From an optimization exercise on the open Yosys and OpenROAD flow, aimed at small area, a short achievable clock period and few clock cycles; shortcuts taken in it are not production practice. Where RTL was checked, it was by simulation tests only, not by an equivalence proof against the original. Some runs may be left out. An edit can pass the tests and still lose a function that they never use. The RTL of runs 4 to 6 was laid out without a check of its function.

File: design/flow/design.v
module Adder (data1, data2, data_out) ;
    output [31:0]data_out;
    input [31:0]data1, data2;
    assign data_out = data1 + data2;
endmodule
module ALU (
    output reg [31:0]data_out,
    output reg zero,
    input [31:0]src_data,
    input [31:0]tar_data,
    input [4:0]shamt,
    input [5:0]funct
);
    always@(*)begin
        case(funct)
            6'b001001:  data_out <= src_data + tar_data;
            6'b001010:  data_out <= src_data - tar_data;
            6'b010010:  data_out <= src_data | tar_data;
            6'b100010:  data_out <= src_data >> shamt;
            default:    data_out <= 32'd0;
        endcase
        zero <= (data_out == 0)? 1'b1 : 1'b0;
    end
endmodule
module ALU_Control (
    output reg [5:0]funct,
    input [5:0]funct_ctrl,
    input [1:0]ALU_OP
);
    always@(*)begin
        if(ALU_OP == 2'b10)begin
            case(funct_ctrl)
                6'b001011:  funct <= 6'b001001;  
                6'b001101:  funct <= 6'b001010;  
                6'b100101:  funct <= 6'b010010;  
                6'b000010:  funct <= 6'b100010;  
                default:    funct <= 6'b000000;
            endcase
        end 
        else if(ALU_OP == 2'b00)begin
            funct <= 6'b001001;
        end
        else if(ALU_OP == 2'b01)begin
            funct <= 6'b001010;
        end
        else begin
            funct <= 0;
        end
    end
endmodule
module Control(
    output reg [1:0]ALU_OP,
    output reg reg_write,
    output reg reg_dst,
    output reg ALU_src,
    output reg mem_write,
    output reg mem_read,
    output reg mem2reg,
    output reg branch,
    output reg jump,
    input [5:0]OP
);
    always@(*)begin
        case(OP)
        6'd0:begin
            ALU_OP <= 2'b10;
            reg_write <= 1;
            reg_dst <= 1;
            ALU_src <= 0;
            mem_write <= 0;
            mem_read <= 0;
            mem2reg <= 0;
            branch <= 0;
            jump <= 0;
        end
        6'b001100:begin
            ALU_OP <= 2'b00;
            reg_write <= 1;
            reg_dst <= 0;
            ALU_src <= 1;
            mem_write <= 0;
            mem_read <= 0;
            mem2reg <= 0;
            branch <= 0;
            jump <= 0;
        end
        6'b001101:begin
            ALU_OP <= 2'b01;
            reg_write <= 1;
            reg_dst <= 0;
            ALU_src <= 1;
            mem_write <= 0;
            mem_read <= 0;
            mem2reg <= 0;
            branch <= 0;
            jump <= 0;
        end
        6'b010000:begin
            ALU_OP <= 2'b00;
            reg_write <= 0;
            reg_dst <= 0;	 
            ALU_src <= 1;
            mem_write <= 1;
            mem_read <= 0;
            mem2reg <= 0;	 
            branch <= 0;
            jump <= 0;
        end
        6'b010001:begin
            ALU_OP <= 2'b00;
            reg_write <= 1;
            reg_dst <= 0;
            ALU_src <= 1;
            mem_write <= 0;
            mem_read <= 1;
            mem2reg <= 1;
            branch <= 0;
            jump <= 0;
        end
        6'b010011:begin
            ALU_OP <= 2'b01;
            reg_write <= 0;
            reg_dst <= 0;	 
            ALU_src <= 0;
            mem_write <= 0;
            mem_read <= 0;
            mem2reg <= 0;	 
            branch <= 1;
            jump <= 0;
        end
        6'b011100:begin
            ALU_OP <= 2'b01;
            reg_write <= 0;
            reg_dst <= 0;	 
            ALU_src <= 0;
            mem_write <= 0;
            mem_read <= 0;
            mem2reg <= 0;	 
            branch <= 0;
            jump <= 1;
        end
        default:begin
            ALU_OP <= 2'b00;
            reg_write <= 0;
            reg_dst <= 0;
            ALU_src <= 0;
            mem_write <= 0;
            mem_read <= 0;
            mem2reg <= 0;
            branch <= 0;
		jump <= 0;
        end
        endcase
    end
endmodule
module DM(
	output [31:0]read_data,
	input [31:0]write_data,
	input [31:0]addr,
	input mem_read,
	input mem_write,
	input clk
);
	reg [7:0]DataMem[0:128 - 1];
	wire [6:0]a0 = addr[6:0];
	wire [6:0]a1 = addr[6:0] + 7'd1;
	wire [6:0]a2 = addr[6:0] + 7'd2;
	wire [6:0]a3 = addr[6:0] + 7'd3;
	assign read_data = {DataMem[a0], DataMem[a1], DataMem[a2], DataMem[a3]};
	always@(posedge clk)begin
		if(mem_write && !mem_read)begin
			DataMem[a0] <= write_data[31:24];
			DataMem[a1] <= write_data[23:16];
			DataMem[a2] <= write_data[15:8];
			DataMem[a3] <= write_data[7:0];
		end
	end
endmodule
module EX_MEM(
    output wb_out,
    output mem_read_out,
    output mem_write_out,
    output mem2reg_out,
    output branch_out,
    output jump_out,
    output [31:0]mem_write_data_out,
    output [31:0]ALU_result_out,
    output [4:0]dst_addr_out,
    input wb_in,
    input mem_read_in,
    input mem_write_in,
    input mem2reg_in,
    input branch_in,
    input jump_in,
    input [31:0]mem_write_data_in,
    input [31:0]ALU_result_in,
    input [4:0]dst_addr_in,
    input clk,
    input rst
);
reg wb, mem_read, mem_write, mem2reg, branch, jump;
reg [31:0]ALU_result, mem_write_data;
reg [4:0]dst_addr;
always @(posedge clk) begin
    if(rst)begin
        wb <= 1'b0;
        mem_read <= 1'b0;
        mem_write <= 1'b0;
        branch <= 1'b0;
        jump <= 1'b0;
    end
    else begin
        wb <= wb_in;
        mem_read <= mem_read_in;
        mem_write <= mem_write_in;
        branch <= branch_in;
        jump <= jump_in;
    end
    mem2reg <= mem2reg_in;
    mem_write_data <= mem_write_data_in;
    ALU_result <= ALU_result_in;
    dst_addr <= dst_addr_in;
end
assign wb_out = wb;
assign mem_read_out = mem_read;
assign mem_write_out = mem_write;
assign mem2reg_out = mem2reg;
assign branch_out = branch;
assign jump_out = jump;
assign mem_write_data_out = mem_write_data;
assign ALU_result_out = ALU_result;
assign dst_addr_out = dst_addr;
endmodule
module Forward(
    output reg [1:0]forward_src,
    output reg [1:0]forward_tar,
    input [4:0]MEM_dst_addr,
    input [4:0]dst_addr,
    input [4:0]EX_src_addr,
    input [4:0]I_dst_addr,
    input MEM_reg_write,
    input reg_write
);
always@(*)begin
    if(MEM_reg_write && (MEM_dst_addr != 0) && (MEM_dst_addr == EX_src_addr))begin
        forward_src <= 2'b10;
    end
    else if(reg_write && (dst_addr != 0) && (dst_addr ==EX_src_addr))begin
        forward_src = 2'b01;
    end
    else forward_src = 0;
    if(MEM_reg_write && (MEM_dst_addr != 0) && (MEM_dst_addr == I_dst_addr))begin
        forward_tar <= 2'b10;
    end
    else if(reg_write && (dst_addr != 0) && (dst_addr ==I_dst_addr))begin
        forward_tar = 2'b01;
    end
    else forward_tar = 0;
end
endmodule
module Hazard_Detection (
    output reg PC_write,
    output reg stall,
    output reg IF_ID_write,
    input [4:0]EX_tar_addr,
    input [4:0]ID_tar_addr,
    input [4:0]ID_src_addr,
    input EX_mem_read
);
    always @(*) begin
        if(EX_mem_read && ((ID_src_addr == EX_tar_addr) || (EX_tar_addr == ID_tar_addr)))begin
            stall <= 1;
            IF_ID_write <= 0;
            PC_write <= 0;
        end
        else begin
            stall <= 0;
            IF_ID_write <= 1;
            PC_write <= 1;
        end
    end
endmodule
module ID_EX(
    output wb_out,
    output ALU_src_out,
    output mem_read_out,
    output mem_write_out,
    output reg_dst_out,
    output mem2reg_out,
    output branch_out,
    output jump_out,
    output [1:0]ALU_OP_out,
    output [31:0]src_data_out,
    output [31:0]R_tar_data_out,
    output [31:0]I_tar_data_out,
    output [4:0]shamt_out,
    output [4:0]R_dst_addr_out,
    output [4:0]I_dst_addr_out,
    output [4:0]src_addr_out,
    output [5:0]funct_ctrl_out,
    input wb_in,
    input ALU_src_in,
    input mem_read_in,
    input mem_write_in,
    input reg_dst_in,
    input mem2reg_in,
    input branch_in,
    input jump_in,
    input [1:0]ALU_OP_in,
    input [31:0]src_data_in,
    input [31:0]R_tar_data_in,
    input [31:0]I_tar_data_in,
    input [4:0]shamt_in,
    input [4:0]R_dst_addr_in,
    input [4:0]I_dst_addr_in,
    input [4:0]src_addr_in,
    input [5:0]funct_ctrl_in,
    input clk,
    input rst
);
reg wb, ALU_src, mem_read, mem_write, reg_dst, mem2reg;
reg branch, jump;
reg [1:0]ALU_OP;
reg [31:0]src_data, R_tar_data, I_tar_data;
reg [4:0]shamt, R_dst_addr, I_dst_addr, src_addr;
reg [5:0]funct_ctrl;
always @(posedge clk) begin
    if(rst)begin
        wb <= 1'b0;
        mem_read <= 1'b0;
        mem_write <= 1'b0;
        branch <= 1'b0;
        jump <= 1'b0;
    end
    else begin
        wb <= wb_in;
        mem_read <= mem_read_in;
        mem_write <= mem_write_in;
        branch <= branch_in;
        jump <= jump_in;
    end
    ALU_src <= ALU_src_in;
    mem2reg <= mem2reg_in;
    reg_dst <= reg_dst_in;
    ALU_OP <= ALU_OP_in;
    src_data <= src_data_in;
    R_tar_data <= R_tar_data_in;
    I_tar_data <= I_tar_data_in;
    src_addr <= src_addr_in;
    shamt <= shamt_in;
    R_dst_addr <= R_dst_addr_in;
    I_dst_addr <= I_dst_addr_in;
    funct_ctrl <= funct_ctrl_in;
end
assign wb_out = wb;
assign ALU_src_out = ALU_src;
assign mem_read_out = mem_read;
assign mem_write_out = mem_write;
assign reg_dst_out = reg_dst;
assign mem2reg_out = mem2reg;
assign branch_out = branch;
assign jump_out = jump;
assign ALU_OP_out = ALU_OP;
assign src_data_out = src_data;
assign R_tar_data_out = R_tar_data;
assign I_tar_data_out = I_tar_data;
assign shamt_out = shamt;
assign R_dst_addr_out = R_dst_addr;
assign I_dst_addr_out = I_dst_addr;
assign src_addr_out = src_addr;
assign funct_ctrl_out = funct_ctrl;
endmodule
module IF_ID(
    output [31:0]instr_out,
    input [31:0]instr_in,
    input IF_ID_write,
    input clk,
    input rst
);
reg [31:0]instr_reg;
always @(posedge clk) begin
    if(rst)begin
        instr_reg <= 32'd0;
    end
    else if(IF_ID_write)begin
        instr_reg <= instr_in;
    end
end
assign instr_out = instr_reg;
endmodule
module MEM_WB(
    output wb_out,
    output mem2reg_out,
    output [31:0]mem_read_data_out,
    output [31:0]ALU_result_out,
    output [4:0]dst_addr_out,
    input wb_in,
    input mem2reg_in,
    input [31:0]mem_read_data_in,
    input [31:0]ALU_result_in,
    input [4:0]dst_addr_in,
    input clk,
    input rst
);
reg wb, mem2reg;
reg [31:0]ALU_result, mem_read_data;
reg [4:0]dst_addr;
always @(posedge clk) begin
    if(rst)begin
        wb <= 1'b0;
    end
    else begin
        wb <= wb_in;
    end
    mem2reg <= mem2reg_in;
    mem_read_data <= mem_read_data_in;
    ALU_result <= ALU_result_in;
    dst_addr <= dst_addr_in;
end
assign wb_out = wb;
assign mem2reg_out = mem2reg;
assign mem_read_data_out = mem_read_data;
assign ALU_result_out = ALU_result;
assign dst_addr_out = dst_addr;
endmodule
module MUX32(
	output reg [31:0]data_out,
	input [31:0]data0,
	input [31:0]data1,
	input select
);
always @(*) begin
	if(select)begin
		data_out <= data1;
	end else begin
		data_out <= data0;
	end
end
endmodule
module MUX32_3(
	output reg [31:0]data_out,
	input [31:0]data0,
	input [31:0]data1,
    input [31:0]data2,
	input [1:0]select
);
always @(*) begin
	case(select)
		0:  data_out <= data0;
		1:  data_out <= data1;
        2:  data_out <= data2;
        default:
            data_out <= 0;
	endcase
end
endmodule
module MUX5(
	output reg [4:0]data_out,
	input [4:0]data0,
	input [4:0]data1,
	input select
);
always @(*) begin
	if(select)begin
		data_out <= data1;
	end else begin
		data_out <= data0;
	end
end
endmodule
module RF(
	output [31:0]src_data,
	output [31:0]tar_data,
	input [4:0]src_addr,
	input [4:0]tar_addr,
	input [4:0]dst_addr,
	input [31:0]dst_data,
	input clk,
	input reg_write
);
	reg [31:0]R[0:32 - 1];
		assign src_data = (src_addr == 5'd0) ? 32'd0 :
			(reg_write && (dst_addr == src_addr)) ? dst_data : R[src_addr];
		assign tar_data = (tar_addr == 5'd0) ? 32'd0 :
			(reg_write && (dst_addr == tar_addr)) ? dst_data : R[tar_addr];
	always@(posedge clk)begin
		if(reg_write && (dst_addr != 5'd0))begin
			R[dst_addr] <= dst_data;
		end
	end
endmodule
module Sign_Extend(
    output reg [31:0]extend_out,
    input [15:0]immediate
);
always @(*) begin
    if(immediate[15] == 0)begin
        extend_out <= {16'd0, immediate};
    end
    else begin
        extend_out <= {16'hFFFF, immediate};
    end
end
endmodule
module Stall_MUX(
    output reg [4:0]src_addr_out,
    output reg [4:0]I_dst_addr_out,
    output reg [1:0]ALU_OP_out,
    output reg reg_write_out,
    output reg reg_dst_out,
    output reg ALU_src_out,
    output reg mem_write_out,
    output reg mem_read_out,
    output reg mem2reg_out,
    output reg branch_out,
    output reg jump_out,
    input [4:0]src_addr_in,
    input [4:0]I_dst_addr_in,
    input [1:0]ALU_OP_in,
    input reg_write_in,
    input reg_dst_in,
    input ALU_src_in,
    input mem_write_in,
    input mem_read_in,
    input mem2reg_in,
    input branch_in,
    input jump_in,
    input stall
);
always@(*)begin
    if(stall)begin
        src_addr_out <= 0;
        I_dst_addr_out <= 0;
        ALU_OP_out <= 0;
        reg_write_out <= 0;
        reg_dst_out <= 0;
        ALU_src_out <= 0;
        mem_write_out <= 0;
        mem_read_out <= 0;
        mem2reg_out <= 0;
        branch_out <= 0;
        jump_out <= 0;
    end
    else begin
        src_addr_out <= src_addr_in;
        I_dst_addr_out <= I_dst_addr_in;
        ALU_OP_out <= ALU_OP_in;
        reg_write_out <= reg_write_in;
        reg_dst_out <= reg_dst_in;
        ALU_src_out <= ALU_src_in;
        mem_write_out <= mem_write_in;
        mem_read_out <= mem_read_in;
        mem2reg_out <= mem2reg_in;
        branch_out <= branch_in;
        jump_out <= jump_in;
    end
end
endmodule
module FinalCPU(
	output	wire	[31:0]	imem_addr,
	output	wire			wb_valid,
	output	wire	[4:0]	wb_addr,
	output	wire	[31:0]	wb_data,
	input	wire	[31:0]	imem_data,
	input	wire			rst,
	input	wire			clk
);
	wire [31:0]IM_OUT, INSTR;
	wire [31:0]ID_SRC_DATA, SRC_DATA, FORWARD_SRC_DATA;
	wire [31:0]ID_R_TAR_DATA, R_TAR_DATA, FORWARD_TAR_DATA;
	wire [31:0]ID_I_TAR_DATA, I_TAR_DATA, TAR_DATA;
	wire [31:0]ALU_OUT, MEM_ALU_OUT, WB_ALU_OUT;
	wire [31:0]MEM_READ_DATA, WB_MEM_READ_DATA;
	wire [31:0]MEM_WRITE_DATA;
	wire [31:0]DST_DATA;
	wire [5:0]FUNCT_CTRL, FUNCT;
	wire [4:0]R_DST_ADDR, I_DST_ADDR, EX_DST_ADDR, MEM_DST_ADDR, DST_ADDR;
	wire [4:0]EX_SRC_ADDR;
	wire [4:0]ID_I_DST_ADDR, ID_SRC_ADDR;
	wire [4:0]SHAMT;
	wire [1:0]CTRL_ALU_OP, ID_ALU_OP, ALU_OP;
	wire [1:0]FORWARD_TAR, FORWARD_SRC;
	wire CTRL_REG_WRITE, ID_REG_WRITE, EX_REG_WRITE, MEM_REG_WRITE, REG_WRITE;
	wire CTRL_REG_DST, ID_REG_DST, REG_DST;
	wire CTRL_ALU_SRC, ID_ALU_SRC, ALU_SRC;
	wire CTRL_MEM_WRITE, ID_MEM_WRITE, EX_MEM_WRITE, MEM_WRITE;
	wire CTRL_MEM_READ, ID_MEM_READ, EX_MEM_READ, MEM_READ;
	wire CTRL_MEM2REG, ID_MEM2REG, EX_MEM2REG, MEM_MEM2REG, MEM2REG;
	wire CTRL_BRANCH, ID_BRANCH, EX_BRANCH, BRANCH;
	wire CTRL_JUMP, ID_JUMP, EX_JUMP, JUMP;
	wire ZERO_FLAG;
	wire STALL, IF_ID_WRITE;
	wire PCWrite;
	wire [31:0]Addr_In, Addr_Out;
	reg [31:0]PC;
	always @(posedge clk) begin
		if(rst)begin
			PC <= 32'd0;
		end
		else if(PCWrite)begin
			PC <= Addr_Out;
		end
	end
	assign Addr_In = PC;
	assign imem_addr = PC;
	assign IM_OUT = imem_data;
	assign wb_valid = REG_WRITE && (DST_ADDR != 5'd0);
	assign wb_addr = DST_ADDR;
	assign wb_data = DST_DATA;
	Adder Address_Adder(
		.data_out(Addr_Out),
		.data1(Addr_In),
		.data2(32'd4)
	);
	IF_ID IF_ID_Register(
		.instr_out(INSTR),
		.instr_in(IM_OUT),
		.IF_ID_write(IF_ID_WRITE),
		.clk(clk),
		.rst(rst)
	);
	Hazard_Detection Hazard_Detection_Unit(
		.PC_write(PCWrite),
		.stall(STALL),
		.IF_ID_write(IF_ID_WRITE),
		.EX_tar_addr(I_DST_ADDR),
		.ID_tar_addr(INSTR[20:16]),
		.ID_src_addr(INSTR[25:21]),
		.EX_mem_read(EX_MEM_READ)
	);
	Control Controller(
		.ALU_OP(CTRL_ALU_OP),
		.reg_write(CTRL_REG_WRITE),
		.reg_dst(CTRL_REG_DST),
		.ALU_src(CTRL_ALU_SRC),
		.mem_write(CTRL_MEM_WRITE),
		.mem_read(CTRL_MEM_READ),
		.mem2reg(CTRL_MEM2REG),
		.branch(CTRL_BRANCH),
		.jump(CTRL_JUMP),
		.OP(INSTR[31:26])
	);
	Stall_MUX Stallation_MUX(
		.src_addr_out(ID_SRC_ADDR),
		.I_dst_addr_out(ID_I_DST_ADDR),
		.ALU_OP_out(ID_ALU_OP),
		.reg_write_out(ID_REG_WRITE),
		.reg_dst_out(ID_REG_DST),
		.ALU_src_out(ID_ALU_SRC),
		.mem_write_out(ID_MEM_WRITE),
		.mem_read_out(ID_MEM_READ),
		.mem2reg_out(ID_MEM2REG),
		.branch_out(ID_BRANCH),
		.jump_out(ID_JUMP),
		.src_addr_in(INSTR[25:21]),
		.I_dst_addr_in(INSTR[20:16]),
		.ALU_OP_in(CTRL_ALU_OP),
		.reg_write_in(CTRL_REG_WRITE),
		.reg_dst_in(CTRL_REG_DST),
		.ALU_src_in(CTRL_ALU_SRC),
		.mem_write_in(CTRL_MEM_WRITE),
		.mem_read_in(CTRL_MEM_READ),
		.mem2reg_in(CTRL_MEM2REG),
		.branch_in(CTRL_BRANCH),
		.jump_in(CTRL_JUMP),
		.stall(STALL)
	);
	RF Register_File(
		.src_data(ID_SRC_DATA),
		.tar_data(ID_R_TAR_DATA),
		.src_addr(INSTR[25:21]),
		.tar_addr(INSTR[20:16]),
		.dst_addr(DST_ADDR),
		.dst_data(DST_DATA),
		.reg_write(REG_WRITE),
		.clk(clk)
	);
	Sign_Extend Sign_Extension(
		.extend_out(ID_I_TAR_DATA),
		.immediate(INSTR[15:0])
	);
	ID_EX ID_EX_Register(
		.wb_out(EX_REG_WRITE),
		.ALU_src_out(ALU_SRC),
		.mem_read_out(EX_MEM_READ),
		.mem_write_out(EX_MEM_WRITE),
		.reg_dst_out(REG_DST),
		.mem2reg_out(EX_MEM2REG),
		.branch_out(EX_BRANCH),
		.jump_out(EX_JUMP),
		.ALU_OP_out(ALU_OP),
		.src_data_out(SRC_DATA),
		.R_tar_data_out(R_TAR_DATA),
		.I_tar_data_out(I_TAR_DATA),
		.shamt_out(SHAMT),
		.R_dst_addr_out(R_DST_ADDR),
		.I_dst_addr_out(I_DST_ADDR),
		.src_addr_out(EX_SRC_ADDR),
		.funct_ctrl_out(FUNCT_CTRL),
		.wb_in(ID_REG_WRITE),
		.ALU_src_in(ID_ALU_SRC),
		.mem_read_in(ID_MEM_READ),
		.mem_write_in(ID_MEM_WRITE),
		.reg_dst_in(ID_REG_DST),
		.mem2reg_in(ID_MEM2REG),
		.branch_in(ID_BRANCH),
		.jump_in(ID_JUMP),
		.ALU_OP_in(ID_ALU_OP),
		.src_data_in(ID_SRC_DATA),
		.R_tar_data_in(ID_R_TAR_DATA),
		.I_tar_data_in(ID_I_TAR_DATA),
		.shamt_in(INSTR[10:6]),
		.R_dst_addr_in(INSTR[15:11]),
		.I_dst_addr_in(ID_I_DST_ADDR),
		.src_addr_in(ID_SRC_ADDR),
		.funct_ctrl_in(INSTR[5:0]),
		.clk(clk),
		.rst(rst)
	);
	Forward Forwarding_Unit(
		.forward_src(FORWARD_SRC),
		.forward_tar(FORWARD_TAR),
		.MEM_dst_addr(MEM_DST_ADDR),
		.dst_addr(DST_ADDR),
		.EX_src_addr(EX_SRC_ADDR),
		.I_dst_addr(I_DST_ADDR),
		.MEM_reg_write(MEM_REG_WRITE),
		.reg_write(REG_WRITE)
	);
	MUX32_3 Forward_SRC_MUX(
		.data_out(FORWARD_SRC_DATA),
		.data0(SRC_DATA),
		.data1(DST_DATA),
		.data2(MEM_ALU_OUT),
		.select(FORWARD_SRC)
	);
	MUX32_3 Forward_TAR_MUX(
		.data_out(FORWARD_TAR_DATA),
		.data0(R_TAR_DATA),
		.data1(DST_DATA),
		.data2(MEM_ALU_OUT),
		.select(FORWARD_TAR)
	);
	ALU_Control ALU_Controller(
		.funct(FUNCT),
		.funct_ctrl(FUNCT_CTRL),
		.ALU_OP(ALU_OP)
	);
	MUX32 ALU_SRC_MUX(
		.data_out(TAR_DATA),
		.data0(FORWARD_TAR_DATA),
		.data1(I_TAR_DATA),
		.select(ALU_SRC)
	);
	ALU ALU_Unit(
		.data_out(ALU_OUT),
		.zero(ZERO_FLAG),
		.src_data(FORWARD_SRC_DATA),
		.tar_data(TAR_DATA),
		.shamt(SHAMT),
		.funct(FUNCT)
	);
	MUX5 Reg_Dst_MUX(
		.data_out(EX_DST_ADDR),
		.data0(I_DST_ADDR),
		.data1(R_DST_ADDR),
		.select(REG_DST)
	);
	EX_MEM EX_MEM_Register(
		.wb_out(MEM_REG_WRITE),
		.mem_read_out(MEM_READ),
		.mem_write_out(MEM_WRITE),
		.mem2reg_out(MEM_MEM2REG),
		.branch_out(BRANCH),
		.jump_out(JUMP),
		.mem_write_data_out(MEM_WRITE_DATA),
		.ALU_result_out(MEM_ALU_OUT),
		.dst_addr_out(MEM_DST_ADDR),
		.wb_in(EX_REG_WRITE),
		.mem_read_in(EX_MEM_READ),
		.mem_write_in(EX_MEM_WRITE),
		.mem2reg_in(EX_MEM2REG),
		.branch_in(EX_BRANCH),
		.jump_in(EX_JUMP),
		.mem_write_data_in(FORWARD_TAR_DATA),
		.ALU_result_in(ALU_OUT),
		.dst_addr_in(EX_DST_ADDR),
		.clk(clk),
		.rst(rst)
	);
	DM Data_Memory(
		.read_data(MEM_READ_DATA),
		.write_data(MEM_WRITE_DATA),
		.addr(MEM_ALU_OUT),
		.mem_read(MEM_READ),
		.mem_write(MEM_WRITE),
		.clk(clk)
	);
	MEM_WB MEM_WB_Register(
		.wb_out(REG_WRITE),
		.mem2reg_out(MEM2REG),
		.mem_read_data_out(WB_MEM_READ_DATA),
		.ALU_result_out(WB_ALU_OUT),
		.dst_addr_out(DST_ADDR),
		.wb_in(MEM_REG_WRITE),
		.mem2reg_in(MEM_MEM2REG),
		.mem_read_data_in(MEM_READ_DATA),
		.ALU_result_in(MEM_ALU_OUT),
		.dst_addr_in(MEM_DST_ADDR),
		.clk(clk),
		.rst(rst)
	);
	MUX32 Dst_Data_MUX(
		.data_out(DST_DATA),
		.data0(WB_ALU_OUT),
		.data1(WB_MEM_READ_DATA),
		.select(MEM2REG)
	);
endmodule
File: design/flow/run.sh
#!/bin/bash
# synth_recipe.tcl (not shown) runs the flow's synth.tcl, then flattens the netlist and writes it again
# the make line also repeats each setting of config.mk as NAME=value (left out here)
make -C /OpenROAD-flow-scripts/flow DESIGN_CONFIG=/design/flow/config.mk WORK_HOME=/design/flow/orfs CLKGATE_MAP_FILE= SYNTH_SCRIPT=/design/flow/synth_recipe.tcl finish
File: design/flow/config.mk
export PLATFORM = sky130hd
export DESIGN_NAME = FinalCPU
export DESIGN_NICKNAME = FinalCPU
export VERILOG_FILES = /design/flow/design.v
export SDC_FILE = /design/flow/constraint.sdc
export NUM_CORES = 8
export LEC_CHECK = 0
export CAP_MARGIN = 20
export CORE_MARGIN = 2
export CORE_UTILIZATION = 40
export SLEW_MARGIN = 20
File: design/flow/constraint.sdc
create_clock -name core_clock -period 8.0 [get_ports {clk}]
set_input_delay 1.6000 -clock core_clock [delete_from_list [all_inputs] [get_ports {clk}]]
set_output_delay 1.6000 -clock core_clock [all_outputs]
set_load 0.01 [all_outputs]
==> run_1/clock_nets.png <==
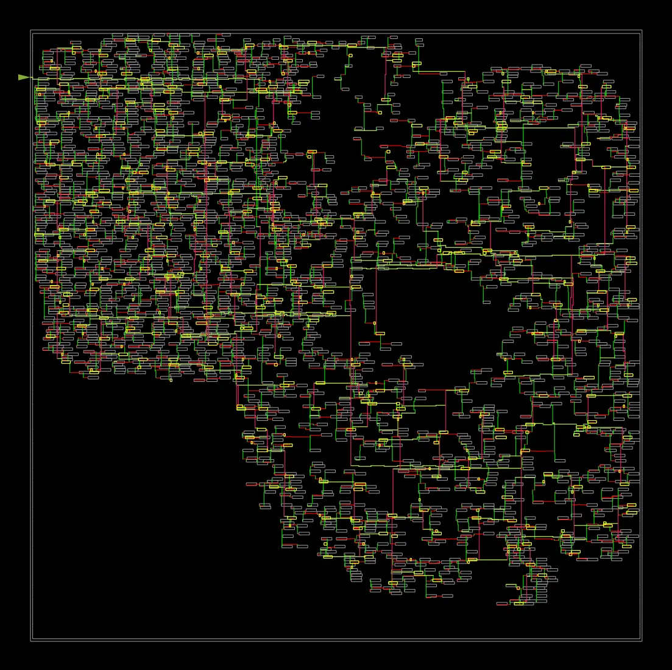
Setup Skew: 0.09994 ns
clock latency on the worst-skew pair: 1.04 ns

==> run_1/ir_map.png <==
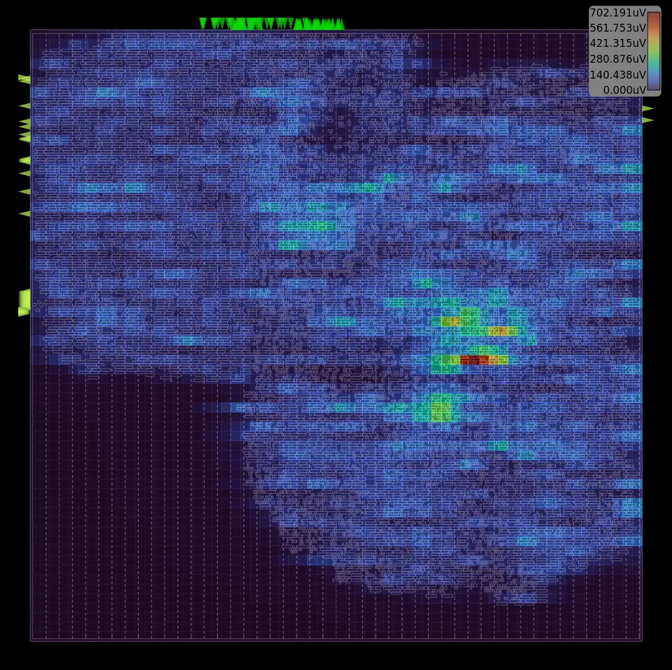

==> run_1/clock_wires.png <==
Drawn at 1 px/um.
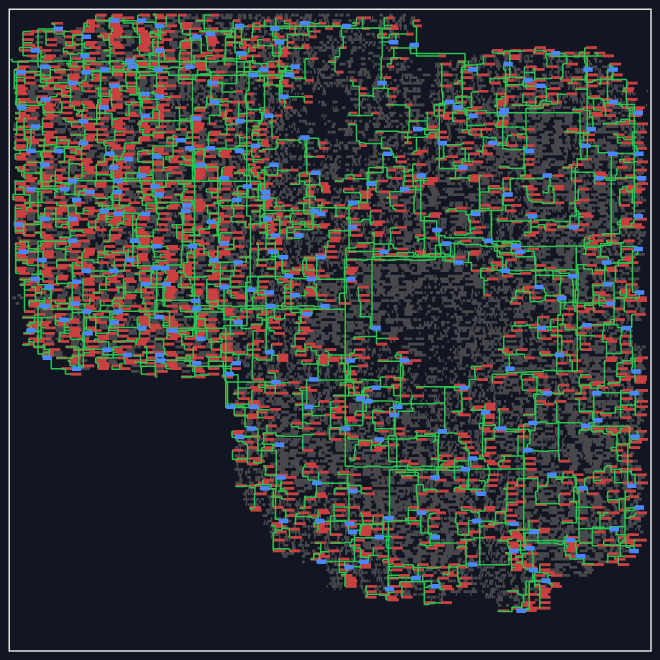
[red] flip-flops | count: 2,352
[blue] clock-net drivers | count: 278
[green] clock wires | length: 35.6 mm
routed clock nets: 279

==> results by group, run 1 <==
Final layout
  • Multi-input logic area: 0.08957 mm2
  • Final Net Count: 13,492
  • #MultiIn Comb: 10,209
  • Signal buffers: 529
  • Post-Layout Cell Count: 19,128
  • Seq Cell Count: 2,352
  • Post-route design area: 0.1782 mm2
  • Area Growth Syn to Fin: 10.04%
  • Reg area: 0.06776 mm2
  • ClkCell Share: 5.047%
  • Logic inverters: 46
  • Final Util: 44.22%
  • Largest regs: Data_Memory.DataMem: 1024 flops, Register_File.R: 1024 flops

Timing
  • Fmax: 0.1368 GHz
  • Setup_tns: 0 ns
  • Final WS setup: 0.6912 ns
  • Slew HR: 1.645%
  • Pin slew with the least headroom to its limit: 1.434 ns
  • RSZ-0062 raised after global routing: false
  • Final setup vio count: 0
  • Final Cycle Share: 91.36%
  • Final hold slack: 0.3094 ns

Setup path
  • Element type at the critical path end: flop
  • Worst Setup SP: MEM_WB_Register.dst_addr[3]$_DFF_P_
  • Critical Path Fanout Max: 14
  • Crit path kind: reg2reg
  • Buf/Inv on CP: 1
  • Worst EP required: 8.96 ns
  • Worst R2R Path Depth: 23
  • Reg2Reg Launch Point: MEM_WB_Register.dst_addr[3]$_DFF_P_
  • CP dominant cell by count: o21ai_0
  • Worst path slowest cell: dfxtp_1

Clocking
  • TritonCTS Sinks: 2,352
  • Post-CTS setup buffers: 0
  • Clk pin slew, worst setup/hold paths: 0.06 ns
  • CTS-repair resized insts: 0
  • CTS tree: built
  • Cts hold-fix bufs: 0
  • CTS buffer count: 278

Global routing
  • First-pass GRT wire length: 1039 mm
  • Antenna violations before repair: 115
  • Met3 usage: 15.93%
  • Global route overflow: 0
  • Vias in the first global route: 124,350
  • All-Layer GR Usage: 36.16%

Floorplanning
  • I/O pin count: 104
  • Die area: 0.4099 mm2
  • Std cell rows: 233
  • DIE HEIGHT: 640.2 um

Hold path
  • HP Class: reg2reg
  • WHS Endpoint: ID_EX_Register.I_tar_data[30]$_DFF_P_

Routing
  • Routed met3 length: 125.4 mm
  • First DRT Iteration DRCs: 27,048
  • Drt total wl: 763.2 mm
  • Top Metal Used: met5
  • # DRC: 0
  • 1st-pass router iterations: 10

Synth
  • Main combinational cell family by area after synthesis: multiplexers
  • Post-Syn Area: 0.1619 mm2
  • Avg Inst Size Synth: 11.56 um2
  • Compound-Gate Fraction of Synth Area: 9.659%
  • Sequential fraction of the synthesis area: 41.74%
  • Synth top cells by count: edfxtp_1 (2,048), nand2_1 (1,921), o21ai_0 (1,838), mux4_2 (1,718), clkbuf_1 (1,155)
  • Post-synth EDFFs: 2,048
  • Adder-cell share of the synthesized area: 0.3292%
  • Synth Flop Type: edfxtp_1
  • Post-synth ARST share: 0%

Placed design
  • Post-DP HPWL: 482.0 mm
  • Gp weighted congestion: 1.060
  • Placed Cells: 18,538

Status
  • Outcome: finished clean
Testbench counts for the RTL of run 1, summed over its fixed seeds: cycles 4,759.
==> run 2: a larger rewrite; changed files in full <==
==> design/flow/design.v <==
module DM(
	output [31:0] read_data,
	input  [31:0] write_data,
	input  [6:0]  base,
	input  [6:0]  off0,
	input  [6:0]  off1,
	input  [6:0]  off2,
	input  [6:0]  off3,
	input         mem_write,
	input         clk
);
	wire [6:0] a0 = base + off0;
	wire [6:0] a1 = base + off1;
	wire [6:0] a2 = base + off2;
	wire [6:0] a3 = base + off3;	 
	wire [1:0] o = a3[1:0];
	wire [7:0] q0, q1, q2, q3;
	reg [31:0] rd;
	reg [7:0] d0, d1, d2, d3;
	always @(*) begin
		case (o)
			2'd0: rd = {q0, q1, q2, q3};
			2'd1: rd = {q1, q2, q3, q0};
			2'd2: rd = {q2, q3, q0, q1};
			default: rd = {q3, q0, q1, q2};
		endcase
		case (o)
			2'd0: {d0, d1, d2, d3} = write_data;
			2'd1: {d1, d2, d3, d0} = write_data;
			2'd2: {d2, d3, d0, d1} = write_data;
			default: {d3, d0, d1, d2} = write_data;
		endcase
	end
	assign read_data = rd;
	DM_Bank b0(.q(q0), .row(a0[6:2]), .d(d0), .we(mem_write), .clk(clk));
	DM_Bank b1(.q(q1), .row(a1[6:2]), .d(d1), .we(mem_write), .clk(clk));
	DM_Bank b2(.q(q2), .row(a2[6:2]), .d(d2), .we(mem_write), .clk(clk));
	DM_Bank b3(.q(q3), .row(a3[6:2]), .d(d3), .we(mem_write), .clk(clk));
endmodule
module DM_Bank(
	output [7:0] q,
	input  [4:0] row,
	input  [7:0] d,
	input        we,
	input        clk
);
	reg [7:0] M [0:31];
	integer i;
	always @(posedge clk) begin
		for (i = 0; i < 32; i = i + 1)
			if (we && row == i) M[i] <= d;
	end
	reg [7:0] r;
	always @(*) begin
		r = 8'd0;
		for (i = 0; i < 32; i = i + 1)
			r = r | ({8{row == i}} & M[i]);
	end
	assign q = r;
endmodule
module RF(
	output [31:0] src_data,
	output [31:0] tar_data,
	input  [4:0]  src_addr,
	input  [4:0]  tar_addr,
	input  [4:0]  dst_addr,
	input  [31:0] dst_data,
	input         reg_write,	 
	input         clk
);
	reg [31:0] R [1:31];
	integer i;
	always @(posedge clk) begin
		for (i = 1; i < 32; i = i + 1)
			if (reg_write && dst_addr == i) R[i] <= dst_data;
	end
	wire byp_s = reg_write && (dst_addr == src_addr);
	wire byp_t = reg_write && (dst_addr == tar_addr);
	reg [31:0] s, t;
	always @(*) begin
		s = {32{byp_s}} & dst_data;
		t = {32{byp_t}} & dst_data;
		for (i = 1; i < 32; i = i + 1) begin
			s = s | ({32{!byp_s && src_addr == i}} & R[i]);
			t = t | ({32{!byp_t && tar_addr == i}} & R[i]);
		end
	end
	assign src_data = s;
	assign tar_data = t;
endmodule
module FinalCPU(
	output	wire	[31:0]	imem_addr,
	output	wire			wb_valid,
	output	wire	[4:0]	wb_addr,
	output	wire	[31:0]	wb_data,
	input	wire	[31:0]	imem_data,
	input	wire			rst,
	input	wire			clk
);
	reg [29:0] pc;
	always @(posedge clk) begin
		if (rst) pc <= 30'd0;
		else     pc <= pc + 30'd1;
	end
	assign imem_addr = {pc, 2'b00};
	reg [31:0] ir;
	reg        d_valid;
	always @(posedge clk) begin
		ir      <= imem_data;
		d_valid <= !rst;
	end
	wire [5:0] op    = ir[31:26];
	wire [4:0] rs    = ir[25:21];
	wire [4:0] rt    = ir[20:16];
	wire [4:0] rd    = ir[15:11];
	wire [4:0] shamt = ir[10:6];
	wire [5:0] fn    = ir[5:0];
	wire [15:0] imm  = ir[15:0];
	wire is_r    = (op == 6'h00);
	wire is_addi = (op == 6'h0C);
	wire is_subi = (op == 6'h0D);
	wire is_sw   = (op == 6'h10);
	wire is_lw   = (op == 6'h11);
	wire f_add = is_r && (fn == 6'h0B);
	wire f_sub = is_r && (fn == 6'h0D);
	wire f_or  = is_r && (fn == 6'h25);
	wire f_srl = is_r && (fn == 6'h02);
	wire [4:0] d_dst = is_r ? rd : rt;
	wire d_wen = d_valid && (is_r || is_addi || is_subi || is_lw) && (d_dst != 5'd0);
	wire d_use_rt = is_r || is_sw;
	reg [31:0] e_a, e_b;
	reg        e_fa, e_fb;
	reg [4:0]  e_shamt;
	reg [6:0]  e_off0, e_off1, e_off2, e_off3;
	reg        e_addsub, e_sub, e_or, e_srl, e_ld;
	reg        e_wen, e_sw;
	reg [4:0]  e_dst;
	reg        w_wen;
	reg [4:0]  w_dst;
	reg [31:0] w_data;
	wire [31:0] rs_val, rt_val;
	RF Register_File(
		.src_data(rs_val),
		.tar_data(rt_val),
		.src_addr(rs),
		.tar_addr(rt),
		.dst_addr(w_dst),
		.dst_data(w_data),
		.reg_write(w_wen),
		.clk(clk)
	);
	always @(posedge clk) begin
		e_a     <= rs_val;
		e_b     <= d_use_rt ? rt_val : {{16{imm[15]}}, imm};
		e_fa    <= e_wen && (e_dst == rs);
		e_fb    <= d_use_rt && e_wen && (e_dst == rt);
		e_shamt <= shamt;
		e_off0  <= imm[6:0] + 7'd3;
		e_off1  <= imm[6:0] + 7'd2;
		e_off2  <= imm[6:0] + 7'd1;
		e_off3  <= imm[6:0];
		e_addsub <= f_add || f_sub || is_addi || is_subi;
		e_sub   <= f_sub || is_subi;
		e_or    <= f_or;
		e_srl   <= f_srl;
		e_ld    <= is_lw;
		e_dst   <= d_dst;
		if (rst) begin
			e_wen <= 1'b0;
			e_sw  <= 1'b0;
		end
		else begin
			e_wen <= d_wen;
			e_sw  <= d_valid && is_sw;
		end
	end
	wire [31:0] a = e_fa ? w_data : e_a;
	wire [31:0] b = e_fb ? w_data : e_b;
	wire [32:0] sum_c = {a, 1'b1} + {b ^ {32{e_sub}}, e_sub};
	wire [31:0] sum = sum_c[32:1];
	wire [31:0] orv = a | b;
	wire [31:0] srl = a >> e_shamt;
	wire [31:0] ld;
	DM Data_Memory(
		.read_data(ld),
		.write_data(b),
		.base(a[6:0]),
		.off0(e_off0),
		.off1(e_off1),
		.off2(e_off2),
		.off3(e_off3),
		.mem_write(e_sw),
		.clk(clk)
	);
	wire [31:0] result = ({32{e_addsub}} & sum) | ({32{e_or}} & orv) |
	                     ({32{e_srl}} & srl) | ({32{e_ld}} & ld);
	always @(posedge clk) begin
		w_data <= result;
		w_dst  <= e_dst;
		if (rst) w_wen <= 1'b0;
		else     w_wen <= e_wen;
	end
	assign wb_valid = w_wen;
	assign wb_addr  = w_dst;
	assign wb_data  = w_data;
endmodule
==> design/flow/config.mk <==
export PLATFORM = sky130hd
export DESIGN_NAME = FinalCPU
export DESIGN_NICKNAME = FinalCPU
export VERILOG_FILES = /design/flow/design.v
export SDC_FILE = /design/flow/constraint.sdc
export NUM_CORES = 8
export LEC_CHECK = 0
export ABC_CLOCK_PERIOD_IN_PS = 3000
export CAP_MARGIN = 20
export CORE_MARGIN = 2
export CORE_UTILIZATION = 60
export SETUP_SLACK_MARGIN = 5
export SLEW_MARGIN = 20
==> results by group, run 2 <==
Placed design
  • Post-DP HPWL: 243.7 mm
  • Gp weighted congestion: 1.023
  • DP Worst Slack: 1.759 ns
  • Area post-placement: 0.1022 mm2
  • # port buffers: 101
  • Placed Cells: 8,885

Synth
  • Mapped Cells: 6,951
  • Synth Flop Type: edfxtp_1
  • Main combinational cell family by area after synthesis: compound AO/OA/AOI/OAI gates
  • Post-synth ARST share: 0%
  • Top cell type's share of synthesized area: 62.91%
  • Post-synth EDFFs: 2,016
  • Synth warnings: 6
  • Compound-Gate Fraction of Synth Area: 16.09%
  • Post-synthesis simple-gate area fraction: 8.337%
  • Synth area leader: edfxtp_1
  • XOR/XNOR Fraction of Synth Area: 1.473%
  • Mux contribution to synthesized area: 3.934%
  • Avg Inst Size Synth: 13.84 um2
  • Synth top cells by count: edfxtp_1 (2,016), a22oi_1 (750), nand2_1 (470), nor2_1 (379), clkbuf_1 (360)
  • Area contributors post-synth: edfxtp_1 (63%), a22oi_1 (5.9%), dfxtp_1 (4.3%)
  • Yosys reg bits: 2,225
  • Adder-cell share of the synthesized area: 0.7879%
  • Most frequent cell after synthesis: edfxtp_1
  • Post-Syn Area: 0.09623 mm2
  • Yosys cell types: 105
  • Sequential fraction of the synthesis area: 67.26%

Clocking
  • Cts hold-fix bufs: 0
  • Post-CTS setup buffers: 847
  • H-Tree Depth: 4
  • TritonCTS Sinks: 2,225
  • Max clock buf depth: 3
  • CTS buffer count: 215
  • CTS-repair resized insts: 1,728
  • CTS Root Cell: clkbuf_16

Floorplanning
  • I/O pin count: 104
  • Die X-Extent: 404.5 um
  • Std cell rows: 146
  • Initial Util: 60.62%
  • DIE HEIGHT: 404.5 um

Global routing
  • Global route overflow: 3
  • Met3 usage: 53.62%
  • Largest net degree at the start of global routing: 45
  • GR peak layer: met2
  • Met1 usage: 74.28%
  • All-Layer GR Usage: 70.05%
  • Met2 GRT Util: 85.26%

Status
  • Exit stage: 5_1_grt
  • Run Error: [ERROR GRT-0232] Routing congestion too high. Check the congestion heatmap in the GUI.
  • Outcome: did not finish
Testbench counts for the RTL of run 2, summed over its fixed seeds: cycles 4,616.
==> run 3, diff against run 2 <==
--- a/design/flow/config.mk
+++ b/design/flow/config.mk
@@ -6,8 +6,6 @@
 export NUM_CORES = 8
 export LEC_CHECK = 0
-export ABC_CLOCK_PERIOD_IN_PS = 3000
 export CAP_MARGIN = 20
 export CORE_MARGIN = 2
-export CORE_UTILIZATION = 60
-export SETUP_SLACK_MARGIN = 5
+export CORE_UTILIZATION = 40
 export SLEW_MARGIN = 20
==> run_3/clock_wires.png <==
Drawn at 1 px/um.
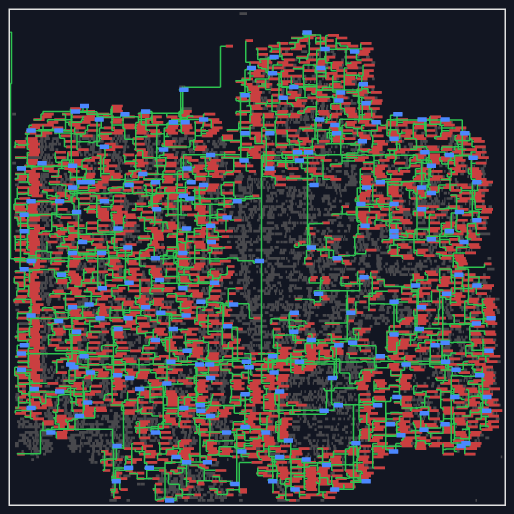
[green] clock wires | length: 26.4 mm
[blue] clock-net drivers | count: 224
[red] flip-flops | count: 2,225
flops lie: all over the die
clock latency on the worst-skew pair: 0.92 ns
Setup Skew: 0.07066 ns

==> run_3/route_heat.png <==
The die is cut into 25 by 25 equal tiles; dark purple is low, yellow is high, scaled to the fullest tile. Values are wire area over tile area, all layers added.
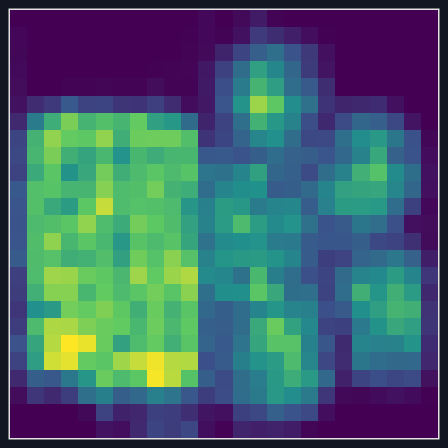
nearly empty tiles: 19%
mean over tiles: 0.31
emptiest ninth of the die: north-east
Wirelength per Cell: 39.34 um
Vias: 74,434
All-Layer GR Usage: 32.66%
drt total wl: 412.6 mm

==> results by group, run 3 <==
Setup path
  • Worst Setup SP: w_data[5]$_DFF_P_
  • Element type at the critical path end: flop
  • Crit path DAT: 7.03 ns
  • FF-to-FF setup slack: 1.72 ns
  • Worst path slowest cell: ha_1
  • Critical Path Fanout Max: 38
  • Worst path cell trace: buf_4 -> mux2_2 -> ha_1 -> mux2i_1 -> or3_2 -> nor4_1 -> a221oi_1 -> o2111ai_1 -> nor4_1 -> buf_4 -> a2bb2oi_1 -> a22o_1 -> a211o_1
  • Buf/Inv on CP: 2
  • CP top delay family: simple AND/OR/NAND/NOR gates
  • Startpoint Class: flop
  • Worst reg2reg endpoint: w_data[25]$_DFF_P_
  • Slowest Stage Delay on Critical Path: 0.95 ns
  • Instance count on the critical path: 13
  • Crit path kind: reg2reg
  • Worst R2R Path Depth: 13
  • Reg2Reg Launch Point: w_data[5]$_DFF_P_
  • Worst EP required: 8.75 ns
  • Crit path capture: w_data[25]$_DFF_P_

Floorplanning
  • Die X-Extent: 494.5 um
  • Core area: 0.2399 mm2
  • I/O pin count: 104
  • DIE HEIGHT: 494.5 um
  • Initial Util: 40.12%
  • Std cell rows: 180
  • N_taps: 3,185
  • Die area: 0.2445 mm2

Timing
  • Hold Vio Cnt, Final: 0
  • Fmax: 0.1592 GHz
  • Final setup vio count: 0
  • Final Cycle Share: 78.51%
  • Fin. max-slew vios: 0
  • Tmin final: 6.281 ns
  • RSZ-0062 raised after global routing: false
  • Pin slew with the least headroom to its limit: 1.273 ns
  • Final WS setup: 1.719 ns
  • Setup_tns: 0 ns
  • Slew HR: 14.42%
  • Final hold slack: 0.3933 ns

Clocking
  • H-Tree Depth: 4
  • Max clock buf depth: 3
  • CTS tree: built
  • Clk pin slew, worst setup/hold paths: 0.06 ns
  • Post-CTS setup buffers: 0
  • CTS-repair resized insts: 0
  • Cts hold-fix bufs: 0
  • CTS buffer count: 224
  • CTS Root Cell: clkbuf_16
  • TritonCTS Sinks: 2,225

Final layout
  • ClkCell Share: 7.011%
  • Post-Layout Cell Count: 10,488
  • Seq Cell Count: 2,225
  • Area Growth Syn to Fin: 14.75%
  • Final Util: 46.04%
  • Seq area share: 58.62%
  • Most frequent cells in the layout: edfxtp_1 (2,016), a22oi_1 (750), nand2_1 (464), nor2_1 (277), buf_4 (277)
  • Signal buffers: 383
  • Top reg by flops: Register_File.R
  • Post-route design area: 0.1104 mm2
  • Ant. Diodes: 11
  • Logic inverters: 60
  • Clock buffer cells: 276
  • Fill cells: 21,029
  • Share of cells above drive strength 1: 13.23%
  • #MultiIn Comb: 4,204
  • Reg area: 0.06473 mm2
  • Max reg flops: 992
  • Signal buffers share of area: 2.874%
  • Multi-input logic area: 0.03054 mm2
  • Commonest non-fill, non-tap cell in the layout: edfxtp_1
  • Final Net Count: 7,192
  • Fraction of area in multi-input gates: 27.66%
  • Top class by area: flip-flops and latches

Global routing
  • Met2 GRT Util: 48.28%
  • First-pass GRT wire length: 562.5 mm
  • Antenna violations before repair: 23
  • Global route overflow: 0
  • Vias in the first global route: 70,200
  • GR peak layer: met2
  • Largest net degree at the start of global routing: 61
  • Met3 usage: 11.52%
  • Met1 usage: 41.35%

Synth
  • Yosys reg bits: 2,225
  • Synth Flop Type: edfxtp_1
  • Synth warnings: 6
  • Synth area leader: edfxtp_1
  • Yosys cell types: 105
  • Post-Syn Area: 0.09623 mm2
  • Synth top cells by count: edfxtp_1 (2,016), a22oi_1 (750), nand2_1 (470), nor2_1 (379), clkbuf_1 (360)
  • Main combinational cell family by area after synthesis: compound AO/OA/AOI/OAI gates
  • Avg Inst Size Synth: 13.84 um2
  • Top cell type's share of synthesized area: 62.91%
  • Sequential fraction of the synthesis area: 67.26%
  • Post-synthesis simple-gate area fraction: 8.337%
  • XOR/XNOR Fraction of Synth Area: 1.473%
  • Post-synth EDFFs: 2,016
  • Compound-Gate Fraction of Synth Area: 16.09%
  • Mapped Cells: 6,951
  • Adder-cell share of the synthesized area: 0.7879%
  • Mux contribution to synthesized area: 3.934%
  • Area contributors post-synth: edfxtp_1 (63%), a22oi_1 (5.9%), dfxtp_1 (4.3%)
  • Most frequent cell after synthesis: edfxtp_1
  • Post-synth ARST share: 0%

Routing
  • 1st-pass router iterations: 10
  • Top Metal Used: met5
  • Routed met3 length: 60.68 mm
  • First DRT Iteration DRCs: 14,864
  • Routed Antenna Nets: 0
  • Via/cell ratio: 7.097
  • M1 WL: 144.3 mm
  • Met2 wire length: 176.6 mm
  • # DRC: 0

Hold path
  • Worst hold start: e_dst[1]$_DFF_P_
  • Worst Hold Depth: 0
  • HP Class: reg2reg
  • WHS Endpoint: w_dst[1]$_DFF_P_

Placed design
  • # port buffers: 101
  • DP Worst Slack: 1.729 ns
  • Post-DP HPWL: 242.0 mm
  • Gp weighted congestion: 1.018
  • Area post-placement: 0.1025 mm2
  • Placed Cells: 10,054

Flow run
  • Max cap viols: 0

Status
  • Outcome: finished clean
==> run_3/ir_map.png <==
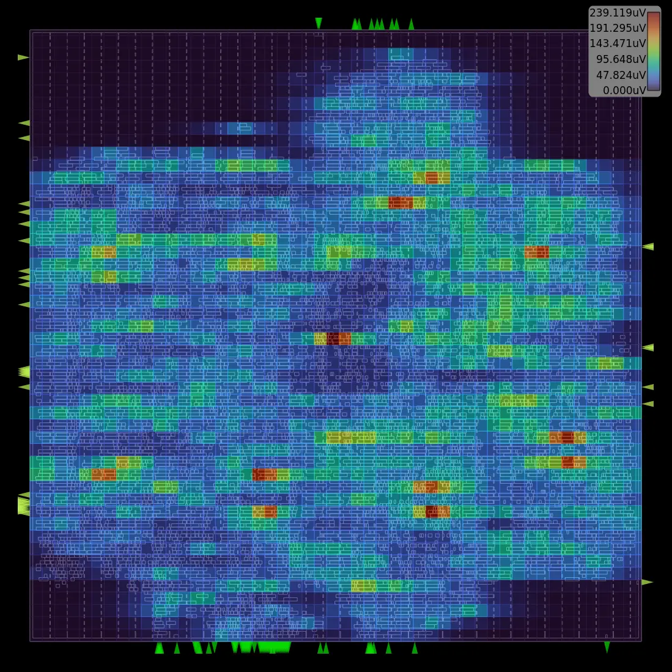

==> run 4, diff against run 3 <==
--- a/design/flow/design.v
+++ b/design/flow/design.v
@@ -10,9 +10,5 @@
 	input         clk
 );
-	wire [6:0] a0 = base + off0;
-	wire [6:0] a1 = base + off1;
-	wire [6:0] a2 = base + off2;
-	wire [6:0] a3 = base + off3;	 
-	wire [1:0] o = a3[1:0];
+	wire [1:0] o = base[1:0] + off3[1:0];	 
 	wire [7:0] q0, q1, q2, q3;
 	reg [31:0] rd;
@@ -33,21 +29,57 @@
 	end
 	assign read_data = rd;
-	DM_Bank b0(.q(q0), .row(a0[6:2]), .d(d0), .we(mem_write), .clk(clk));
-	DM_Bank b1(.q(q1), .row(a1[6:2]), .d(d1), .we(mem_write), .clk(clk));
-	DM_Bank b2(.q(q2), .row(a2[6:2]), .d(d2), .we(mem_write), .clk(clk));
-	DM_Bank b3(.q(q3), .row(a3[6:2]), .d(d3), .we(mem_write), .clk(clk));
+	DM_Bank b0(.q(q0), .base(base), .off(off0), .d(d0), .we(mem_write), .clk(clk));
+	DM_Bank b1(.q(q1), .base(base), .off(off1), .d(d1), .we(mem_write), .clk(clk));
+	DM_Bank b2(.q(q2), .base(base), .off(off2), .d(d2), .we(mem_write), .clk(clk));
+	DM_Bank b3(.q(q3), .base(base), .off(off3), .d(d3), .we(mem_write), .clk(clk));
 endmodule
 module DM_Bank(
 	output [7:0] q,
-	input  [4:0] row,
+	input  [6:0] base,	 
+	input  [6:0] off,	 
 	input  [7:0] d,
 	input        we,
 	input        clk
 );
+	wire [4:0] u = base[6:2];
+	wire [4:0] v = off[6:2];
+	wire [4:0] p = u ^ v;
+	wire [4:0] g = u & v;
+	wire c = (base[1] & off[1]) | ((base[1] ^ off[1]) & base[0] & off[0]);
+	wire [4:0] t0a, t0b, t1a, t1b;
+	assign t0a[0] = ~(p[0] ^ c);
+	assign t1a[0] =  (p[0] ^ c);
+	assign t0b[0] = t0a[0];
+	assign t1b[0] = t1a[0];
+	genvar j;
+	generate
+		for (j = 1; j < 5; j = j + 1) begin : bits
+			wire ca = g[j-1] | p[j-1];	 
+			wire cb = g[j-1];		 
+			assign t0a[j] = ~(p[j] ^ ca);
+			assign t1a[j] =  (p[j] ^ ca);
+			assign t0b[j] = ~(p[j] ^ cb);
+			assign t1b[j] =  (p[j] ^ cb);
+		end
+	endgenerate
+	reg [31:0] sel;
+	integer k, i;
+	reg m;
+	always @(*) begin
+		for (k = 0; k < 32; k = k + 1) begin
+			m = 1'b1;
+			for (i = 0; i < 5; i = i + 1) begin
+				if (i == 0 || !k[i-1])
+					m = m & (k[i] ? t1a[i] : t0a[i]);
+				else
+					m = m & (k[i] ? t1b[i] : t0b[i]);
+			end
+			sel[k] = m;
+		end
+	end
 	reg [7:0] M [0:31];
-	integer i;
 	always @(posedge clk) begin
 		for (i = 0; i < 32; i = i + 1)
-			if (we && row == i) M[i] <= d;
+			if (we && sel[i]) M[i] <= d;
 	end
 	reg [7:0] r;
@@ -55,5 +87,5 @@
 		r = 8'd0;
 		for (i = 0; i < 32; i = i + 1)
-			r = r | ({8{row == i}} & M[i]);
+			r = r | ({8{sel[i]}} & M[i]);
 	end
 	assign q = r;
@@ -79,13 +111,13 @@
 	reg [31:0] s, t;
 	always @(*) begin
-		s = {32{byp_s}} & dst_data;
-		t = {32{byp_t}} & dst_data;
+		s = 32'd0;
+		t = 32'd0;
 		for (i = 1; i < 32; i = i + 1) begin
-			s = s | ({32{!byp_s && src_addr == i}} & R[i]);
-			t = t | ({32{!byp_t && tar_addr == i}} & R[i]);
-		end
-	end
-	assign src_data = s;
-	assign tar_data = t;
+			s = s | ({32{src_addr == i}} & R[i]);
+			t = t | ({32{tar_addr == i}} & R[i]);
+		end
+	end
+	assign src_data = byp_s ? dst_data : s;
+	assign tar_data = byp_t ? dst_data : t;
 endmodule
 module FinalCPU(
@@ -104,10 +136,6 @@
 	end
 	assign imem_addr = {pc, 2'b00};
-	reg [31:0] ir;
-	reg        d_valid;
-	always @(posedge clk) begin
-		ir      <= imem_data;
-		d_valid <= !rst;
-	end
+	wire [31:0] ir = imem_data;
+	wire        d_valid = !rst;
 	wire [5:0] op    = ir[31:26];
 	wire [4:0] rs    = ir[25:21];
--- a/design/flow/config.mk
+++ b/design/flow/config.mk
@@ -8,4 +8,6 @@
 export CAP_MARGIN = 20
 export CORE_MARGIN = 2
-export CORE_UTILIZATION = 40
+export CORE_UTILIZATION = 45
+export SETUP_SLACK_MARGIN = 5
 export SLEW_MARGIN = 20
+export TNS_END_PERCENT = 0
==> run_4/ir_map.png <==
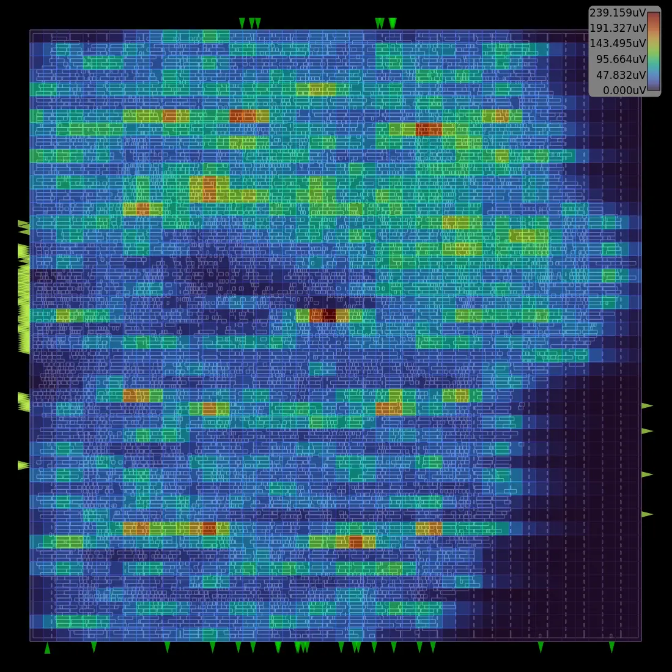

==> run_4/clock_wires.png <==
Drawn at 1 px/um.
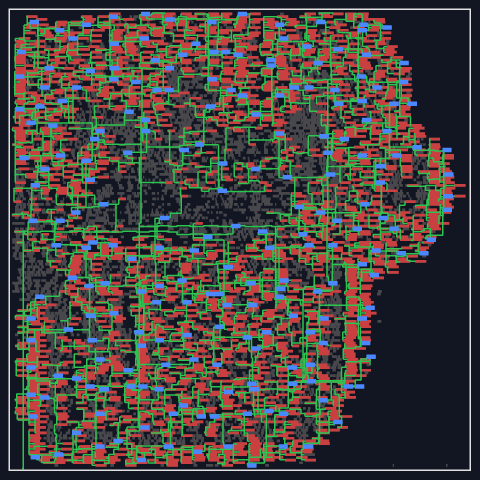
[blue] clock-net drivers | count: 219
[red] flip-flops | count: 2,192
[green] clock wires | length: 25.9 mm
flops lie: all over the die
Setup Skew: 0.04772 ns
clock latency on the worst-skew pair: 0.90 ns

==> results by group, run 4 <==
Clocking
  • H-Tree Depth: 4
  • Clk pin slew, worst setup/hold paths: 0.06 ns
  • Cts hold-fix bufs: 0
  • Post-CTS setup buffers: 163
  • CTS tree: built
  • CTS buffer count: 219
  • CTS Root Cell: clkbuf_16
  • CTS-repair resized insts: 304

Final layout
  • Max reg flops: 992
  • Final Util: 53.94%
  • Commonest non-fill, non-tap cell in the layout: edfxtp_1
  • Signal buffers share of area: 5.267%
  • Fraction of area in multi-input gates: 27.61%
  • Final Net Count: 7,080
  • ClkCell Share: 6.336%
  • Signal buffers: 637
  • Most frequent cells in the layout: edfxtp_1 (2,016), a22oi_1 (576), buf_4 (453), a22o_1 (299), a221oi_1 (295)
  • Logic inverters: 59
  • Post-Layout Cell Count: 9,878
  • Reg area: 0.06410 mm2
  • Area Growth Syn to Fin: 19.37%
  • Post-route design area: 0.1115 mm2
  • Ant. Diodes: 12
  • Top class by area: flip-flops and latches
  • Seq area share: 57.50%

Global routing
  • All-Layer GR Usage: 38.05%
  • Antenna violations before repair: 32
  • Largest net degree at the start of global routing: 65
  • Vias in the first global route: 69,053
  • Met2 GRT Util: 51.77%
  • Met3 usage: 16.72%
  • First-pass GRT wire length: 557.8 mm
  • GR peak layer: met2
  • Met1 usage: 51.20%

Routing
  • Routed met3 length: 72.17 mm
  • First DRT Iteration DRCs: 17,097
  • # DRC: 0
  • 1st-pass router iterations: 15
  • Routed Antenna Nets: 0
  • Drt total wl: 412.7 mm
  • Vias: 73,968
  • Wirelength per Cell: 41.78 um
  • Via/cell ratio: 7.488
  • M1 WL: 146.9 mm

Timing
  • RSZ-0062 raised after global routing: true
  • Final WS setup: 3.524 ns
  • Slew HR: 17.52%
  • Fin. max-slew vios: 0
  • Hold Vio Cnt, Final: 0
  • Final hold slack: 0.3999 ns
  • Final setup vio count: 0
  • Setup_tns: 0 ns
  • Tmin final: 4.476 ns
  • Pin slew with the least headroom to its limit: 1.233 ns

Placed design
  • DP Worst Slack: 2.378 ns
  • Post-DP HPWL: 244.8 mm
  • Placed Cells: 9,214
  • Area post-placement: 0.1001 mm2
  • Gp weighted congestion: 0.9968
  • # port buffers: 101

Floorplanning
  • Die area: 0.2112 mm2
  • Core area: 0.2067 mm2
  • Die X-Extent: 459.5 um
  • N_taps: 2,704
  • I/O pin count: 104
  • Std cell rows: 167
  • DIE HEIGHT: 459.5 um
  • Initial Util: 45.19%

Synth
  • Mapped Cells: 6,493
  • Avg Inst Size Synth: 14.38 um2
  • Mux contribution to synthesized area: 2.640%
  • Most frequent cell after synthesis: edfxtp_1
  • Synth warnings: 6
  • Yosys reg bits: 2,192
  • Post-synth EDFFs: 2,016
  • Synth area leader: edfxtp_1
  • Top cell type's share of synthesized area: 64.83%
  • Synth Flop Type: edfxtp_1
  • Area contributors post-synth: edfxtp_1 (65%), a22oi_1 (4.7%), dfxtp_1 (3.8%)
  • Compound-Gate Fraction of Synth Area: 16.15%
  • Synth top cells by count: edfxtp_1 (2,016), a22oi_1 (588), nor2_1 (405), clkbuf_1 (320), a221oi_1 (309)
  • Sequential fraction of the synthesis area: 68.60%
  • Yosys cell types: 99
  • Post-synthesis simple-gate area fraction: 7.837%

Setup path
  • Crit path kind: in2reg
  • CP top delay family: simple AND/OR/NAND/NOR gates
  • Worst EP required: 8.70 ns
  • Worst R2R Path Depth: 18
  • Slowest Stage Delay on Critical Path: 0.73 ns
  • Critical Path Fanout Max: 24
  • Instance count on the critical path: 8
  • Startpoint Class: input port
  • Buf/Inv on CP: 2
  • FF-to-FF setup slack: 3.73 ns
  • Reg2Reg Launch Point: e_fa$_DFF_P_
  • Worst reg2reg endpoint: w_data[10]$_DFF_P_
  • Crit path capture: e_a[19]$_DFF_P_
  • Crit path DAT: 5.18 ns
  • Worst Setup SP: imem_data[24]
  • Element type at the critical path end: flop

Hold path
  • WHS Endpoint: w_dst[0]$_DFF_P_
  • HP Class: reg2reg

Status
  • Outcome: finished clean

Flow run
  • Max cap viols: 0
==> run_4/clock_nets.png <==
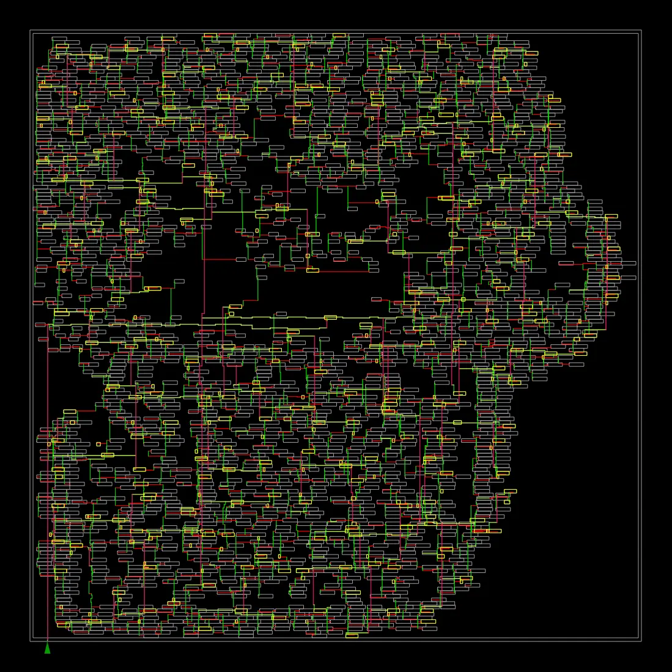
Seq Cell Count: 2,192
TritonCTS Sinks: 2,192
Clock buffer cells: 260

==> run 5, diff against run 4 <==
--- a/design/flow/config.mk
+++ b/design/flow/config.mk
@@ -6,7 +6,8 @@
 export NUM_CORES = 8
 export LEC_CHECK = 0
+export ABC_CLOCK_PERIOD_IN_PS = 2500
 export CAP_MARGIN = 20
 export CORE_MARGIN = 2
-export CORE_UTILIZATION = 45
+export CORE_UTILIZATION = 50
 export SETUP_SLACK_MARGIN = 5
 export SLEW_MARGIN = 20
==> run_5/clock_wires.png <==
Drawn at 1 px/um.
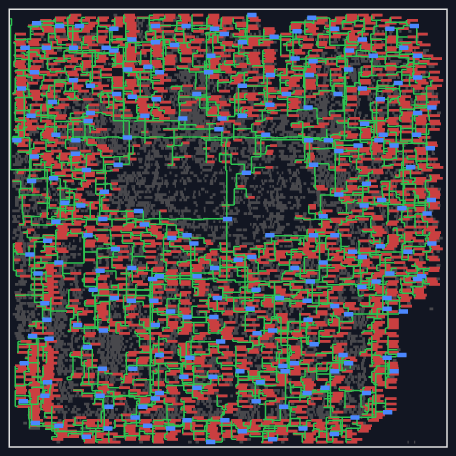
[red] flip-flops | count: 2,192
[green] clock wires | length: 25.4 mm
[blue] clock-net drivers | count: 218
routed clock nets: 219
flops lie: all over the die
Setup Skew: 0.03952 ns
clock latency on the worst-skew pair: 0.93 ns

==> run_5/route_heat.png <==
The die is cut into 22 by 22 equal tiles; dark purple is low, yellow is high, scaled to the fullest tile. Values are wire area over tile area, all layers added.
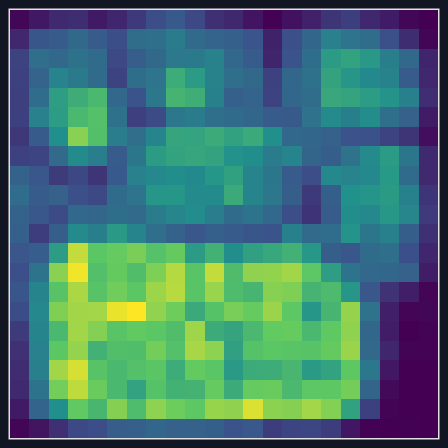
fullest tile: 0.91
mean over tiles: 0.40
nearly empty tiles: 5.0%
densest ninth of the die: south
All-Layer GR Usage: 41.88%
Vias: 73,303

==> results by group, run 5 <==
Routing
  • 1st-pass router iterations: 14
  • Via/cell ratio: 7.647
  • Routed met3 length: 69.94 mm
  • Met2 wire length: 163.8 mm
  • # DRC: 0
  • Drt total wl: 409.7 mm
  • Top Metal Used: met5
  • Wirelength per Cell: 42.74 um

Setup path
  • FF-to-FF setup slack: 3.58 ns
  • Reg2Reg Launch Point: w_data[3]$_DFF_P_
  • Worst EP required: 8.81 ns
  • Startpoint Class: input port
  • Crit path kind: in2reg
  • Critical Path Fanout Max: 17
  • Worst Setup SP: imem_data[25]
  • Worst R2R Path Depth: 14
  • CP top delay family: simple AND/OR/NAND/NOR gates
  • Element type at the critical path end: flop
  • Buf/Inv on CP: 2

Global routing
  • Met2 GRT Util: 57.37%
  • Global route overflow: 0
  • Largest net degree at the start of global routing: 65
  • Vias in the first global route: 67,470
  • Antenna violations before repair: 27
  • First-pass GRT wire length: 553.8 mm
  • Met3 usage: 16.97%

Timing
  • Final hold slack: 0.3899 ns
  • Final Cycle Share: 56.40%
  • Fin. max-slew vios: 0
  • Slew HR: 14.32%
  • Fmax: 0.2216 GHz
  • Final setup vio count: 0
  • Tmin final: 4.512 ns
  • Final WS setup: 3.488 ns

Clocking
  • Cts hold-fix bufs: 0
  • CTS buffer count: 218
  • TritonCTS Sinks: 2,192
  • Post-CTS setup buffers: 139
  • H-Tree Depth: 4
  • Max clock buf depth: 3

Final layout
  • Post-Layout Cell Count: 9,586
  • Top class by area: flip-flops and latches
  • Ant. Diodes: 26
  • Commonest non-fill, non-tap cell in the layout: edfxtp_1
  • Top reg by flops: Register_File.R
  • Most frequent cells in the layout: edfxtp_1 (2,016), a22oi_1 (580), buf_4 (381), a221oi_1 (302), a22o_1 (300)
  • Clock buffer cells: 287
  • Seq Cell Count: 2,192
  • Fraction of area in multi-input gates: 27.58%
  • Seq area share: 58.02%
  • Share of cells above drive strength 1: 18.87%
  • Fill cells: 14,320
  • #MultiIn Comb: 3,862
  • Multi-input logic area: 0.03047 mm2
  • Signal buffers share of area: 4.783%
  • Post-route design area: 0.1105 mm2

Placed design
  • Placed Cells: 8,958
  • DP Worst Slack: 2.050 ns
  • Post-DP HPWL: 245.6 mm
  • # port buffers: 101
  • Gp weighted congestion: 0.9923

Hold path
  • Worst Hold Depth: 0
  • HP Class: reg2reg
  • Worst hold start: e_dst[2]$_DFF_P_
  • WHS Endpoint: w_dst[2]$_DFF_P_

Synth
  • Area contributors post-synth: edfxtp_1 (65%), a22oi_1 (4.7%), dfxtp_1 (3.8%)
  • Sequential fraction of the synthesis area: 68.60%
  • Mapped Cells: 6,493
  • Synth area leader: edfxtp_1
  • Compound-Gate Fraction of Synth Area: 16.15%
  • Top cell type's share of synthesized area: 64.83%
  • Post-synthesis simple-gate area fraction: 7.837%
  • Synth top cells by count: edfxtp_1 (2,016), a22oi_1 (588), nor2_1 (405), clkbuf_1 (320), a221oi_1 (309)
  • Adder-cell share of the synthesized area: 1.005%
  • Post-synth ARST share: 0%
  • XOR/XNOR Fraction of Synth Area: 1.888%

Floorplanning
  • Die X-Extent: 436.2 um
  • Std cell rows: 158

Status
  • Outcome: finished clean
==> run_5/ir_map.png <==
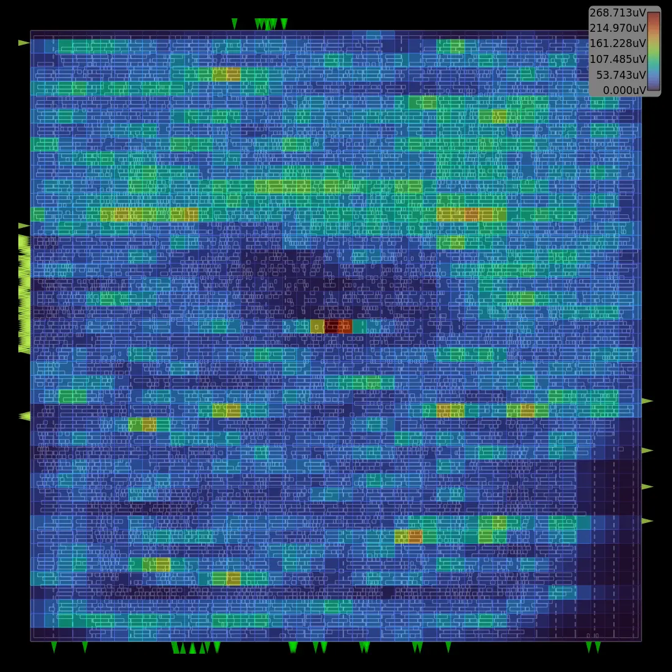

## Run 6: files that changed since run 5, shown whole
==> design/flow/design.v <==
module ALU_AddSub(
	output [31:0] sum,
	input  [31:0] na,
	input  [31:0] nb,
	input         sub
);
	wire [31:0] nbx, p, g;
	genvar i, l;
	generate
		for (i = 0; i < 32; i = i + 1) begin : pg
			g_xor2 gx(.a(nb[i]), .b(sub), .y(nbx[i]));	 
			g_xor2 gpp(.a(na[i]), .b(nbx[i]), .y(p[i]));	 
			g_nor2 ggg(.a(na[i]), .b(nbx[i]), .y(g[i]));	 
		end
	endgenerate
	wire [31:0] G [0:5];
	wire [31:0] P [0:5];
	wire g0c;
	g_aoi21 gc0(.a(p[0]), .b(sub), .c(g[0]), .y(g0c));	 
	g_inv   gc1(.a(g0c), .y(G[0][0]));
	assign G[0][31:1] = g[31:1];
	assign P[0] = p;
	generate
		for (l = 1; l <= 5; l = l + 1) begin : lv
			for (i = 0; i < 32; i = i + 1) begin : nd
				if (i < (1 << (l - 1))) begin : done
					g_inv gi(.a(G[l-1][i]), .y(G[l][i]));
					assign P[l][i] = 1'b0;
				end
				else if (l % 2 == 1) begin : inv
					g_aoi21 gg(.a(P[l-1][i]), .b(G[l-1][i-(1<<(l-1))]), .c(G[l-1][i]), .y(G[l][i]));
					if (i >= (1 << l)) begin : pp
						g_nand2 gp(.a(P[l-1][i]), .b(P[l-1][i-(1<<(l-1))]), .y(P[l][i]));
					end
					else begin : np
						assign P[l][i] = 1'b0;
					end
				end
				else begin : pos
					g_oai21 gg(.a(P[l-1][i]), .b(G[l-1][i-(1<<(l-1))]), .c(G[l-1][i]), .y(G[l][i]));
					if (i >= (1 << l)) begin : pp
						g_nor2 gp(.a(P[l-1][i]), .b(P[l-1][i-(1<<(l-1))]), .y(P[l][i]));
					end
					else begin : np
						assign P[l][i] = 1'b0;
					end
				end
			end
		end
	endgenerate
	g_xor2 gs0(.a(p[0]), .b(sub), .y(sum[0]));
	generate
		for (i = 1; i < 32; i = i + 1) begin : s
			g_xnor2 gs(.a(p[i]), .b(G[5][i-1]), .y(sum[i]));
		end
	endgenerate
endmodule
module ALU_Shr(
	output [31:0] y,
	input  [31:0] na,
	input  [4:0]  sh
);
	wire [31:0] x [0:5];
	assign x[0] = na;
	wire [4:0] nsh = ~sh;
	genvar i, l;
	generate
		for (l = 0; l < 5; l = l + 1) begin : lv
			for (i = 0; i < 32; i = i + 1) begin : b
				if (i + (1 << l) < 32) begin : m
					g_mux2i gm(.a0(x[l][i]), .a1(x[l][i + (1 << l)]), .s(sh[l]), .y(x[l+1][i]));
				end
				else if (l % 2 == 0) begin : f1
					g_nor2 gf(.a(x[l][i]), .b(sh[l]), .y(x[l+1][i]));
				end
				else begin : f0
					g_nand2 gf(.a(x[l][i]), .b(nsh[l]), .y(x[l+1][i]));
				end
			end
		end
	endgenerate
	assign y = x[5];
endmodule
module ALU_ResBit(
	output y,
	input  as, input sum,
	input  orr, input orv,
	input  srl, input shf,
	input  l0, input q0,
	input  l1, input q1,
	input  l2, input q2,
	input  l3, input q3
);
	wire n0, n1, n2, n3;
	g_aoi22 g0(.a(as), .b(sum), .c(orr), .d(orv), .y(n0));
	g_aoi22 g1(.a(srl), .b(shf), .c(l0), .d(q0), .y(n1));
	g_aoi22 g2(.a(l1), .b(q1), .c(l2), .d(q2), .y(n2));
	g_nand2 g3(.a(l3), .b(q3), .y(n3));
	g_nand4 g4(.a(n0), .b(n1), .c(n2), .d(n3), .y(y));
endmodule
module DM(
	output [7:0]  q0,
	output [7:0]  q1,
	output [7:0]  q2,
	output [7:0]  q3,
	output [3:0]  oh,
	input  [31:0] nwrite_data,	 
	input  [6:0]  nbase,
	input  [6:0]  off0,
	input  [6:0]  off1,
	input  [6:0]  off2,
	input  [6:0]  off3,
	input         mem_write,
	input         clk
);
	wire [1:0] o = ~nbase[1:0] + off3[1:0];
	assign oh = 4'b0001 << o;
	wire [31:0] wd = ~nwrite_data;
	reg [7:0] d0, d1, d2, d3;
	always @(*) begin
		case (o)
			2'd0: {d0, d1, d2, d3} = wd;
			2'd1: {d1, d2, d3, d0} = wd;
			2'd2: {d2, d3, d0, d1} = wd;
			default: {d3, d0, d1, d2} = wd;
		endcase
	end
	DM_Bank b0(.q(q0), .nbase(nbase), .off(off0), .d(d0), .we(mem_write), .clk(clk));
	DM_Bank b1(.q(q1), .nbase(nbase), .off(off1), .d(d1), .we(mem_write), .clk(clk));
	DM_Bank b2(.q(q2), .nbase(nbase), .off(off2), .d(d2), .we(mem_write), .clk(clk));
	DM_Bank b3(.q(q3), .nbase(nbase), .off(off3), .d(d3), .we(mem_write), .clk(clk));
endmodule
module DM_Bank(
	output [7:0] q,
	input  [6:0] nbase,	 
	input  [6:0] off,	 
	input  [7:0] d,
	input        we,
	input        clk
);
	wire [31:0] sel;
	DM_RowSel rowsel(.sel(sel), .nbase(nbase), .off(off));
	reg [7:0] M [0:31];
	integer i;
	always @(posedge clk) begin
		for (i = 0; i < 32; i = i + 1)
			if (we && sel[i]) M[i] <= d;
	end
	genvar j, k;
	generate
		for (j = 0; j < 8; j = j + 1) begin : bits
			wire [31:0] col;
			for (k = 0; k < 32; k = k + 1) begin : rows
				assign col[k] = M[k][j];
			end
			g_ao32 rd(.sel(sel), .d(col), .y(q[j]));
		end
	endgenerate
endmodule
module DM_RowSel(
	output [31:0] sel,
	input  [6:0]  nbase,
	input  [6:0]  off
);
	wire [4:0] nu = nbase[6:2];
	wire [4:0] v  = off[6:2];
	wire [4:0] nv = ~off[6:2];
	wire c = (~nbase[1] & off[1]) | ((~nbase[1] | off[1]) & ~nbase[0] & off[0]);
	wire [4:0] p, t0a, t1a, t0b, t1b;
	genvar j, k;
	generate
		for (j = 0; j < 5; j = j + 1) begin : bits
			g_xnor2 gp(.a(nu[j]), .b(v[j]), .y(p[j]));
			if (j == 0) begin : b0
				g_xor2  g1(.a(p[0]), .b(c), .y(t1a[0]));
				g_xnor2 g0(.a(p[0]), .b(c), .y(t0a[0]));
				assign t1b[0] = t1a[0];
				assign t0b[0] = t0a[0];
			end
			else begin : bn
				wire ca, cb;
				g_nand2 gca(.a(nu[j-1]), .b(nv[j-1]), .y(ca));
				g_nor2  gcb(.a(nu[j-1]), .b(nv[j-1]), .y(cb));
				g_xor2  g1a(.a(p[j]), .b(ca), .y(t1a[j]));
				g_xnor2 g0a(.a(p[j]), .b(ca), .y(t0a[j]));
				g_xor2  g1b(.a(p[j]), .b(cb), .y(t1b[j]));
				g_xnor2 g0b(.a(p[j]), .b(cb), .y(t0b[j]));
			end
		end
		for (k = 0; k < 32; k = k + 1) begin : rows
			wire [4:0] t;
			for (j = 0; j < 5; j = j + 1) begin : tb
				if (j == 0 || ((k >> (j - 1)) & 1) == 0)
					assign t[j] = ((k >> j) & 1) ? t1a[j] : t0a[j];
				else
					assign t[j] = ((k >> j) & 1) ? t1b[j] : t0b[j];
			end
			wire n012, n34;
			g_nand3 ga(.a(t[0]), .b(t[1]), .c(t[2]), .y(n012));
			g_nand2 gb(.a(t[3]), .b(t[4]), .y(n34));
			g_nor2  gc(.a(n012), .b(n34), .y(sel[k]));
		end
	endgenerate
endmodule
module g_aoi22(input a, input b, input c, input d, output y);
	assign y = ~((a & b) | (c & d));
endmodule
module g_aoi21(input a, input b, input c, output y);
	assign y = ~((a & b) | c);
endmodule
module g_oai21(input a, input b, input c, output y);
	assign y = ~((a | b) & c);
endmodule
module g_nand2(input a, input b, output y);
	assign y = ~(a & b);
endmodule
module g_nand3(input a, input b, input c, output y);
	assign y = ~(a & b & c);
endmodule
module g_nand4(input a, input b, input c, input d, output y);
	assign y = ~(a & b & c & d);
endmodule
module g_nor2(input a, input b, output y);
	assign y = ~(a | b);
endmodule
module g_xor2(input a, input b, output y);
	assign y = a ^ b;
endmodule
module g_xnor2(input a, input b, output y);
	assign y = ~(a ^ b);
endmodule
module g_inv(input a, output y);
	assign y = ~a;
endmodule
module g_mux2i(input a0, input a1, input s, output y);
	assign y = ~(s ? a1 : a0);
endmodule
module g_ao32(input [31:0] sel, input [31:0] d, output y);
	wire [15:0] n1;
	wire [3:0]  n2;
	wire [1:0]  n3;
	genvar i;
	generate
		for (i = 0; i < 16; i = i + 1) begin : l1
			g_aoi22 g(.a(sel[2*i]), .b(d[2*i]), .c(sel[2*i+1]), .d(d[2*i+1]), .y(n1[i]));
		end
		for (i = 0; i < 4; i = i + 1) begin : l2
			g_nand4 g(.a(n1[4*i]), .b(n1[4*i+1]), .c(n1[4*i+2]), .d(n1[4*i+3]), .y(n2[i]));
		end
		for (i = 0; i < 2; i = i + 1) begin : l3
			g_nor2 g(.a(n2[2*i]), .b(n2[2*i+1]), .y(n3[i]));
		end
	endgenerate
	g_nand2 l4(.a(n3[0]), .b(n3[1]), .y(y));
endmodule
module g_ao31(input [31:1] sel, input [31:1] d, output y);
	wire [15:0] n1;
	wire [3:0]  n2;
	wire [1:0]  n3;
	genvar i;
	generate
		for (i = 0; i < 15; i = i + 1) begin : l1
			g_aoi22 g(.a(sel[2*i+1]), .b(d[2*i+1]), .c(sel[2*i+2]), .d(d[2*i+2]), .y(n1[i]));
		end
		for (i = 0; i < 4; i = i + 1) begin : l2
			g_nand4 g(.a(n1[4*i]), .b(n1[4*i+1]), .c(n1[4*i+2]), .d(n1[4*i+3]), .y(n2[i]));
		end
		for (i = 0; i < 2; i = i + 1) begin : l3
			g_nor2 g(.a(n2[2*i]), .b(n2[2*i+1]), .y(n3[i]));
		end
	endgenerate
	g_nand2 l1x(.a(sel[31]), .b(d[31]), .y(n1[15]));
	g_nand2 l4(.a(n3[0]), .b(n3[1]), .y(y));
endmodule
module RF(
	output [31:0] src_data,
	output [31:0] tar_data,
	input  [4:0]  src_addr,
	input  [4:0]  tar_addr,
	input  [4:0]  dst_addr,
	input  [31:0] dst_data,
	input         reg_write,	 
	input         clk
);
	reg [31:0] R [1:31];
	integer i;
	always @(posedge clk) begin
		for (i = 1; i < 32; i = i + 1)
			if (reg_write && dst_addr == i) R[i] <= dst_data;
	end
	wire [31:1] ssel, tsel;
	RF_Dec dec_s(.a(src_addr), .sel(ssel));
	RF_Dec dec_t(.a(tar_addr), .sel(tsel));
	wire [31:0] s, t;
	genvar j, k;
	generate
		for (j = 0; j < 32; j = j + 1) begin : bits
			wire [31:1] col;
			for (k = 1; k < 32; k = k + 1) begin : regs
				assign col[k] = R[k][j];
			end
			g_ao31 rs(.sel(ssel), .d(col), .y(s[j]));
			g_ao31 rt(.sel(tsel), .d(col), .y(t[j]));
		end
	endgenerate
	wire byp_s = reg_write && (dst_addr == src_addr);
	wire byp_t = reg_write && (dst_addr == tar_addr);
	assign src_data = byp_s ? dst_data : s;
	assign tar_data = byp_t ? dst_data : t;
endmodule
module RF_Dec(input [4:0] a, output [31:1] sel);
	genvar k;
	generate
		for (k = 1; k < 32; k = k + 1) begin : d
			assign sel[k] = (a == k);
		end
	endgenerate
endmodule
module FinalCPU(
	output	wire	[31:0]	imem_addr,
	output	wire			wb_valid,
	output	wire	[4:0]	wb_addr,
	output	wire	[31:0]	wb_data,
	input	wire	[31:0]	imem_data,
	input	wire			rst,
	input	wire			clk
);
	reg [29:0] pc;
	always @(posedge clk) begin
		if (rst) pc <= 30'd0;
		else     pc <= pc + 30'd1;
	end
	assign imem_addr = {pc, 2'b00};
	wire [31:0] ir = imem_data;
	wire        d_valid = !rst;
	wire [5:0] op    = ir[31:26];
	wire [4:0] rs    = ir[25:21];
	wire [4:0] rt    = ir[20:16];
	wire [4:0] rd    = ir[15:11];
	wire [4:0] shamt = ir[10:6];
	wire [5:0] fn    = ir[5:0];
	wire [15:0] imm  = ir[15:0];
	wire is_r    = (op == 6'h00);
	wire is_addi = (op == 6'h0C);
	wire is_subi = (op == 6'h0D);
	wire is_sw   = (op == 6'h10);
	wire is_lw   = (op == 6'h11);
	wire f_add = is_r && (fn == 6'h0B);
	wire f_sub = is_r && (fn == 6'h0D);
	wire f_or  = is_r && (fn == 6'h25);
	wire f_srl = is_r && (fn == 6'h02);
	wire [4:0] d_dst = is_r ? rd : rt;
	wire d_wen = d_valid && (is_r || is_addi || is_subi || is_lw) && (d_dst != 5'd0);
	wire d_use_rt = is_r || is_sw;
	reg [31:0] e_a, e_b;
	reg        e_fa, e_fb;
	reg [4:0]  e_shamt;
	reg [6:0]  e_off0, e_off1, e_off2, e_off3;
	reg        e_addsub, e_sub, e_or, e_srl, e_ld;
	reg        e_wen, e_sw;
	reg [4:0]  e_dst;
	reg        w_wen;
	reg [4:0]  w_dst;
	reg [31:0] w_data;
	wire [31:0] rs_val, rt_val;
	RF Register_File(
		.src_data(rs_val),
		.tar_data(rt_val),
		.src_addr(rs),
		.tar_addr(rt),
		.dst_addr(w_dst),
		.dst_data(w_data),
		.reg_write(w_wen),
		.clk(clk)
	);
	always @(posedge clk) begin
		e_a     <= rs_val;
		e_b     <= d_use_rt ? rt_val : {{16{imm[15]}}, imm};
		e_fa    <= e_wen && (e_dst == rs);
		e_fb    <= d_use_rt && e_wen && (e_dst == rt);
		e_shamt <= shamt;
		e_off0  <= imm[6:0] + 7'd3;
		e_off1  <= imm[6:0] + 7'd2;
		e_off2  <= imm[6:0] + 7'd1;
		e_off3  <= imm[6:0];
		e_addsub <= f_add || f_sub || is_addi || is_subi;
		e_sub   <= f_sub || is_subi;
		e_or    <= f_or;
		e_srl   <= f_srl;
		e_ld    <= is_lw;
		e_dst   <= d_dst;
		if (rst) begin
			e_wen <= 1'b0;
			e_sw  <= 1'b0;
		end
		else begin
			e_wen <= d_wen;
			e_sw  <= d_valid && is_sw;
		end
	end
	wire [31:0] na, nb;
	genvar i;
	generate
		for (i = 0; i < 32; i = i + 1) begin : fwd
			g_mux2i ma(.a0(e_a[i]), .a1(w_data[i]), .s(e_fa), .y(na[i]));
			g_mux2i mb(.a0(e_b[i]), .a1(w_data[i]), .s(e_fb), .y(nb[i]));
		end
	endgenerate
	wire [31:0] sum, srl, orv;
	ALU_AddSub adder(.sum(sum), .na(na), .nb(nb), .sub(e_sub));
	ALU_Shr shifter(.y(srl), .na(na), .sh(e_shamt));
	generate
		for (i = 0; i < 32; i = i + 1) begin : orb
			g_nand2 go(.a(na[i]), .b(nb[i]), .y(orv[i]));	 
		end
	endgenerate
	wire [7:0] q [0:3];
	wire [3:0] oh;
	DM Data_Memory(
		.q0(q[0]),
		.q1(q[1]),
		.q2(q[2]),
		.q3(q[3]),
		.oh(oh),
		.nwrite_data(nb),
		.nbase(na[6:0]),
		.off0(e_off0),
		.off1(e_off1),
		.off2(e_off2),
		.off3(e_off3),
		.mem_write(e_sw),
		.clk(clk)
	);
	wire [3:0] l = {4{e_ld}} & oh;
	wire [31:0] result;
	generate
		for (i = 0; i < 32; i = i + 1) begin : res
			localparam integer K = 3 - i / 8;
			ALU_ResBit rb(
				.y(result[i]),
				.as(e_addsub), .sum(sum[i]),
				.orr(e_or), .orv(orv[i]),
				.srl(e_srl), .shf(srl[i]),
				.l0(l[0]), .q0(q[(0 + K) % 4][i % 8]),
				.l1(l[1]), .q1(q[(1 + K) % 4][i % 8]),
				.l2(l[2]), .q2(q[(2 + K) % 4][i % 8]),
				.l3(l[3]), .q3(q[(3 + K) % 4][i % 8])
			);
		end
	endgenerate
	always @(posedge clk) begin
		w_data <= result;
		w_dst  <= e_dst;
		if (rst) w_wen <= 1'b0;
		else     w_wen <= e_wen;
	end
	assign wb_valid = w_wen;
	assign wb_addr  = w_dst;
	assign wb_data  = w_data;
endmodule
==> design/flow/config.mk <==
export PLATFORM = sky130hd
export DESIGN_NAME = FinalCPU
export DESIGN_NICKNAME = FinalCPU
export VERILOG_FILES = /design/flow/design.v
export SDC_FILE = /design/flow/constraint.sdc
export NUM_CORES = 8
export LEC_CHECK = 0
export CAP_MARGIN = 20
export CORE_MARGIN = 2
export CORE_UTILIZATION = 45
export SETUP_SLACK_MARGIN = 5
export SLEW_MARGIN = 20
export SYNTH_HIERARCHICAL = 1
export SYNTH_MINIMUM_KEEP_SIZE = 0
export TNS_END_PERCENT = 0
==> run_6/clock_wires.png <==
Drawn at 1 px/um.
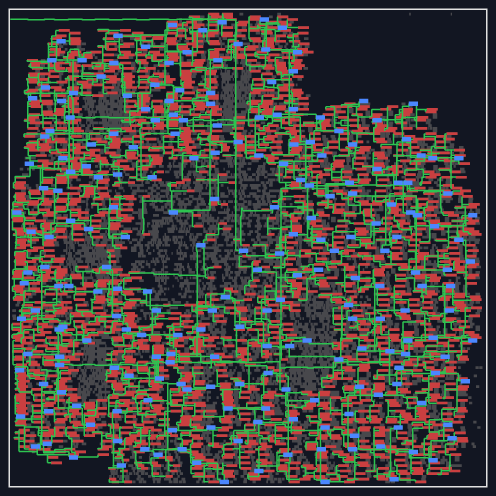
[blue] clock-net drivers | count: 224
[red] flip-flops | count: 2,192
[green] clock wires | length: 26.6 mm
routed clock nets: 225
clock latency on the worst-skew pair: 0.91 ns
Setup Skew: 0.07486 ns

==> run_6/clock_nets.png <==
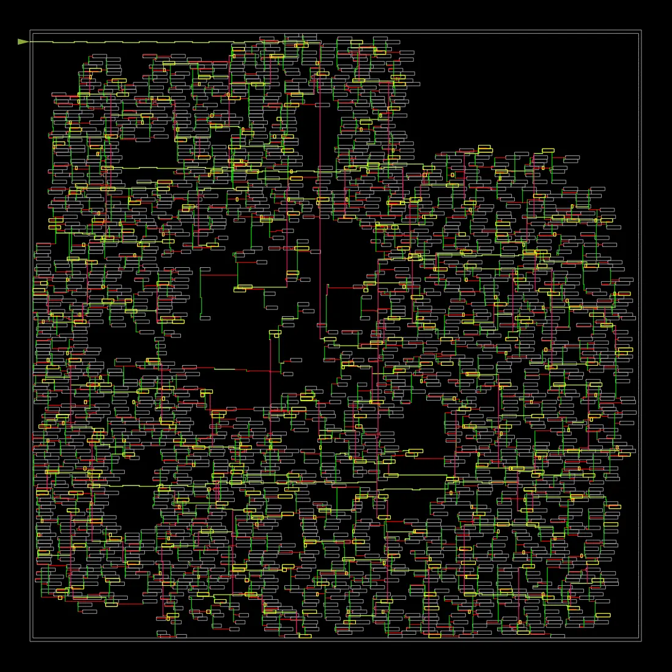
CTS buffer count: 224
Clock buffer cells: 287

==> results by group, run 6 <==
Flow run
  • Max cap viols: 0

Routing
  • Wirelength per Cell: 34.58 um
  • Via/cell ratio: 6.393
  • Met2 wire length: 159.0 mm
  • First DRT Iteration DRCs: 8,415
  • Top Metal Used: met5
  • Routed Antenna Nets: 0
  • 1st-pass router iterations: 5
  • Routed met3 length: 32.96 mm
  • # DRC: 0
  • Vias: 65,725
  • M1 WL: 140.3 mm

Setup path
  • Element type at the critical path end: flop
  • Worst path cell trace: clkdlybuf4s15_2 -> or2_4 -> buf_4 -> nor2_4 -> buf_4 -> a22oi_2 -> nand4_1 -> nor2_4 -> nand2_1 -> mux2_4
  • Instance count on the critical path: 10
  • Crit path capture: e_a[20]$_DFF_P_
  • Worst R2R Path Depth: 13
  • Worst path slowest cell: nand4_1
  • Slowest Stage Delay on Critical Path: 0.54 ns
  • Startpoint Class: input port
  • Crit path kind: in2reg
  • Buf/Inv on CP: 3
  • Worst reg2reg endpoint: w_data[23]$_DFF_P_
  • CP top delay family: simple AND/OR/NAND/NOR gates
  • FF-to-FF setup slack: 4.47 ns
  • Crit path DAT: 4.42 ns
  • Worst Setup SP: imem_data[24]
  • Critical Path Fanout Max: 15

Synth
  • Yosys cell types: 50
  • Adder-cell share of the synthesized area: 0.1448%
  • Post-Syn Area: 0.1002 mm2
  • Main combinational cell family by area after synthesis: compound AO/OA/AOI/OAI gates
  • Mapped Cells: 6,445
  • Mux contribution to synthesized area: 3.653%
  • Post-synth EDFFs: 2,016
  • Post-synth ARST share: 0%
  • Sequential fraction of the synthesis area: 63.91%
  • Post-synthesis simple-gate area fraction: 8.774%
  • Synth warnings: 14
  • Synth Flop Type: edfxtp_1
  • Synth top cells by count: edfxtp_1 (2,016), a22oi_2 (1,568), nor2_1 (545), nand2_1 (458), nand4_1 (427)
  • Most frequent cell after synthesis: edfxtp_1
  • XOR/XNOR Fraction of Synth Area: 2.076%
  • Yosys reg bits: 2,192
  • Compound-Gate Fraction of Synth Area: 20.81%
  • Synth area leader: edfxtp_1
  • Avg Inst Size Synth: 15.55 um2
  • Top cell type's share of synthesized area: 60.39%

Final layout
  • Share of cells above drive strength 1: 44.07%
  • Final Util: 54.59%
  • Final Net Count: 7,132
  • Seq area share: 53.02%
  • Reg area: 0.06422 mm2
  • Post-Layout Cell Count: 10,280
  • Fill cells: 17,715
  • Signal buffers: 466
  • ClkCell Share: 6.288%
  • Commonest non-fill, non-tap cell in the layout: edfxtp_1
  • Post-route design area: 0.1211 mm2
  • Logic inverters: 62
  • Multi-input logic area: 0.04012 mm2
  • Most frequent cells in the layout: edfxtp_1 (2,016), a22oi_2 (1,568), nand4_1 (427), nand2_1 (417), nor2_4 (251)
  • Top reg by flops: Register_File.R
  • Max reg flops: 992
  • Top class by area: flip-flops and latches
  • Seq Cell Count: 2,192
  • Fraction of area in multi-input gates: 33.12%
  • #MultiIn Comb: 4,144
  • Signal buffers share of area: 4.265%

Clocking
  • CTS tree: built
  • Clk pin slew, worst setup/hold paths: 0.06 ns
  • TritonCTS Sinks: 2,192
  • Max clock buf depth: 3
  • Post-CTS setup buffers: 115
  • H-Tree Depth: 4
  • Cts hold-fix bufs: 0
  • CTS-repair resized insts: 687
  • CTS Root Cell: clkbuf_16

Floorplanning
  • N_taps: 2,975
  • DIE HEIGHT: 476.0 um
  • Core area: 0.2219 mm2
  • Die area: 0.2265 mm2
  • I/O pin count: 104
  • Die X-Extent: 476.0 um
  • Initial Util: 45.18%

Timing
  • Hold Vio Cnt, Final: 0
  • Final WS setup: 4.338 ns
  • Setup_tns: 0 ns
  • Tmin final: 3.662 ns
  • Fin. max-slew vios: 0
  • Final hold slack: 0.3810 ns
  • RSZ-0062 raised after global routing: true
  • Final setup vio count: 0
  • Slew HR: 30.05%

Placed design
  • Post-DP HPWL: 208.0 mm
  • # port buffers: 101
  • Gp weighted congestion: 0.9848
  • Area post-placement: 0.1070 mm2
  • DP Worst Slack: 2.435 ns
  • Placed Cells: 9,632

Hold path
  • Worst hold start: e_dst[4]$_DFF_P_
  • HP Class: reg2reg
  • WHS Endpoint: w_dst[4]$_DFF_P_
  • Worst Hold Depth: 0

Global routing
  • GR peak layer: met2
  • Met1 usage: 40.84%
  • Met2 GRT Util: 46.80%
  • Met3 usage: 6.992%
  • First-pass GRT wire length: 489.5 mm
  • Largest net degree at the start of global routing: 80
  • Vias in the first global route: 63,631
  • All-Layer GR Usage: 30.65%
  • Global route overflow: 0

Status
  • Outcome: finished clean
==> run_6/ir_map.png <==
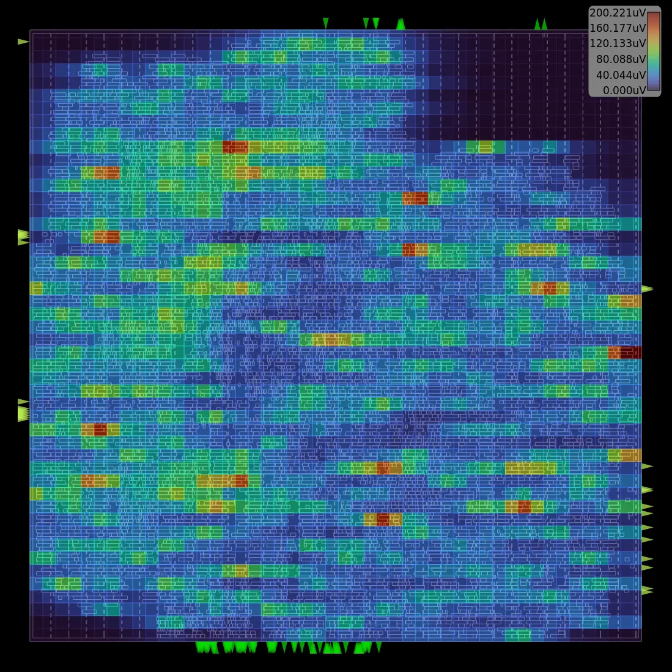

==> run 7, diff against run 6 <==
--- a/design/flow/design.v
+++ b/design/flow/design.v
@@ -106,5 +106,8 @@
 	output [3:0]  oh,
 	input  [31:0] nwrite_data,	 
-	input  [6:0]  nbase,
+	input         base_fwd_next,	 
+	input  [6:0]  base_reg,	 
+	input  [6:0]  base_wb,	 
+	input  [1:0]  nbase_lo,	 
 	input  [6:0]  off0,
 	input  [6:0]  off1,
@@ -114,5 +117,5 @@
 	input         clk
 );
-	wire [1:0] o = ~nbase[1:0] + off3[1:0];
+	wire [1:0] o = ~nbase_lo + off3[1:0];
 	assign oh = 4'b0001 << o;
 	wire [31:0] wd = ~nwrite_data;
@@ -126,12 +129,14 @@
 		endcase
 	end
-	DM_Bank b0(.q(q0), .nbase(nbase), .off(off0), .d(d0), .we(mem_write), .clk(clk));
-	DM_Bank b1(.q(q1), .nbase(nbase), .off(off1), .d(d1), .we(mem_write), .clk(clk));
-	DM_Bank b2(.q(q2), .nbase(nbase), .off(off2), .d(d2), .we(mem_write), .clk(clk));
-	DM_Bank b3(.q(q3), .nbase(nbase), .off(off3), .d(d3), .we(mem_write), .clk(clk));
+	DM_Bank b0(.q(q0), .fwd_next(base_fwd_next), .base_reg(base_reg), .base_wb(base_wb), .off(off0), .d(d0), .we(mem_write), .clk(clk));
+	DM_Bank b1(.q(q1), .fwd_next(base_fwd_next), .base_reg(base_reg), .base_wb(base_wb), .off(off1), .d(d1), .we(mem_write), .clk(clk));
+	DM_Bank b2(.q(q2), .fwd_next(base_fwd_next), .base_reg(base_reg), .base_wb(base_wb), .off(off2), .d(d2), .we(mem_write), .clk(clk));
+	DM_Bank b3(.q(q3), .fwd_next(base_fwd_next), .base_reg(base_reg), .base_wb(base_wb), .off(off3), .d(d3), .we(mem_write), .clk(clk));
 endmodule
 module DM_Bank(
 	output [7:0] q,
-	input  [6:0] nbase,	 
+	input        fwd_next,
+	input  [6:0] base_reg,
+	input  [6:0] base_wb,
 	input  [6:0] off,	 
 	input  [7:0] d,
@@ -139,4 +144,13 @@
 	input        clk
 );
+	reg fwd;
+	always @(posedge clk) fwd <= fwd_next;
+	wire [6:0] nbase;
+	genvar m;
+	generate
+		for (m = 0; m < 7; m = m + 1) begin : bm
+			g_mux2i g(.a0(base_reg[m]), .a1(base_wb[m]), .s(fwd), .y(nbase[m]));
+		end
+	endgenerate
 	wire [31:0] sel;
 	DM_RowSel rowsel(.sel(sel), .nbase(nbase), .off(off));
@@ -418,4 +432,8 @@
 	wire [3:0] oh;
 	DM Data_Memory(
+		.base_fwd_next(e_wen && (e_dst == rs)),
+		.base_reg(e_a[6:0]),
+		.base_wb(w_data[6:0]),
+		.nbase_lo(na[1:0]),
 		.q0(q[0]),
 		.q1(q[1]),
@@ -424,5 +442,4 @@
 		.oh(oh),
 		.nwrite_data(nb),
-		.nbase(na[6:0]),
 		.off0(e_off0),
 		.off1(e_off1),
@@ -455,6 +472,27 @@
 		else     w_wen <= e_wen;
 	end
-	assign wb_valid = w_wen;
-	assign wb_addr  = w_dst;
-	assign wb_data  = w_data;
+	Out_Reg Output_Register(
+		.wb_valid(wb_valid),
+		.wb_addr(wb_addr),
+		.wb_data(wb_data),
+		.valid_in(!rst && e_wen),
+		.addr_in(e_dst),
+		.data_in(result),
+		.clk(clk)
+	);
+endmodule
+module Out_Reg(
+	output reg        wb_valid,
+	output reg [4:0]  wb_addr,
+	output reg [31:0] wb_data,
+	input             valid_in,
+	input      [4:0]  addr_in,
+	input      [31:0] data_in,
+	input             clk
+);
+	always @(posedge clk) begin
+		wb_valid <= valid_in;
+		wb_addr  <= addr_in;
+		wb_data  <= data_in;
+	end
 endmodule
==> run_7/route_heat.png <==
The die is cut into 24 by 24 equal tiles; dark purple is low, yellow is high, scaled to the fullest tile. Values are wire area over tile area, all layers added.
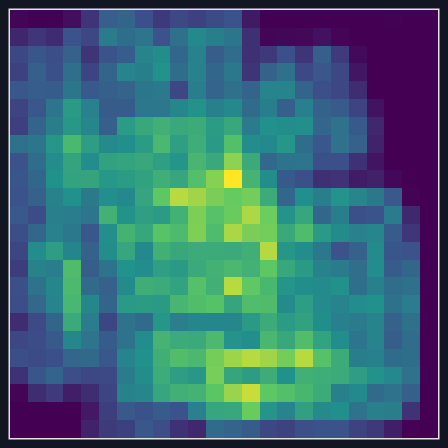
densest ninth of the die: centre
fullest tile: 0.66
nearly empty tiles: 13%
mean over tiles: 0.25
drt total wl: 340.7 mm
All-Layer GR Usage: 29.19%
Wirelength per Cell: 32.94 um

==> run_7/ir_map.png <==
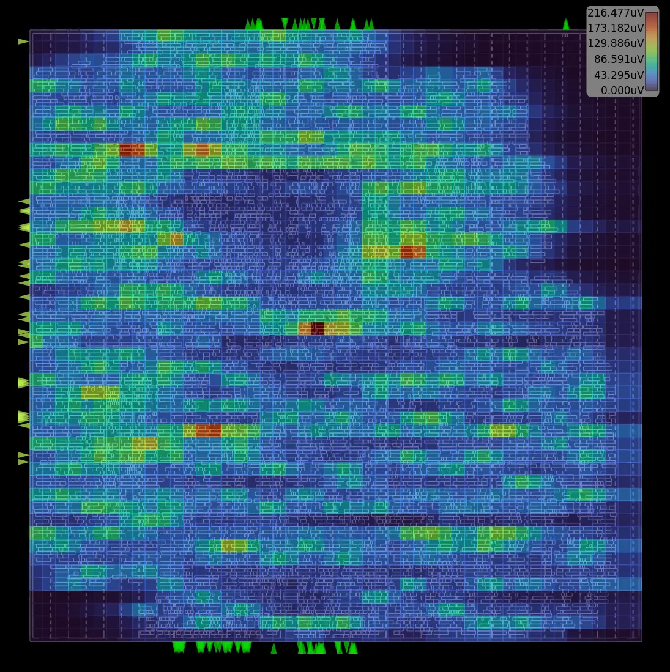

==> results by group, run 7 <==
Clocking
  • Clk pin slew, worst setup/hold paths: 0.06 ns
  • H-Tree Depth: 4
  • Max clock buf depth: 3
  • CTS buffer count: 229
  • CTS tree: built

Hold path
  • Worst hold start: e_dst[0]$_DFF_P_
  • HP Class: reg2reg
  • WHS Endpoint: w_dst[0]$_DFF_P_

Final layout
  • Commonest non-fill, non-tap cell in the layout: edfxtp_1
  • Ant. Diodes: 10
  • Clock buffer cells: 308
  • Seq Cell Count: 2,234
  • Fraction of area in multi-input gates: 33.31%
  • Top class by area: flip-flops and latches
  • Reg area: 0.06498 mm2
  • Most frequent cells in the layout: edfxtp_1 (2,016), a22oi_2 (1,568), nand4_1 (425), nand2_1 (418), buf_4 (290)
  • ClkCell Share: 6.202%
  • Area Growth Syn to Fin: 19.29%
  • Final Net Count: 7,186
  • Fill cells: 17,917
  • Post-Layout Cell Count: 10,345
  • Signal buffers: 452
  • Seq area share: 53.75%
  • Multi-input logic area: 0.04027 mm2
  • Post-route design area: 0.1209 mm2
  • Max reg flops: 992

Setup path
  • Element type at the critical path end: flop
  • Crit path kind: reg2reg
  • FF-to-FF setup slack: 4.40 ns
  • Startpoint Class: flop
  • Crit path DAT: 4.35 ns
  • Instance count on the critical path: 15
  • Worst R2R Path Depth: 15
  • Crit path capture: Output_Register.wb_data[27]$_DFF_P_
  • Worst path slowest cell: dfxtp_4
  • Worst path cell trace: buf_8 -> buf_8 -> buf_12 -> mux2i_4 -> xor2_2 -> xor2_2 -> nand2_1 -> nor2_4 -> nand2_1 -> o21ai_1 -> a21oi_2 -> xnor2_1 -> a22oi_2 -> nand4_1 -> buf_4
  • Slowest Stage Delay on Critical Path: 0.52 ns

Routing
  • Routed Antenna Nets: 0
  • Via/cell ratio: 6.323
  • M1 WL: 141.0 mm
  • Met2 wire length: 154.8 mm
  • Vias: 65,415
  • Routed met3 length: 30.34 mm
  • # DRC: 0

Synth
  • Synth area leader: edfxtp_1
  • Post-synth ARST share: 0%
  • Most frequent cell after synthesis: edfxtp_1
  • Post-Syn Area: 0.1014 mm2
  • Yosys reg bits: 2,234
  • Synth warnings: 15
  • Avg Inst Size Synth: 15.56 um2
  • Yosys cell types: 50
  • Mux contribution to synthesized area: 3.912%
  • Synth Flop Type: edfxtp_1
  • Adder-cell share of the synthesized area: 0.1432%
  • XOR/XNOR Fraction of Synth Area: 2.053%
  • Top cell type's share of synthesized area: 59.73%
  • Main combinational cell family by area after synthesis: compound AO/OA/AOI/OAI gates

Timing
  • Slew HR: 28.44%
  • Hold Vio Cnt, Final: 0
  • Final setup vio count: 0
  • Final Cycle Share: 45.06%
  • Final WS setup: 4.395 ns
  • Fmax: 0.2774 GHz
  • Pin slew with the least headroom to its limit: 1.073 ns
  • Tmin final: 3.605 ns
  • Setup_tns: 0 ns

Floorplanning
  • Std cell rows: 174
  • Die X-Extent: 478.6 um
  • Die area: 0.2291 mm2
  • Core area: 0.2245 mm2
  • I/O pin count: 104
  • N_taps: 2,992
  • Initial Util: 45.16%

Global routing
  • Met1 usage: 40.32%
  • Met2 GRT Util: 44.91%
  • First-pass GRT wire length: 479.8 mm
  • Vias in the first global route: 64,348
  • Global route overflow: 0

Status
  • Outcome: finished clean

Placed design
  • Post-DP HPWL: 214.7 mm
  • Gp weighted congestion: 0.9542
  • DP Worst Slack: 2.811 ns
  • # port buffers: 101
  • Area post-placement: 0.1078 mm2
  • Placed Cells: 9,733
Testbench counts for the RTL of run 7, summed over its fixed seeds: cycles 4,608.
==> run_7/clock_wires.png <==
Drawn at 1 px/um.
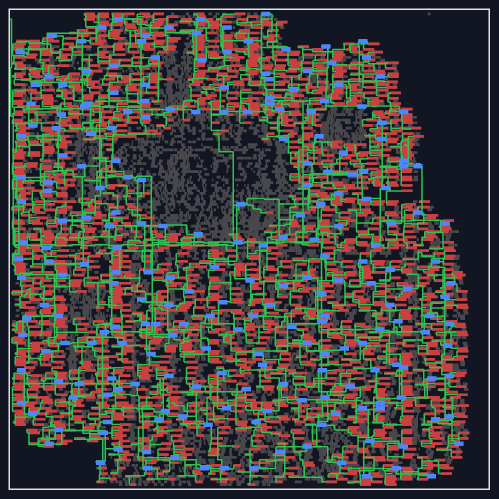
[blue] clock-net drivers | count: 229
[red] flip-flops | count: 2,234
[green] clock wires | length: 27.0 mm
flops lie: all over the die
Setup Skew: 0.04332 ns
clock latency on the worst-skew pair: 0.89 ns

==> run 8, diff against run 7 <==
--- a/design/flow/config.mk
+++ b/design/flow/config.mk
@@ -8,5 +8,7 @@
 export CAP_MARGIN = 20
 export CORE_MARGIN = 2
-export CORE_UTILIZATION = 45
+export CORE_UTILIZATION = 55
+export CTS_CLUSTER_DIAMETER = 100
+export CTS_CLUSTER_SIZE = 30
 export SETUP_SLACK_MARGIN = 5
 export SLEW_MARGIN = 20
==> run_8/gates.png <==
Drawn at 1.5 px/um.
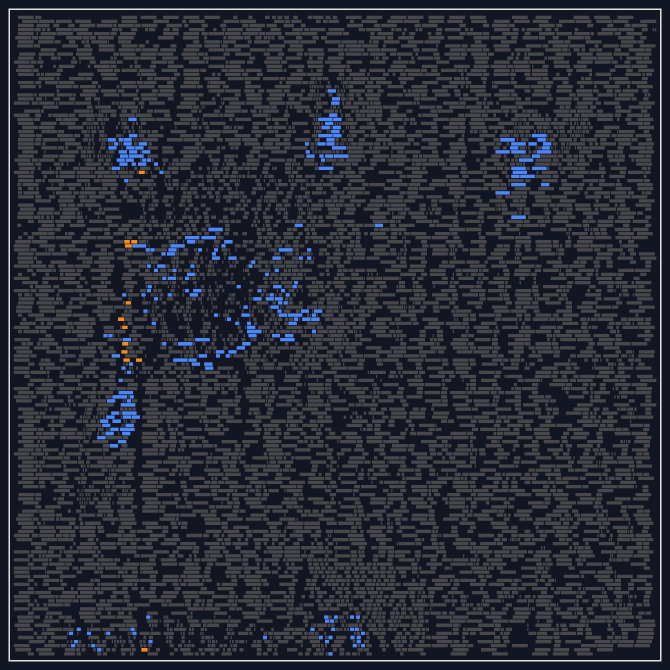
| colour | family | cells | most used |
|---|---|---|---|
| orange | fa/ha/maj cells | 12 | ha_1 |
| blue | xor and xnor cells | 237 | xor2_2 |
Post-Layout Cell Count: 9,599
commonest non-fill, non-tap cell in the layout: edfxtp_1
fraction of area in multi-input gates: 35.05%

==> run_8/clock_nets.png <==
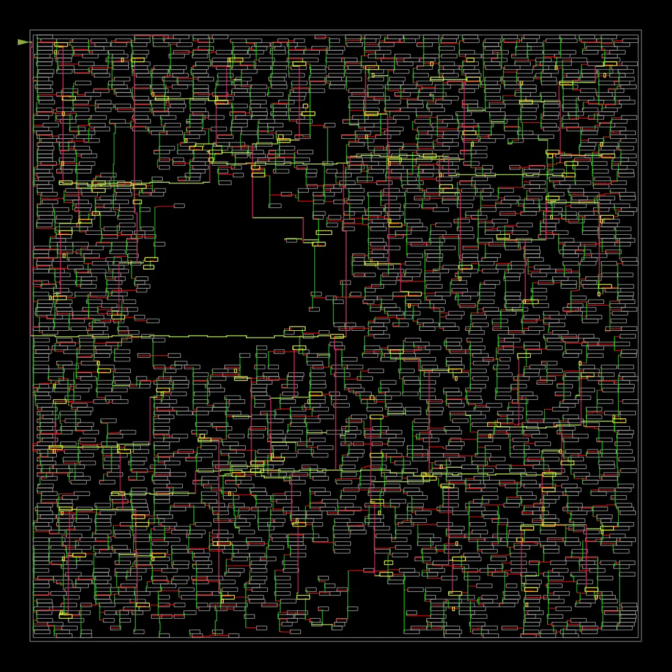
CTS buffer count: 89
Setup Skew: 0.03501 ns
clock latency on the worst-skew pair: 0.80 ns
Clock buffer cells: 150

==> results by group, run 8 <==
Status
  • Outcome: finished clean

Setup path
  • Crit path kind: reg2reg
  • Instance count on the critical path: 12
  • Worst Setup SP: w_data[8]$_DFF_P_
  • Crit path capture: Output_Register.wb_data[29]$_DFF_P_
  • Buf/Inv on CP: 2
  • Worst path cell trace: buf_12 -> mux2i_1 -> xor2_2 -> a21oi_2 -> o21ai_2 -> a21oi_2 -> o21ai_2 -> a21oi_4 -> xnor2_1 -> a22oi_2 -> nand4_1 -> buf_4
  • Worst EP required: 8.69 ns
  • Crit path DAT: 4.16 ns
  • Worst path slowest cell: mux2i_1
  • Element type at the critical path end: flop
  • Critical Path Fanout Max: 35
  • FF-to-FF setup slack: 4.53 ns
  • CP top delay family: compound AO/OA/AOI/OAI gates
  • Startpoint Class: flop
  • Worst reg2reg endpoint: Output_Register.wb_data[29]$_DFF_P_
  • Worst R2R Path Depth: 12
  • Reg2Reg Launch Point: w_data[8]$_DFF_P_
  • Slowest Stage Delay on Critical Path: 0.78 ns

Floorplanning
  • DIE HEIGHT: 433.3 um
  • Die X-Extent: 433.3 um
  • Std cell rows: 157
  • Die area: 0.1877 mm2
  • Core area: 0.1831 mm2
  • N_taps: 2,464
  • Initial Util: 55.36%
  • I/O pin count: 104

Global routing
  • Largest net degree at the start of global routing: 66
  • All-Layer GR Usage: 36.50%
  • First-pass GRT wire length: 481.5 mm
  • Met1 usage: 50.44%
  • Global route overflow: 0
  • Vias in the first global route: 63,375
  • GR peak layer: met2
  • Antenna violations before repair: 26
  • Met3 usage: 8.835%
  • Met2 GRT Util: 55.45%

Timing
  • Final setup vio count: 0
  • Fin. max-slew vios: 0
  • Slew HR: 29.21%
  • Final WS setup: 4.531 ns
  • Fmax: 0.2883 GHz
  • Pin slew with the least headroom to its limit: 1.053 ns
  • RSZ-0062 raised after global routing: true
  • Setup_tns: 0 ns
  • Hold Vio Cnt, Final: 0
  • Final hold slack: 0.4372 ns
  • Tmin final: 3.469 ns
  • Final Cycle Share: 43.36%

Routing
  • Vias: 65,822
  • # DRC: 0
  • Routed Antenna Nets: 0
  • Routed met3 length: 36.16 mm
  • Wirelength per Cell: 36.21 um
  • First DRT Iteration DRCs: 8,498
  • Met2 wire length: 156.7 mm
  • M1 WL: 137.6 mm
  • Via/cell ratio: 6.857
  • Drt total wl: 347.6 mm
  • Top Metal Used: met5
  • 1st-pass router iterations: 7

Final layout
  • Final Util: 63.74%
  • Logic inverters: 62
  • #MultiIn Comb: 4,177
  • Most frequent cells in the layout: edfxtp_1 (2,016), a22oi_2 (1,568), nand4_1 (425), nand2_1 (414), buf_4 (284)
  • Top class by area: flip-flops and latches
  • Signal buffers: 482
  • Final Net Count: 7,088
  • Seq area share: 55.76%
  • Area Growth Syn to Fin: 15.12%
  • Seq Cell Count: 2,234
  • Share of cells above drive strength 1: 43.62%
  • Multi-input logic area: 0.04090 mm2
  • Max reg flops: 992
  • Fill cells: 13,321
  • Reg area: 0.06506 mm2
  • ClkCell Share: 2.396%
  • Ant. Diodes: 14
  • Post-route design area: 0.1167 mm2
  • Signal buffers share of area: 3.929%
  • Top reg by flops: Register_File.R

Clocking
  • Max clock buf depth: 3
  • Post-CTS setup buffers: 183
  • CTS Root Cell: clkbuf_16
  • H-Tree Depth: 3
  • Cts hold-fix bufs: 0
  • TritonCTS Sinks: 2,234
  • CTS-repair resized insts: 985
  • Clk pin slew, worst setup/hold paths: 0.11 ns
  • CTS tree: built

Hold path
  • HP Class: reg2reg
  • Worst hold start: e_dst[3]$_DFF_P_
  • WHS Endpoint: Output_Register.wb_addr[3]$_DFF_P_
  • Worst Hold Depth: 0

Synth
  • Synth Flop Type: edfxtp_1
  • Area contributors post-synth: edfxtp_1 (60%), a22oi_2 (19%), dfxtp_1 (4.3%)
  • Mux contribution to synthesized area: 3.912%
  • Most frequent cell after synthesis: edfxtp_1
  • Sequential fraction of the synthesis area: 64.03%
  • Compound-Gate Fraction of Synth Area: 20.55%
  • Post-Syn Area: 0.1014 mm2
  • Yosys cell types: 50
  • XOR/XNOR Fraction of Synth Area: 2.053%
  • Mapped Cells: 6,515
  • Main combinational cell family by area after synthesis: compound AO/OA/AOI/OAI gates
  • Post-synth ARST share: 0%
  • Post-synthesis simple-gate area fraction: 8.672%
  • Adder-cell share of the synthesized area: 0.1432%
  • Synth warnings: 15
  • Top cell type's share of synthesized area: 59.73%
  • Post-synth EDFFs: 2,016
  • Avg Inst Size Synth: 15.56 um2
  • Yosys reg bits: 2,234
  • Synth area leader: edfxtp_1
  • Synth top cells by count: edfxtp_1 (2,016), a22oi_2 (1,568), nor2_1 (547), nand2_1 (457), nand4_1 (425)

Placed design
  • Post-DP HPWL: 216.7 mm
  • Gp weighted congestion: 0.9930
  • Area post-placement: 0.1071 mm2
  • Placed Cells: 9,189
  • DP Worst Slack: 2.660 ns
  • # port buffers: 101

Flow run
  • Max cap viols: 0
==> run_8/clock_wires.png <==
Drawn at 1 px/um.
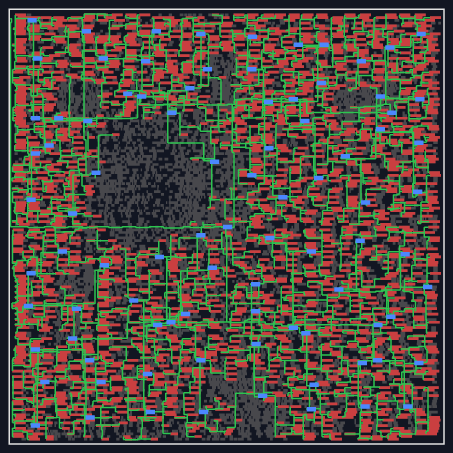
[blue] clock-net drivers | count: 89
[green] clock wires | length: 23.2 mm
[red] flip-flops | count: 2,234
routed clock nets: 90

==> run 9, diff against run 8 <==
==> design/flow/flow/run.sh (new file) <==
#!/bin/bash
# Layout flow: the standard flow, with one extra step before floorplanning
# (flow/downsize.tcl, run by ORFS's PRE_FLOORPLAN_TCL hook) that returns each
# combinational cell to its smallest size; timing repair then upsizes where
# needed. Each step's full output goes to a log file here.
set -euo pipefail
W=$(pwd)
bash standard.sh synth > synth.log 2>&1
bash standard.sh floorplan PRE_FLOORPLAN_TCL="$W/flow/downsize.tcl" > floorplan.log 2>&1
bash standard.sh finish > layout.log 2>&1
test -f out/final.def
==> design/flow/flow/downsize.tcl (new file) <==
# Swap each combinational cell (not buffers, inverters or flip-flops) for the
# smallest-area cell of the same function and footprint family. Synthesis maps
# the small gate modules of this design one at a time and sizes each for an
# assumed load; the timing repair that follows upsizes where timing needs it.
set swapped 0
set saved 0.0
foreach inst [get_cells *] {
  set lc [get_lib_cells -of_objects $inst]
  set name [get_name $lc]
  if {![regexp {^sky130_fd_sc_hd__([a-z0-9]+)_([0-9]+)$} $name -> base drive]} { continue }
  if {[regexp {^(df|edf|sdf|dl|sdl|buf|inv|clk|conb|tap|fill|decap|dly|probe|lpflow|ebuf|einv|bufinv|bufbuf|macro|diode)} $base]} { continue }
  set best $lc
  set best_area [get_property $lc area]
  foreach cand [get_lib_cells sky130_fd_sc_hd__${base}_*] {
    if {![regexp "^sky130_fd_sc_hd__${base}_\[0-9\]+\$" [get_name $cand]]} { continue }
    if {[get_property $cand dont_use]} { continue }
    set a [get_property $cand area]
    if {$a < $best_area} { set best $cand; set best_area $a }
  }
  if {$best ne $lc} {
    set saved [expr {$saved + [get_property $lc area] - $best_area}]
    replace_cell $inst $best
    incr swapped
  }
}
puts "downsize: swapped $swapped cells, saved [format %.1f $saved] um2"
==> design/flow/standard.sh (new file) <==
#!/bin/bash
# synth_recipe.tcl (not shown) runs the flow's synth.tcl, then flattens the netlist and writes it again
# the make line also repeats each setting of config.mk as NAME=value (left out here)
make -C /OpenROAD-flow-scripts/flow DESIGN_CONFIG=/design/flow/config.mk WORK_HOME=/design/flow/orfs CLKGATE_MAP_FILE= SYNTH_SCRIPT=/design/flow/synth_recipe.tcl "${@:-finish}"
--- a/design/flow/config.mk
+++ b/design/flow/config.mk
@@ -8,7 +8,5 @@
 export CAP_MARGIN = 20
 export CORE_MARGIN = 2
-export CORE_UTILIZATION = 55
-export CTS_CLUSTER_DIAMETER = 100
-export CTS_CLUSTER_SIZE = 30
+export CORE_UTILIZATION = 45
 export SETUP_SLACK_MARGIN = 5
 export SLEW_MARGIN = 20
removed: design/flow/run.sh
==> run_9/ir_map.png <==
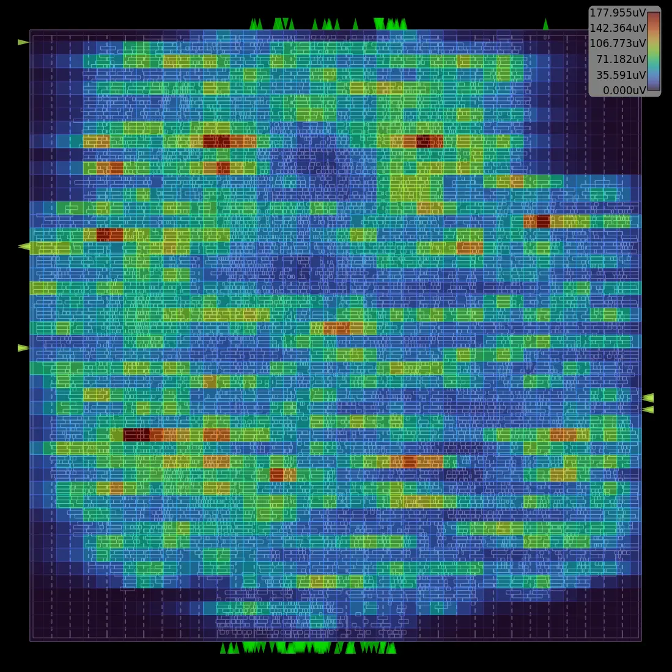

==> run_9/clock_wires.png <==
Drawn at 1 px/um.
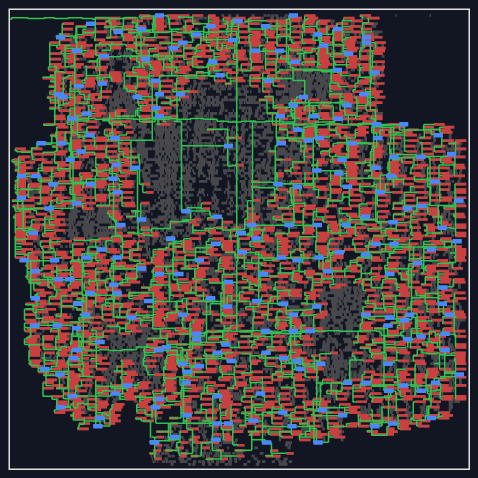
[blue] clock-net drivers | count: 223
[red] flip-flops | count: 2,234
[green] clock wires | length: 25.5 mm
flops lie: all over the die
Setup Skew: 0.06405 ns

==> results by group, run 9 <==
Clocking
  • H-Tree Depth: 4
  • Cts hold-fix bufs: 0
  • Clock latency on the worst-skew pair: 0.88 ns
  • CTS buffer count: 223
  • Max clock buf depth: 3
  • Post-CTS setup buffers: 165
  • CTS Root Cell: clkbuf_16
  • CTS-repair resized insts: 1,066
  • TritonCTS Sinks: 2,234

Placed design
  • Area post-placement: 0.09922 mm2
  • Placed Cells: 9,423
  • # port buffers: 101
  • DP Worst Slack: 2.864 ns

Setup path
  • Startpoint Class: input port
  • Instance count on the critical path: 12
  • Element type at the critical path end: flop
  • Worst Setup SP: imem_data[16]
  • Worst R2R Path Depth: 14
  • Buf/Inv on CP: 3
  • Slowest Stage Delay on Critical Path: 0.38 ns
  • Worst path slowest cell: nor2_2
  • Worst path cell trace: buf_2 -> nand3b_1 -> buf_4 -> nor2_4 -> buf_4 -> a22oi_1 -> nand4_1 -> nor2_2 -> nand2_1 -> mux2_1 -> nand2_1 -> o21ai_0
  • FF-to-FF setup slack: 4.56 ns
  • Worst EP required: 8.72 ns
  • Critical Path Fanout Max: 32
  • Crit path capture: e_b[0]$_DFF_P_
  • CP top delay family: simple AND/OR/NAND/NOR gates
  • Crit path DAT: 4.16 ns

Final layout
  • Final Net Count: 7,242
  • Reg area: 0.06499 mm2
  • Most frequent cells in the layout: edfxtp_1 (2,016), a22oi_1 (1,460), nand4_1 (425), nand2_1 (400), buf_4 (298)
  • #MultiIn Comb: 4,187
  • Commonest non-fill, non-tap cell in the layout: edfxtp_1
  • Seq area share: 56.69%
  • Seq Cell Count: 2,234
  • Post-route design area: 0.1147 mm2
  • Top reg by flops: Register_File.R
  • Ant. Diodes: 19
  • ClkCell Share: 6.624%
  • Clock buffer cells: 275
  • Post-Layout Cell Count: 10,102
  • Final Util: 55.93%
  • Signal buffers share of area: 4.256%
  • Logic inverters: 62
  • Fraction of area in multi-input gates: 29.25%
  • Fill cells: 16,054
  • Top class by area: flip-flops and latches

Global routing
  • Antenna violations before repair: 26
  • All-Layer GR Usage: 31.78%
  • Met3 usage: 8.914%
  • Vias in the first global route: 65,249
  • Global route overflow: 0
  • First-pass GRT wire length: 478.9 mm
  • Met2 GRT Util: 47.59%
  • Met1 usage: 41.81%
  • GR peak layer: met2

Routing
  • Via/cell ratio: 6.697
  • Top Metal Used: met5
  • # DRC: 0
  • Routed Antenna Nets: 0
  • Routed met3 length: 40.64 mm
  • M1 WL: 128.3 mm

Timing
  • Pin slew with the least headroom to its limit: 1.276 ns
  • Final hold slack: 0.4587 ns
  • Hold Vio Cnt, Final: 0
  • Final WS setup: 4.553 ns
  • Final setup vio count: 0
  • Fin. max-slew vios: 0
  • Final Cycle Share: 43.09%
  • Tmin final: 3.447 ns
  • Fmax: 0.2901 GHz
  • Slew HR: 14.84%
  • RSZ-0062 raised after global routing: true

Flow run
  • Max cap viols: 0

Synth
  • Mapped Cells: 6,515

Floorplanning
  • Std cell rows: 166
  • Core area: 0.2050 mm2
  • N_taps: 2,688
  • I/O pin count: 104
  • Initial Util: 45.32%
  • DIE HEIGHT: 458.4 um

Status
  • Outcome: finished clean

Hold path
  • Worst Hold Depth: 1
  • Worst hold start: pc[0]$_SDFF_PP0_
  • WHS Endpoint: pc[0]$_SDFF_PP0_
==> run_9/route_heat.png <==
The die is cut into 23 by 23 equal tiles; dark purple is low, yellow is high, scaled to the fullest tile. Values are wire area over tile area, all layers added.
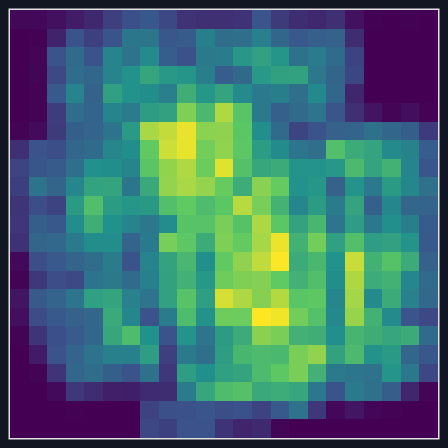
fullest tile: 0.71
nearly empty tiles: 13%
densest ninth of the die: centre
tiles over half the peak: 36%
mean over tiles: 0.29
drt total wl: 342.8 mm
Wirelength per Cell: 33.93 um
Vias: 67,651


==> gallery <==
Clock routing.
shot_01.png
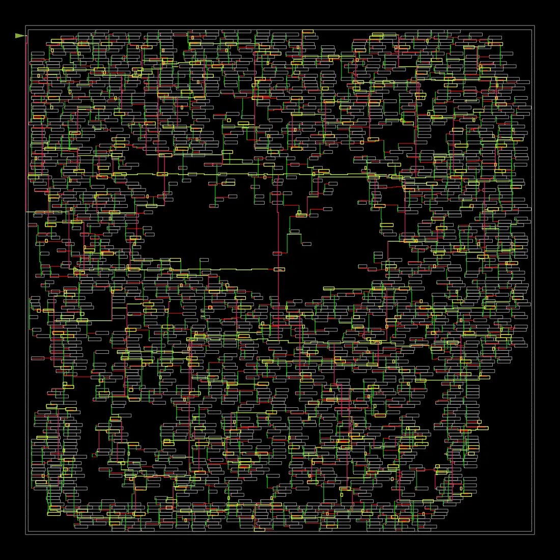
shot_02.png
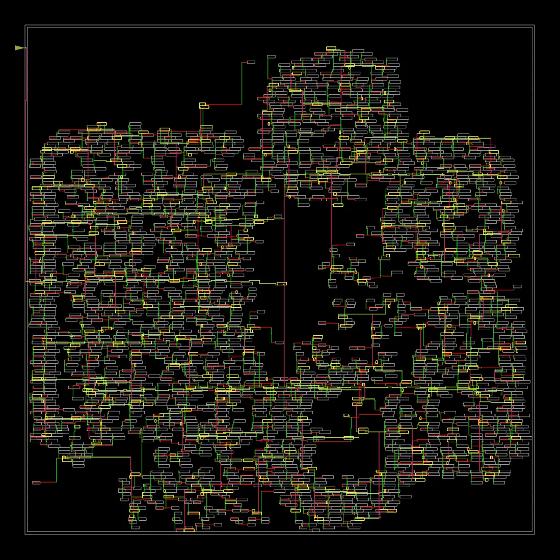
shot_03.png
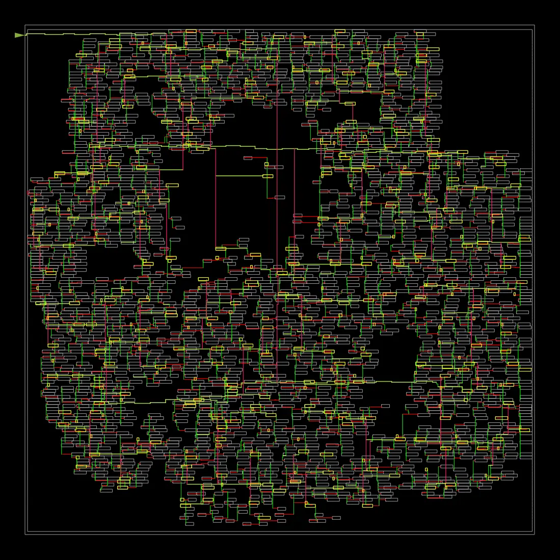
- run 5 = shot_01.png
- run 9 = shot_03.png
- run 3 = shot_02.png


==> gallery <==
Wiring heat map.
Plate I
The die is cut into 22 by 22 equal tiles; dark purple is low, yellow is high, scaled to the fullest tile. Values are wire area over tile area, all layers added.
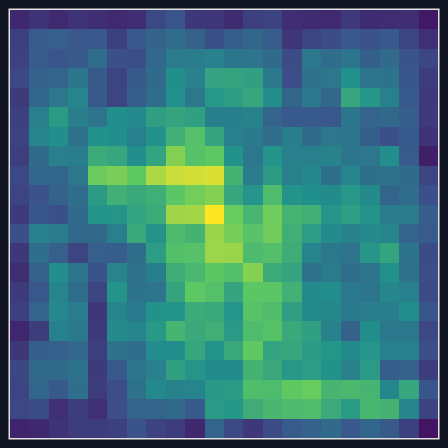
Plate II
The die is cut into 23 by 23 equal tiles; dark purple is low, yellow is high, scaled to the fullest tile. Values are wire area over tile area, all layers added.
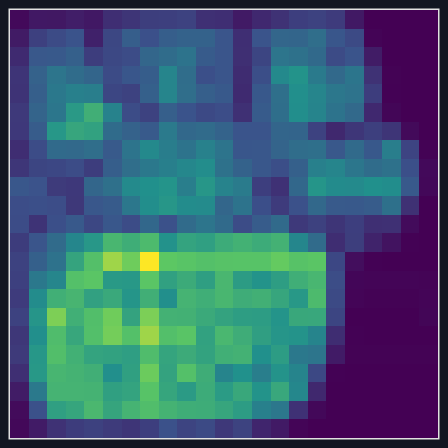
Plate III
Drawn at 0.5 px/um. The die is cut into 32 by 32 equal tiles; dark purple is low, yellow is high, scaled to the fullest tile. Values are wire area over tile area, all layers added.
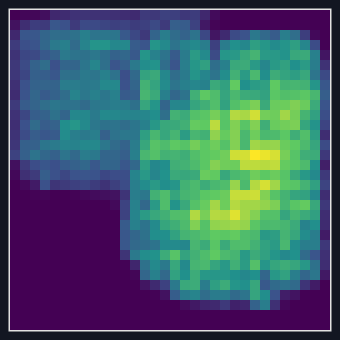
Plate IV
The die is cut into 24 by 24 equal tiles; dark purple is low, yellow is high, scaled to the fullest tile. Values are wire area over tile area, all layers added.
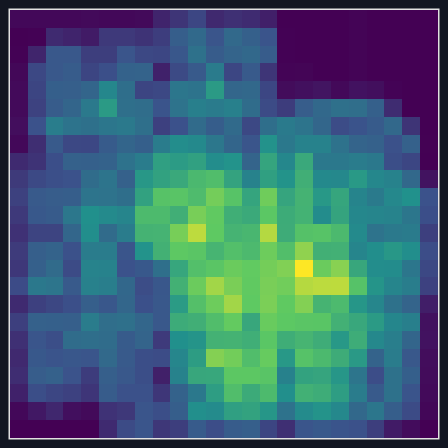
| from | picture |
|---|---|
| run 8 | Plate I |
| run 1 | Plate III |
| run 4 | Plate II |
| run 6 | Plate IV |

Key to Plate II:
tiles over half the peak: 27%
nearly empty tiles: 15%
emptiest ninth of the die: south-east

port drivers added, routing unchanged:
The flow's constraints put no driver on any port. The routed layouts listed below were extracted and timed again, unchanged, in two steps.
Step 1, drivers: a clkbuf_16 drives clk and a buf_2 each remaining input, both assumed.
Step 2 adds t to the input delays and takes it off the output delays; t is the mean of the earliest and latest rising clock arrival at the registers after step 1. Input paths then give back, and output paths get back, about the clock's delay inside the block.
Three values: ideal ports, drivers, drivers and shift; two values: the first two.
| run | t, ns | slack for setup (ns) | worst register clock-pin slew, ns |
|---|---|---|---|
| run 1 | 1.109 | 0.691 / 0.691 / 0.691 | 0.07 / 0.07 |
| run 3 | 0.988 | 1.719 / 1.719 / 1.719 | 0.07 / 0.07 |
| run 4 | 0.992 | 3.524 / 3.590 / 2.597 | 0.07 / 0.07 |
| run 5 | 0.994 | 3.488 / 3.517 / 2.523 | 0.07 / 0.07 |
| run 6 | 0.972 | 4.338 / 4.409 / 3.437 | 0.08 / 0.08 |
| run 7 | 0.960 | 4.395 / 4.395 / 3.555 | 0.07 / 0.07 |
| run 8 | 0.875 | 4.531 / 4.531 / 3.731 | 0.12 / 0.12 |
| run 9 | 0.949 | 4.553 / 4.503 / 3.555 | 0.07 / 0.07 |
After both steps setup and hold are still met in every run listed. The setup slack of run 9, which loses most, moves by -0.050 ns with the drivers and by -0.998 ns with both steps.
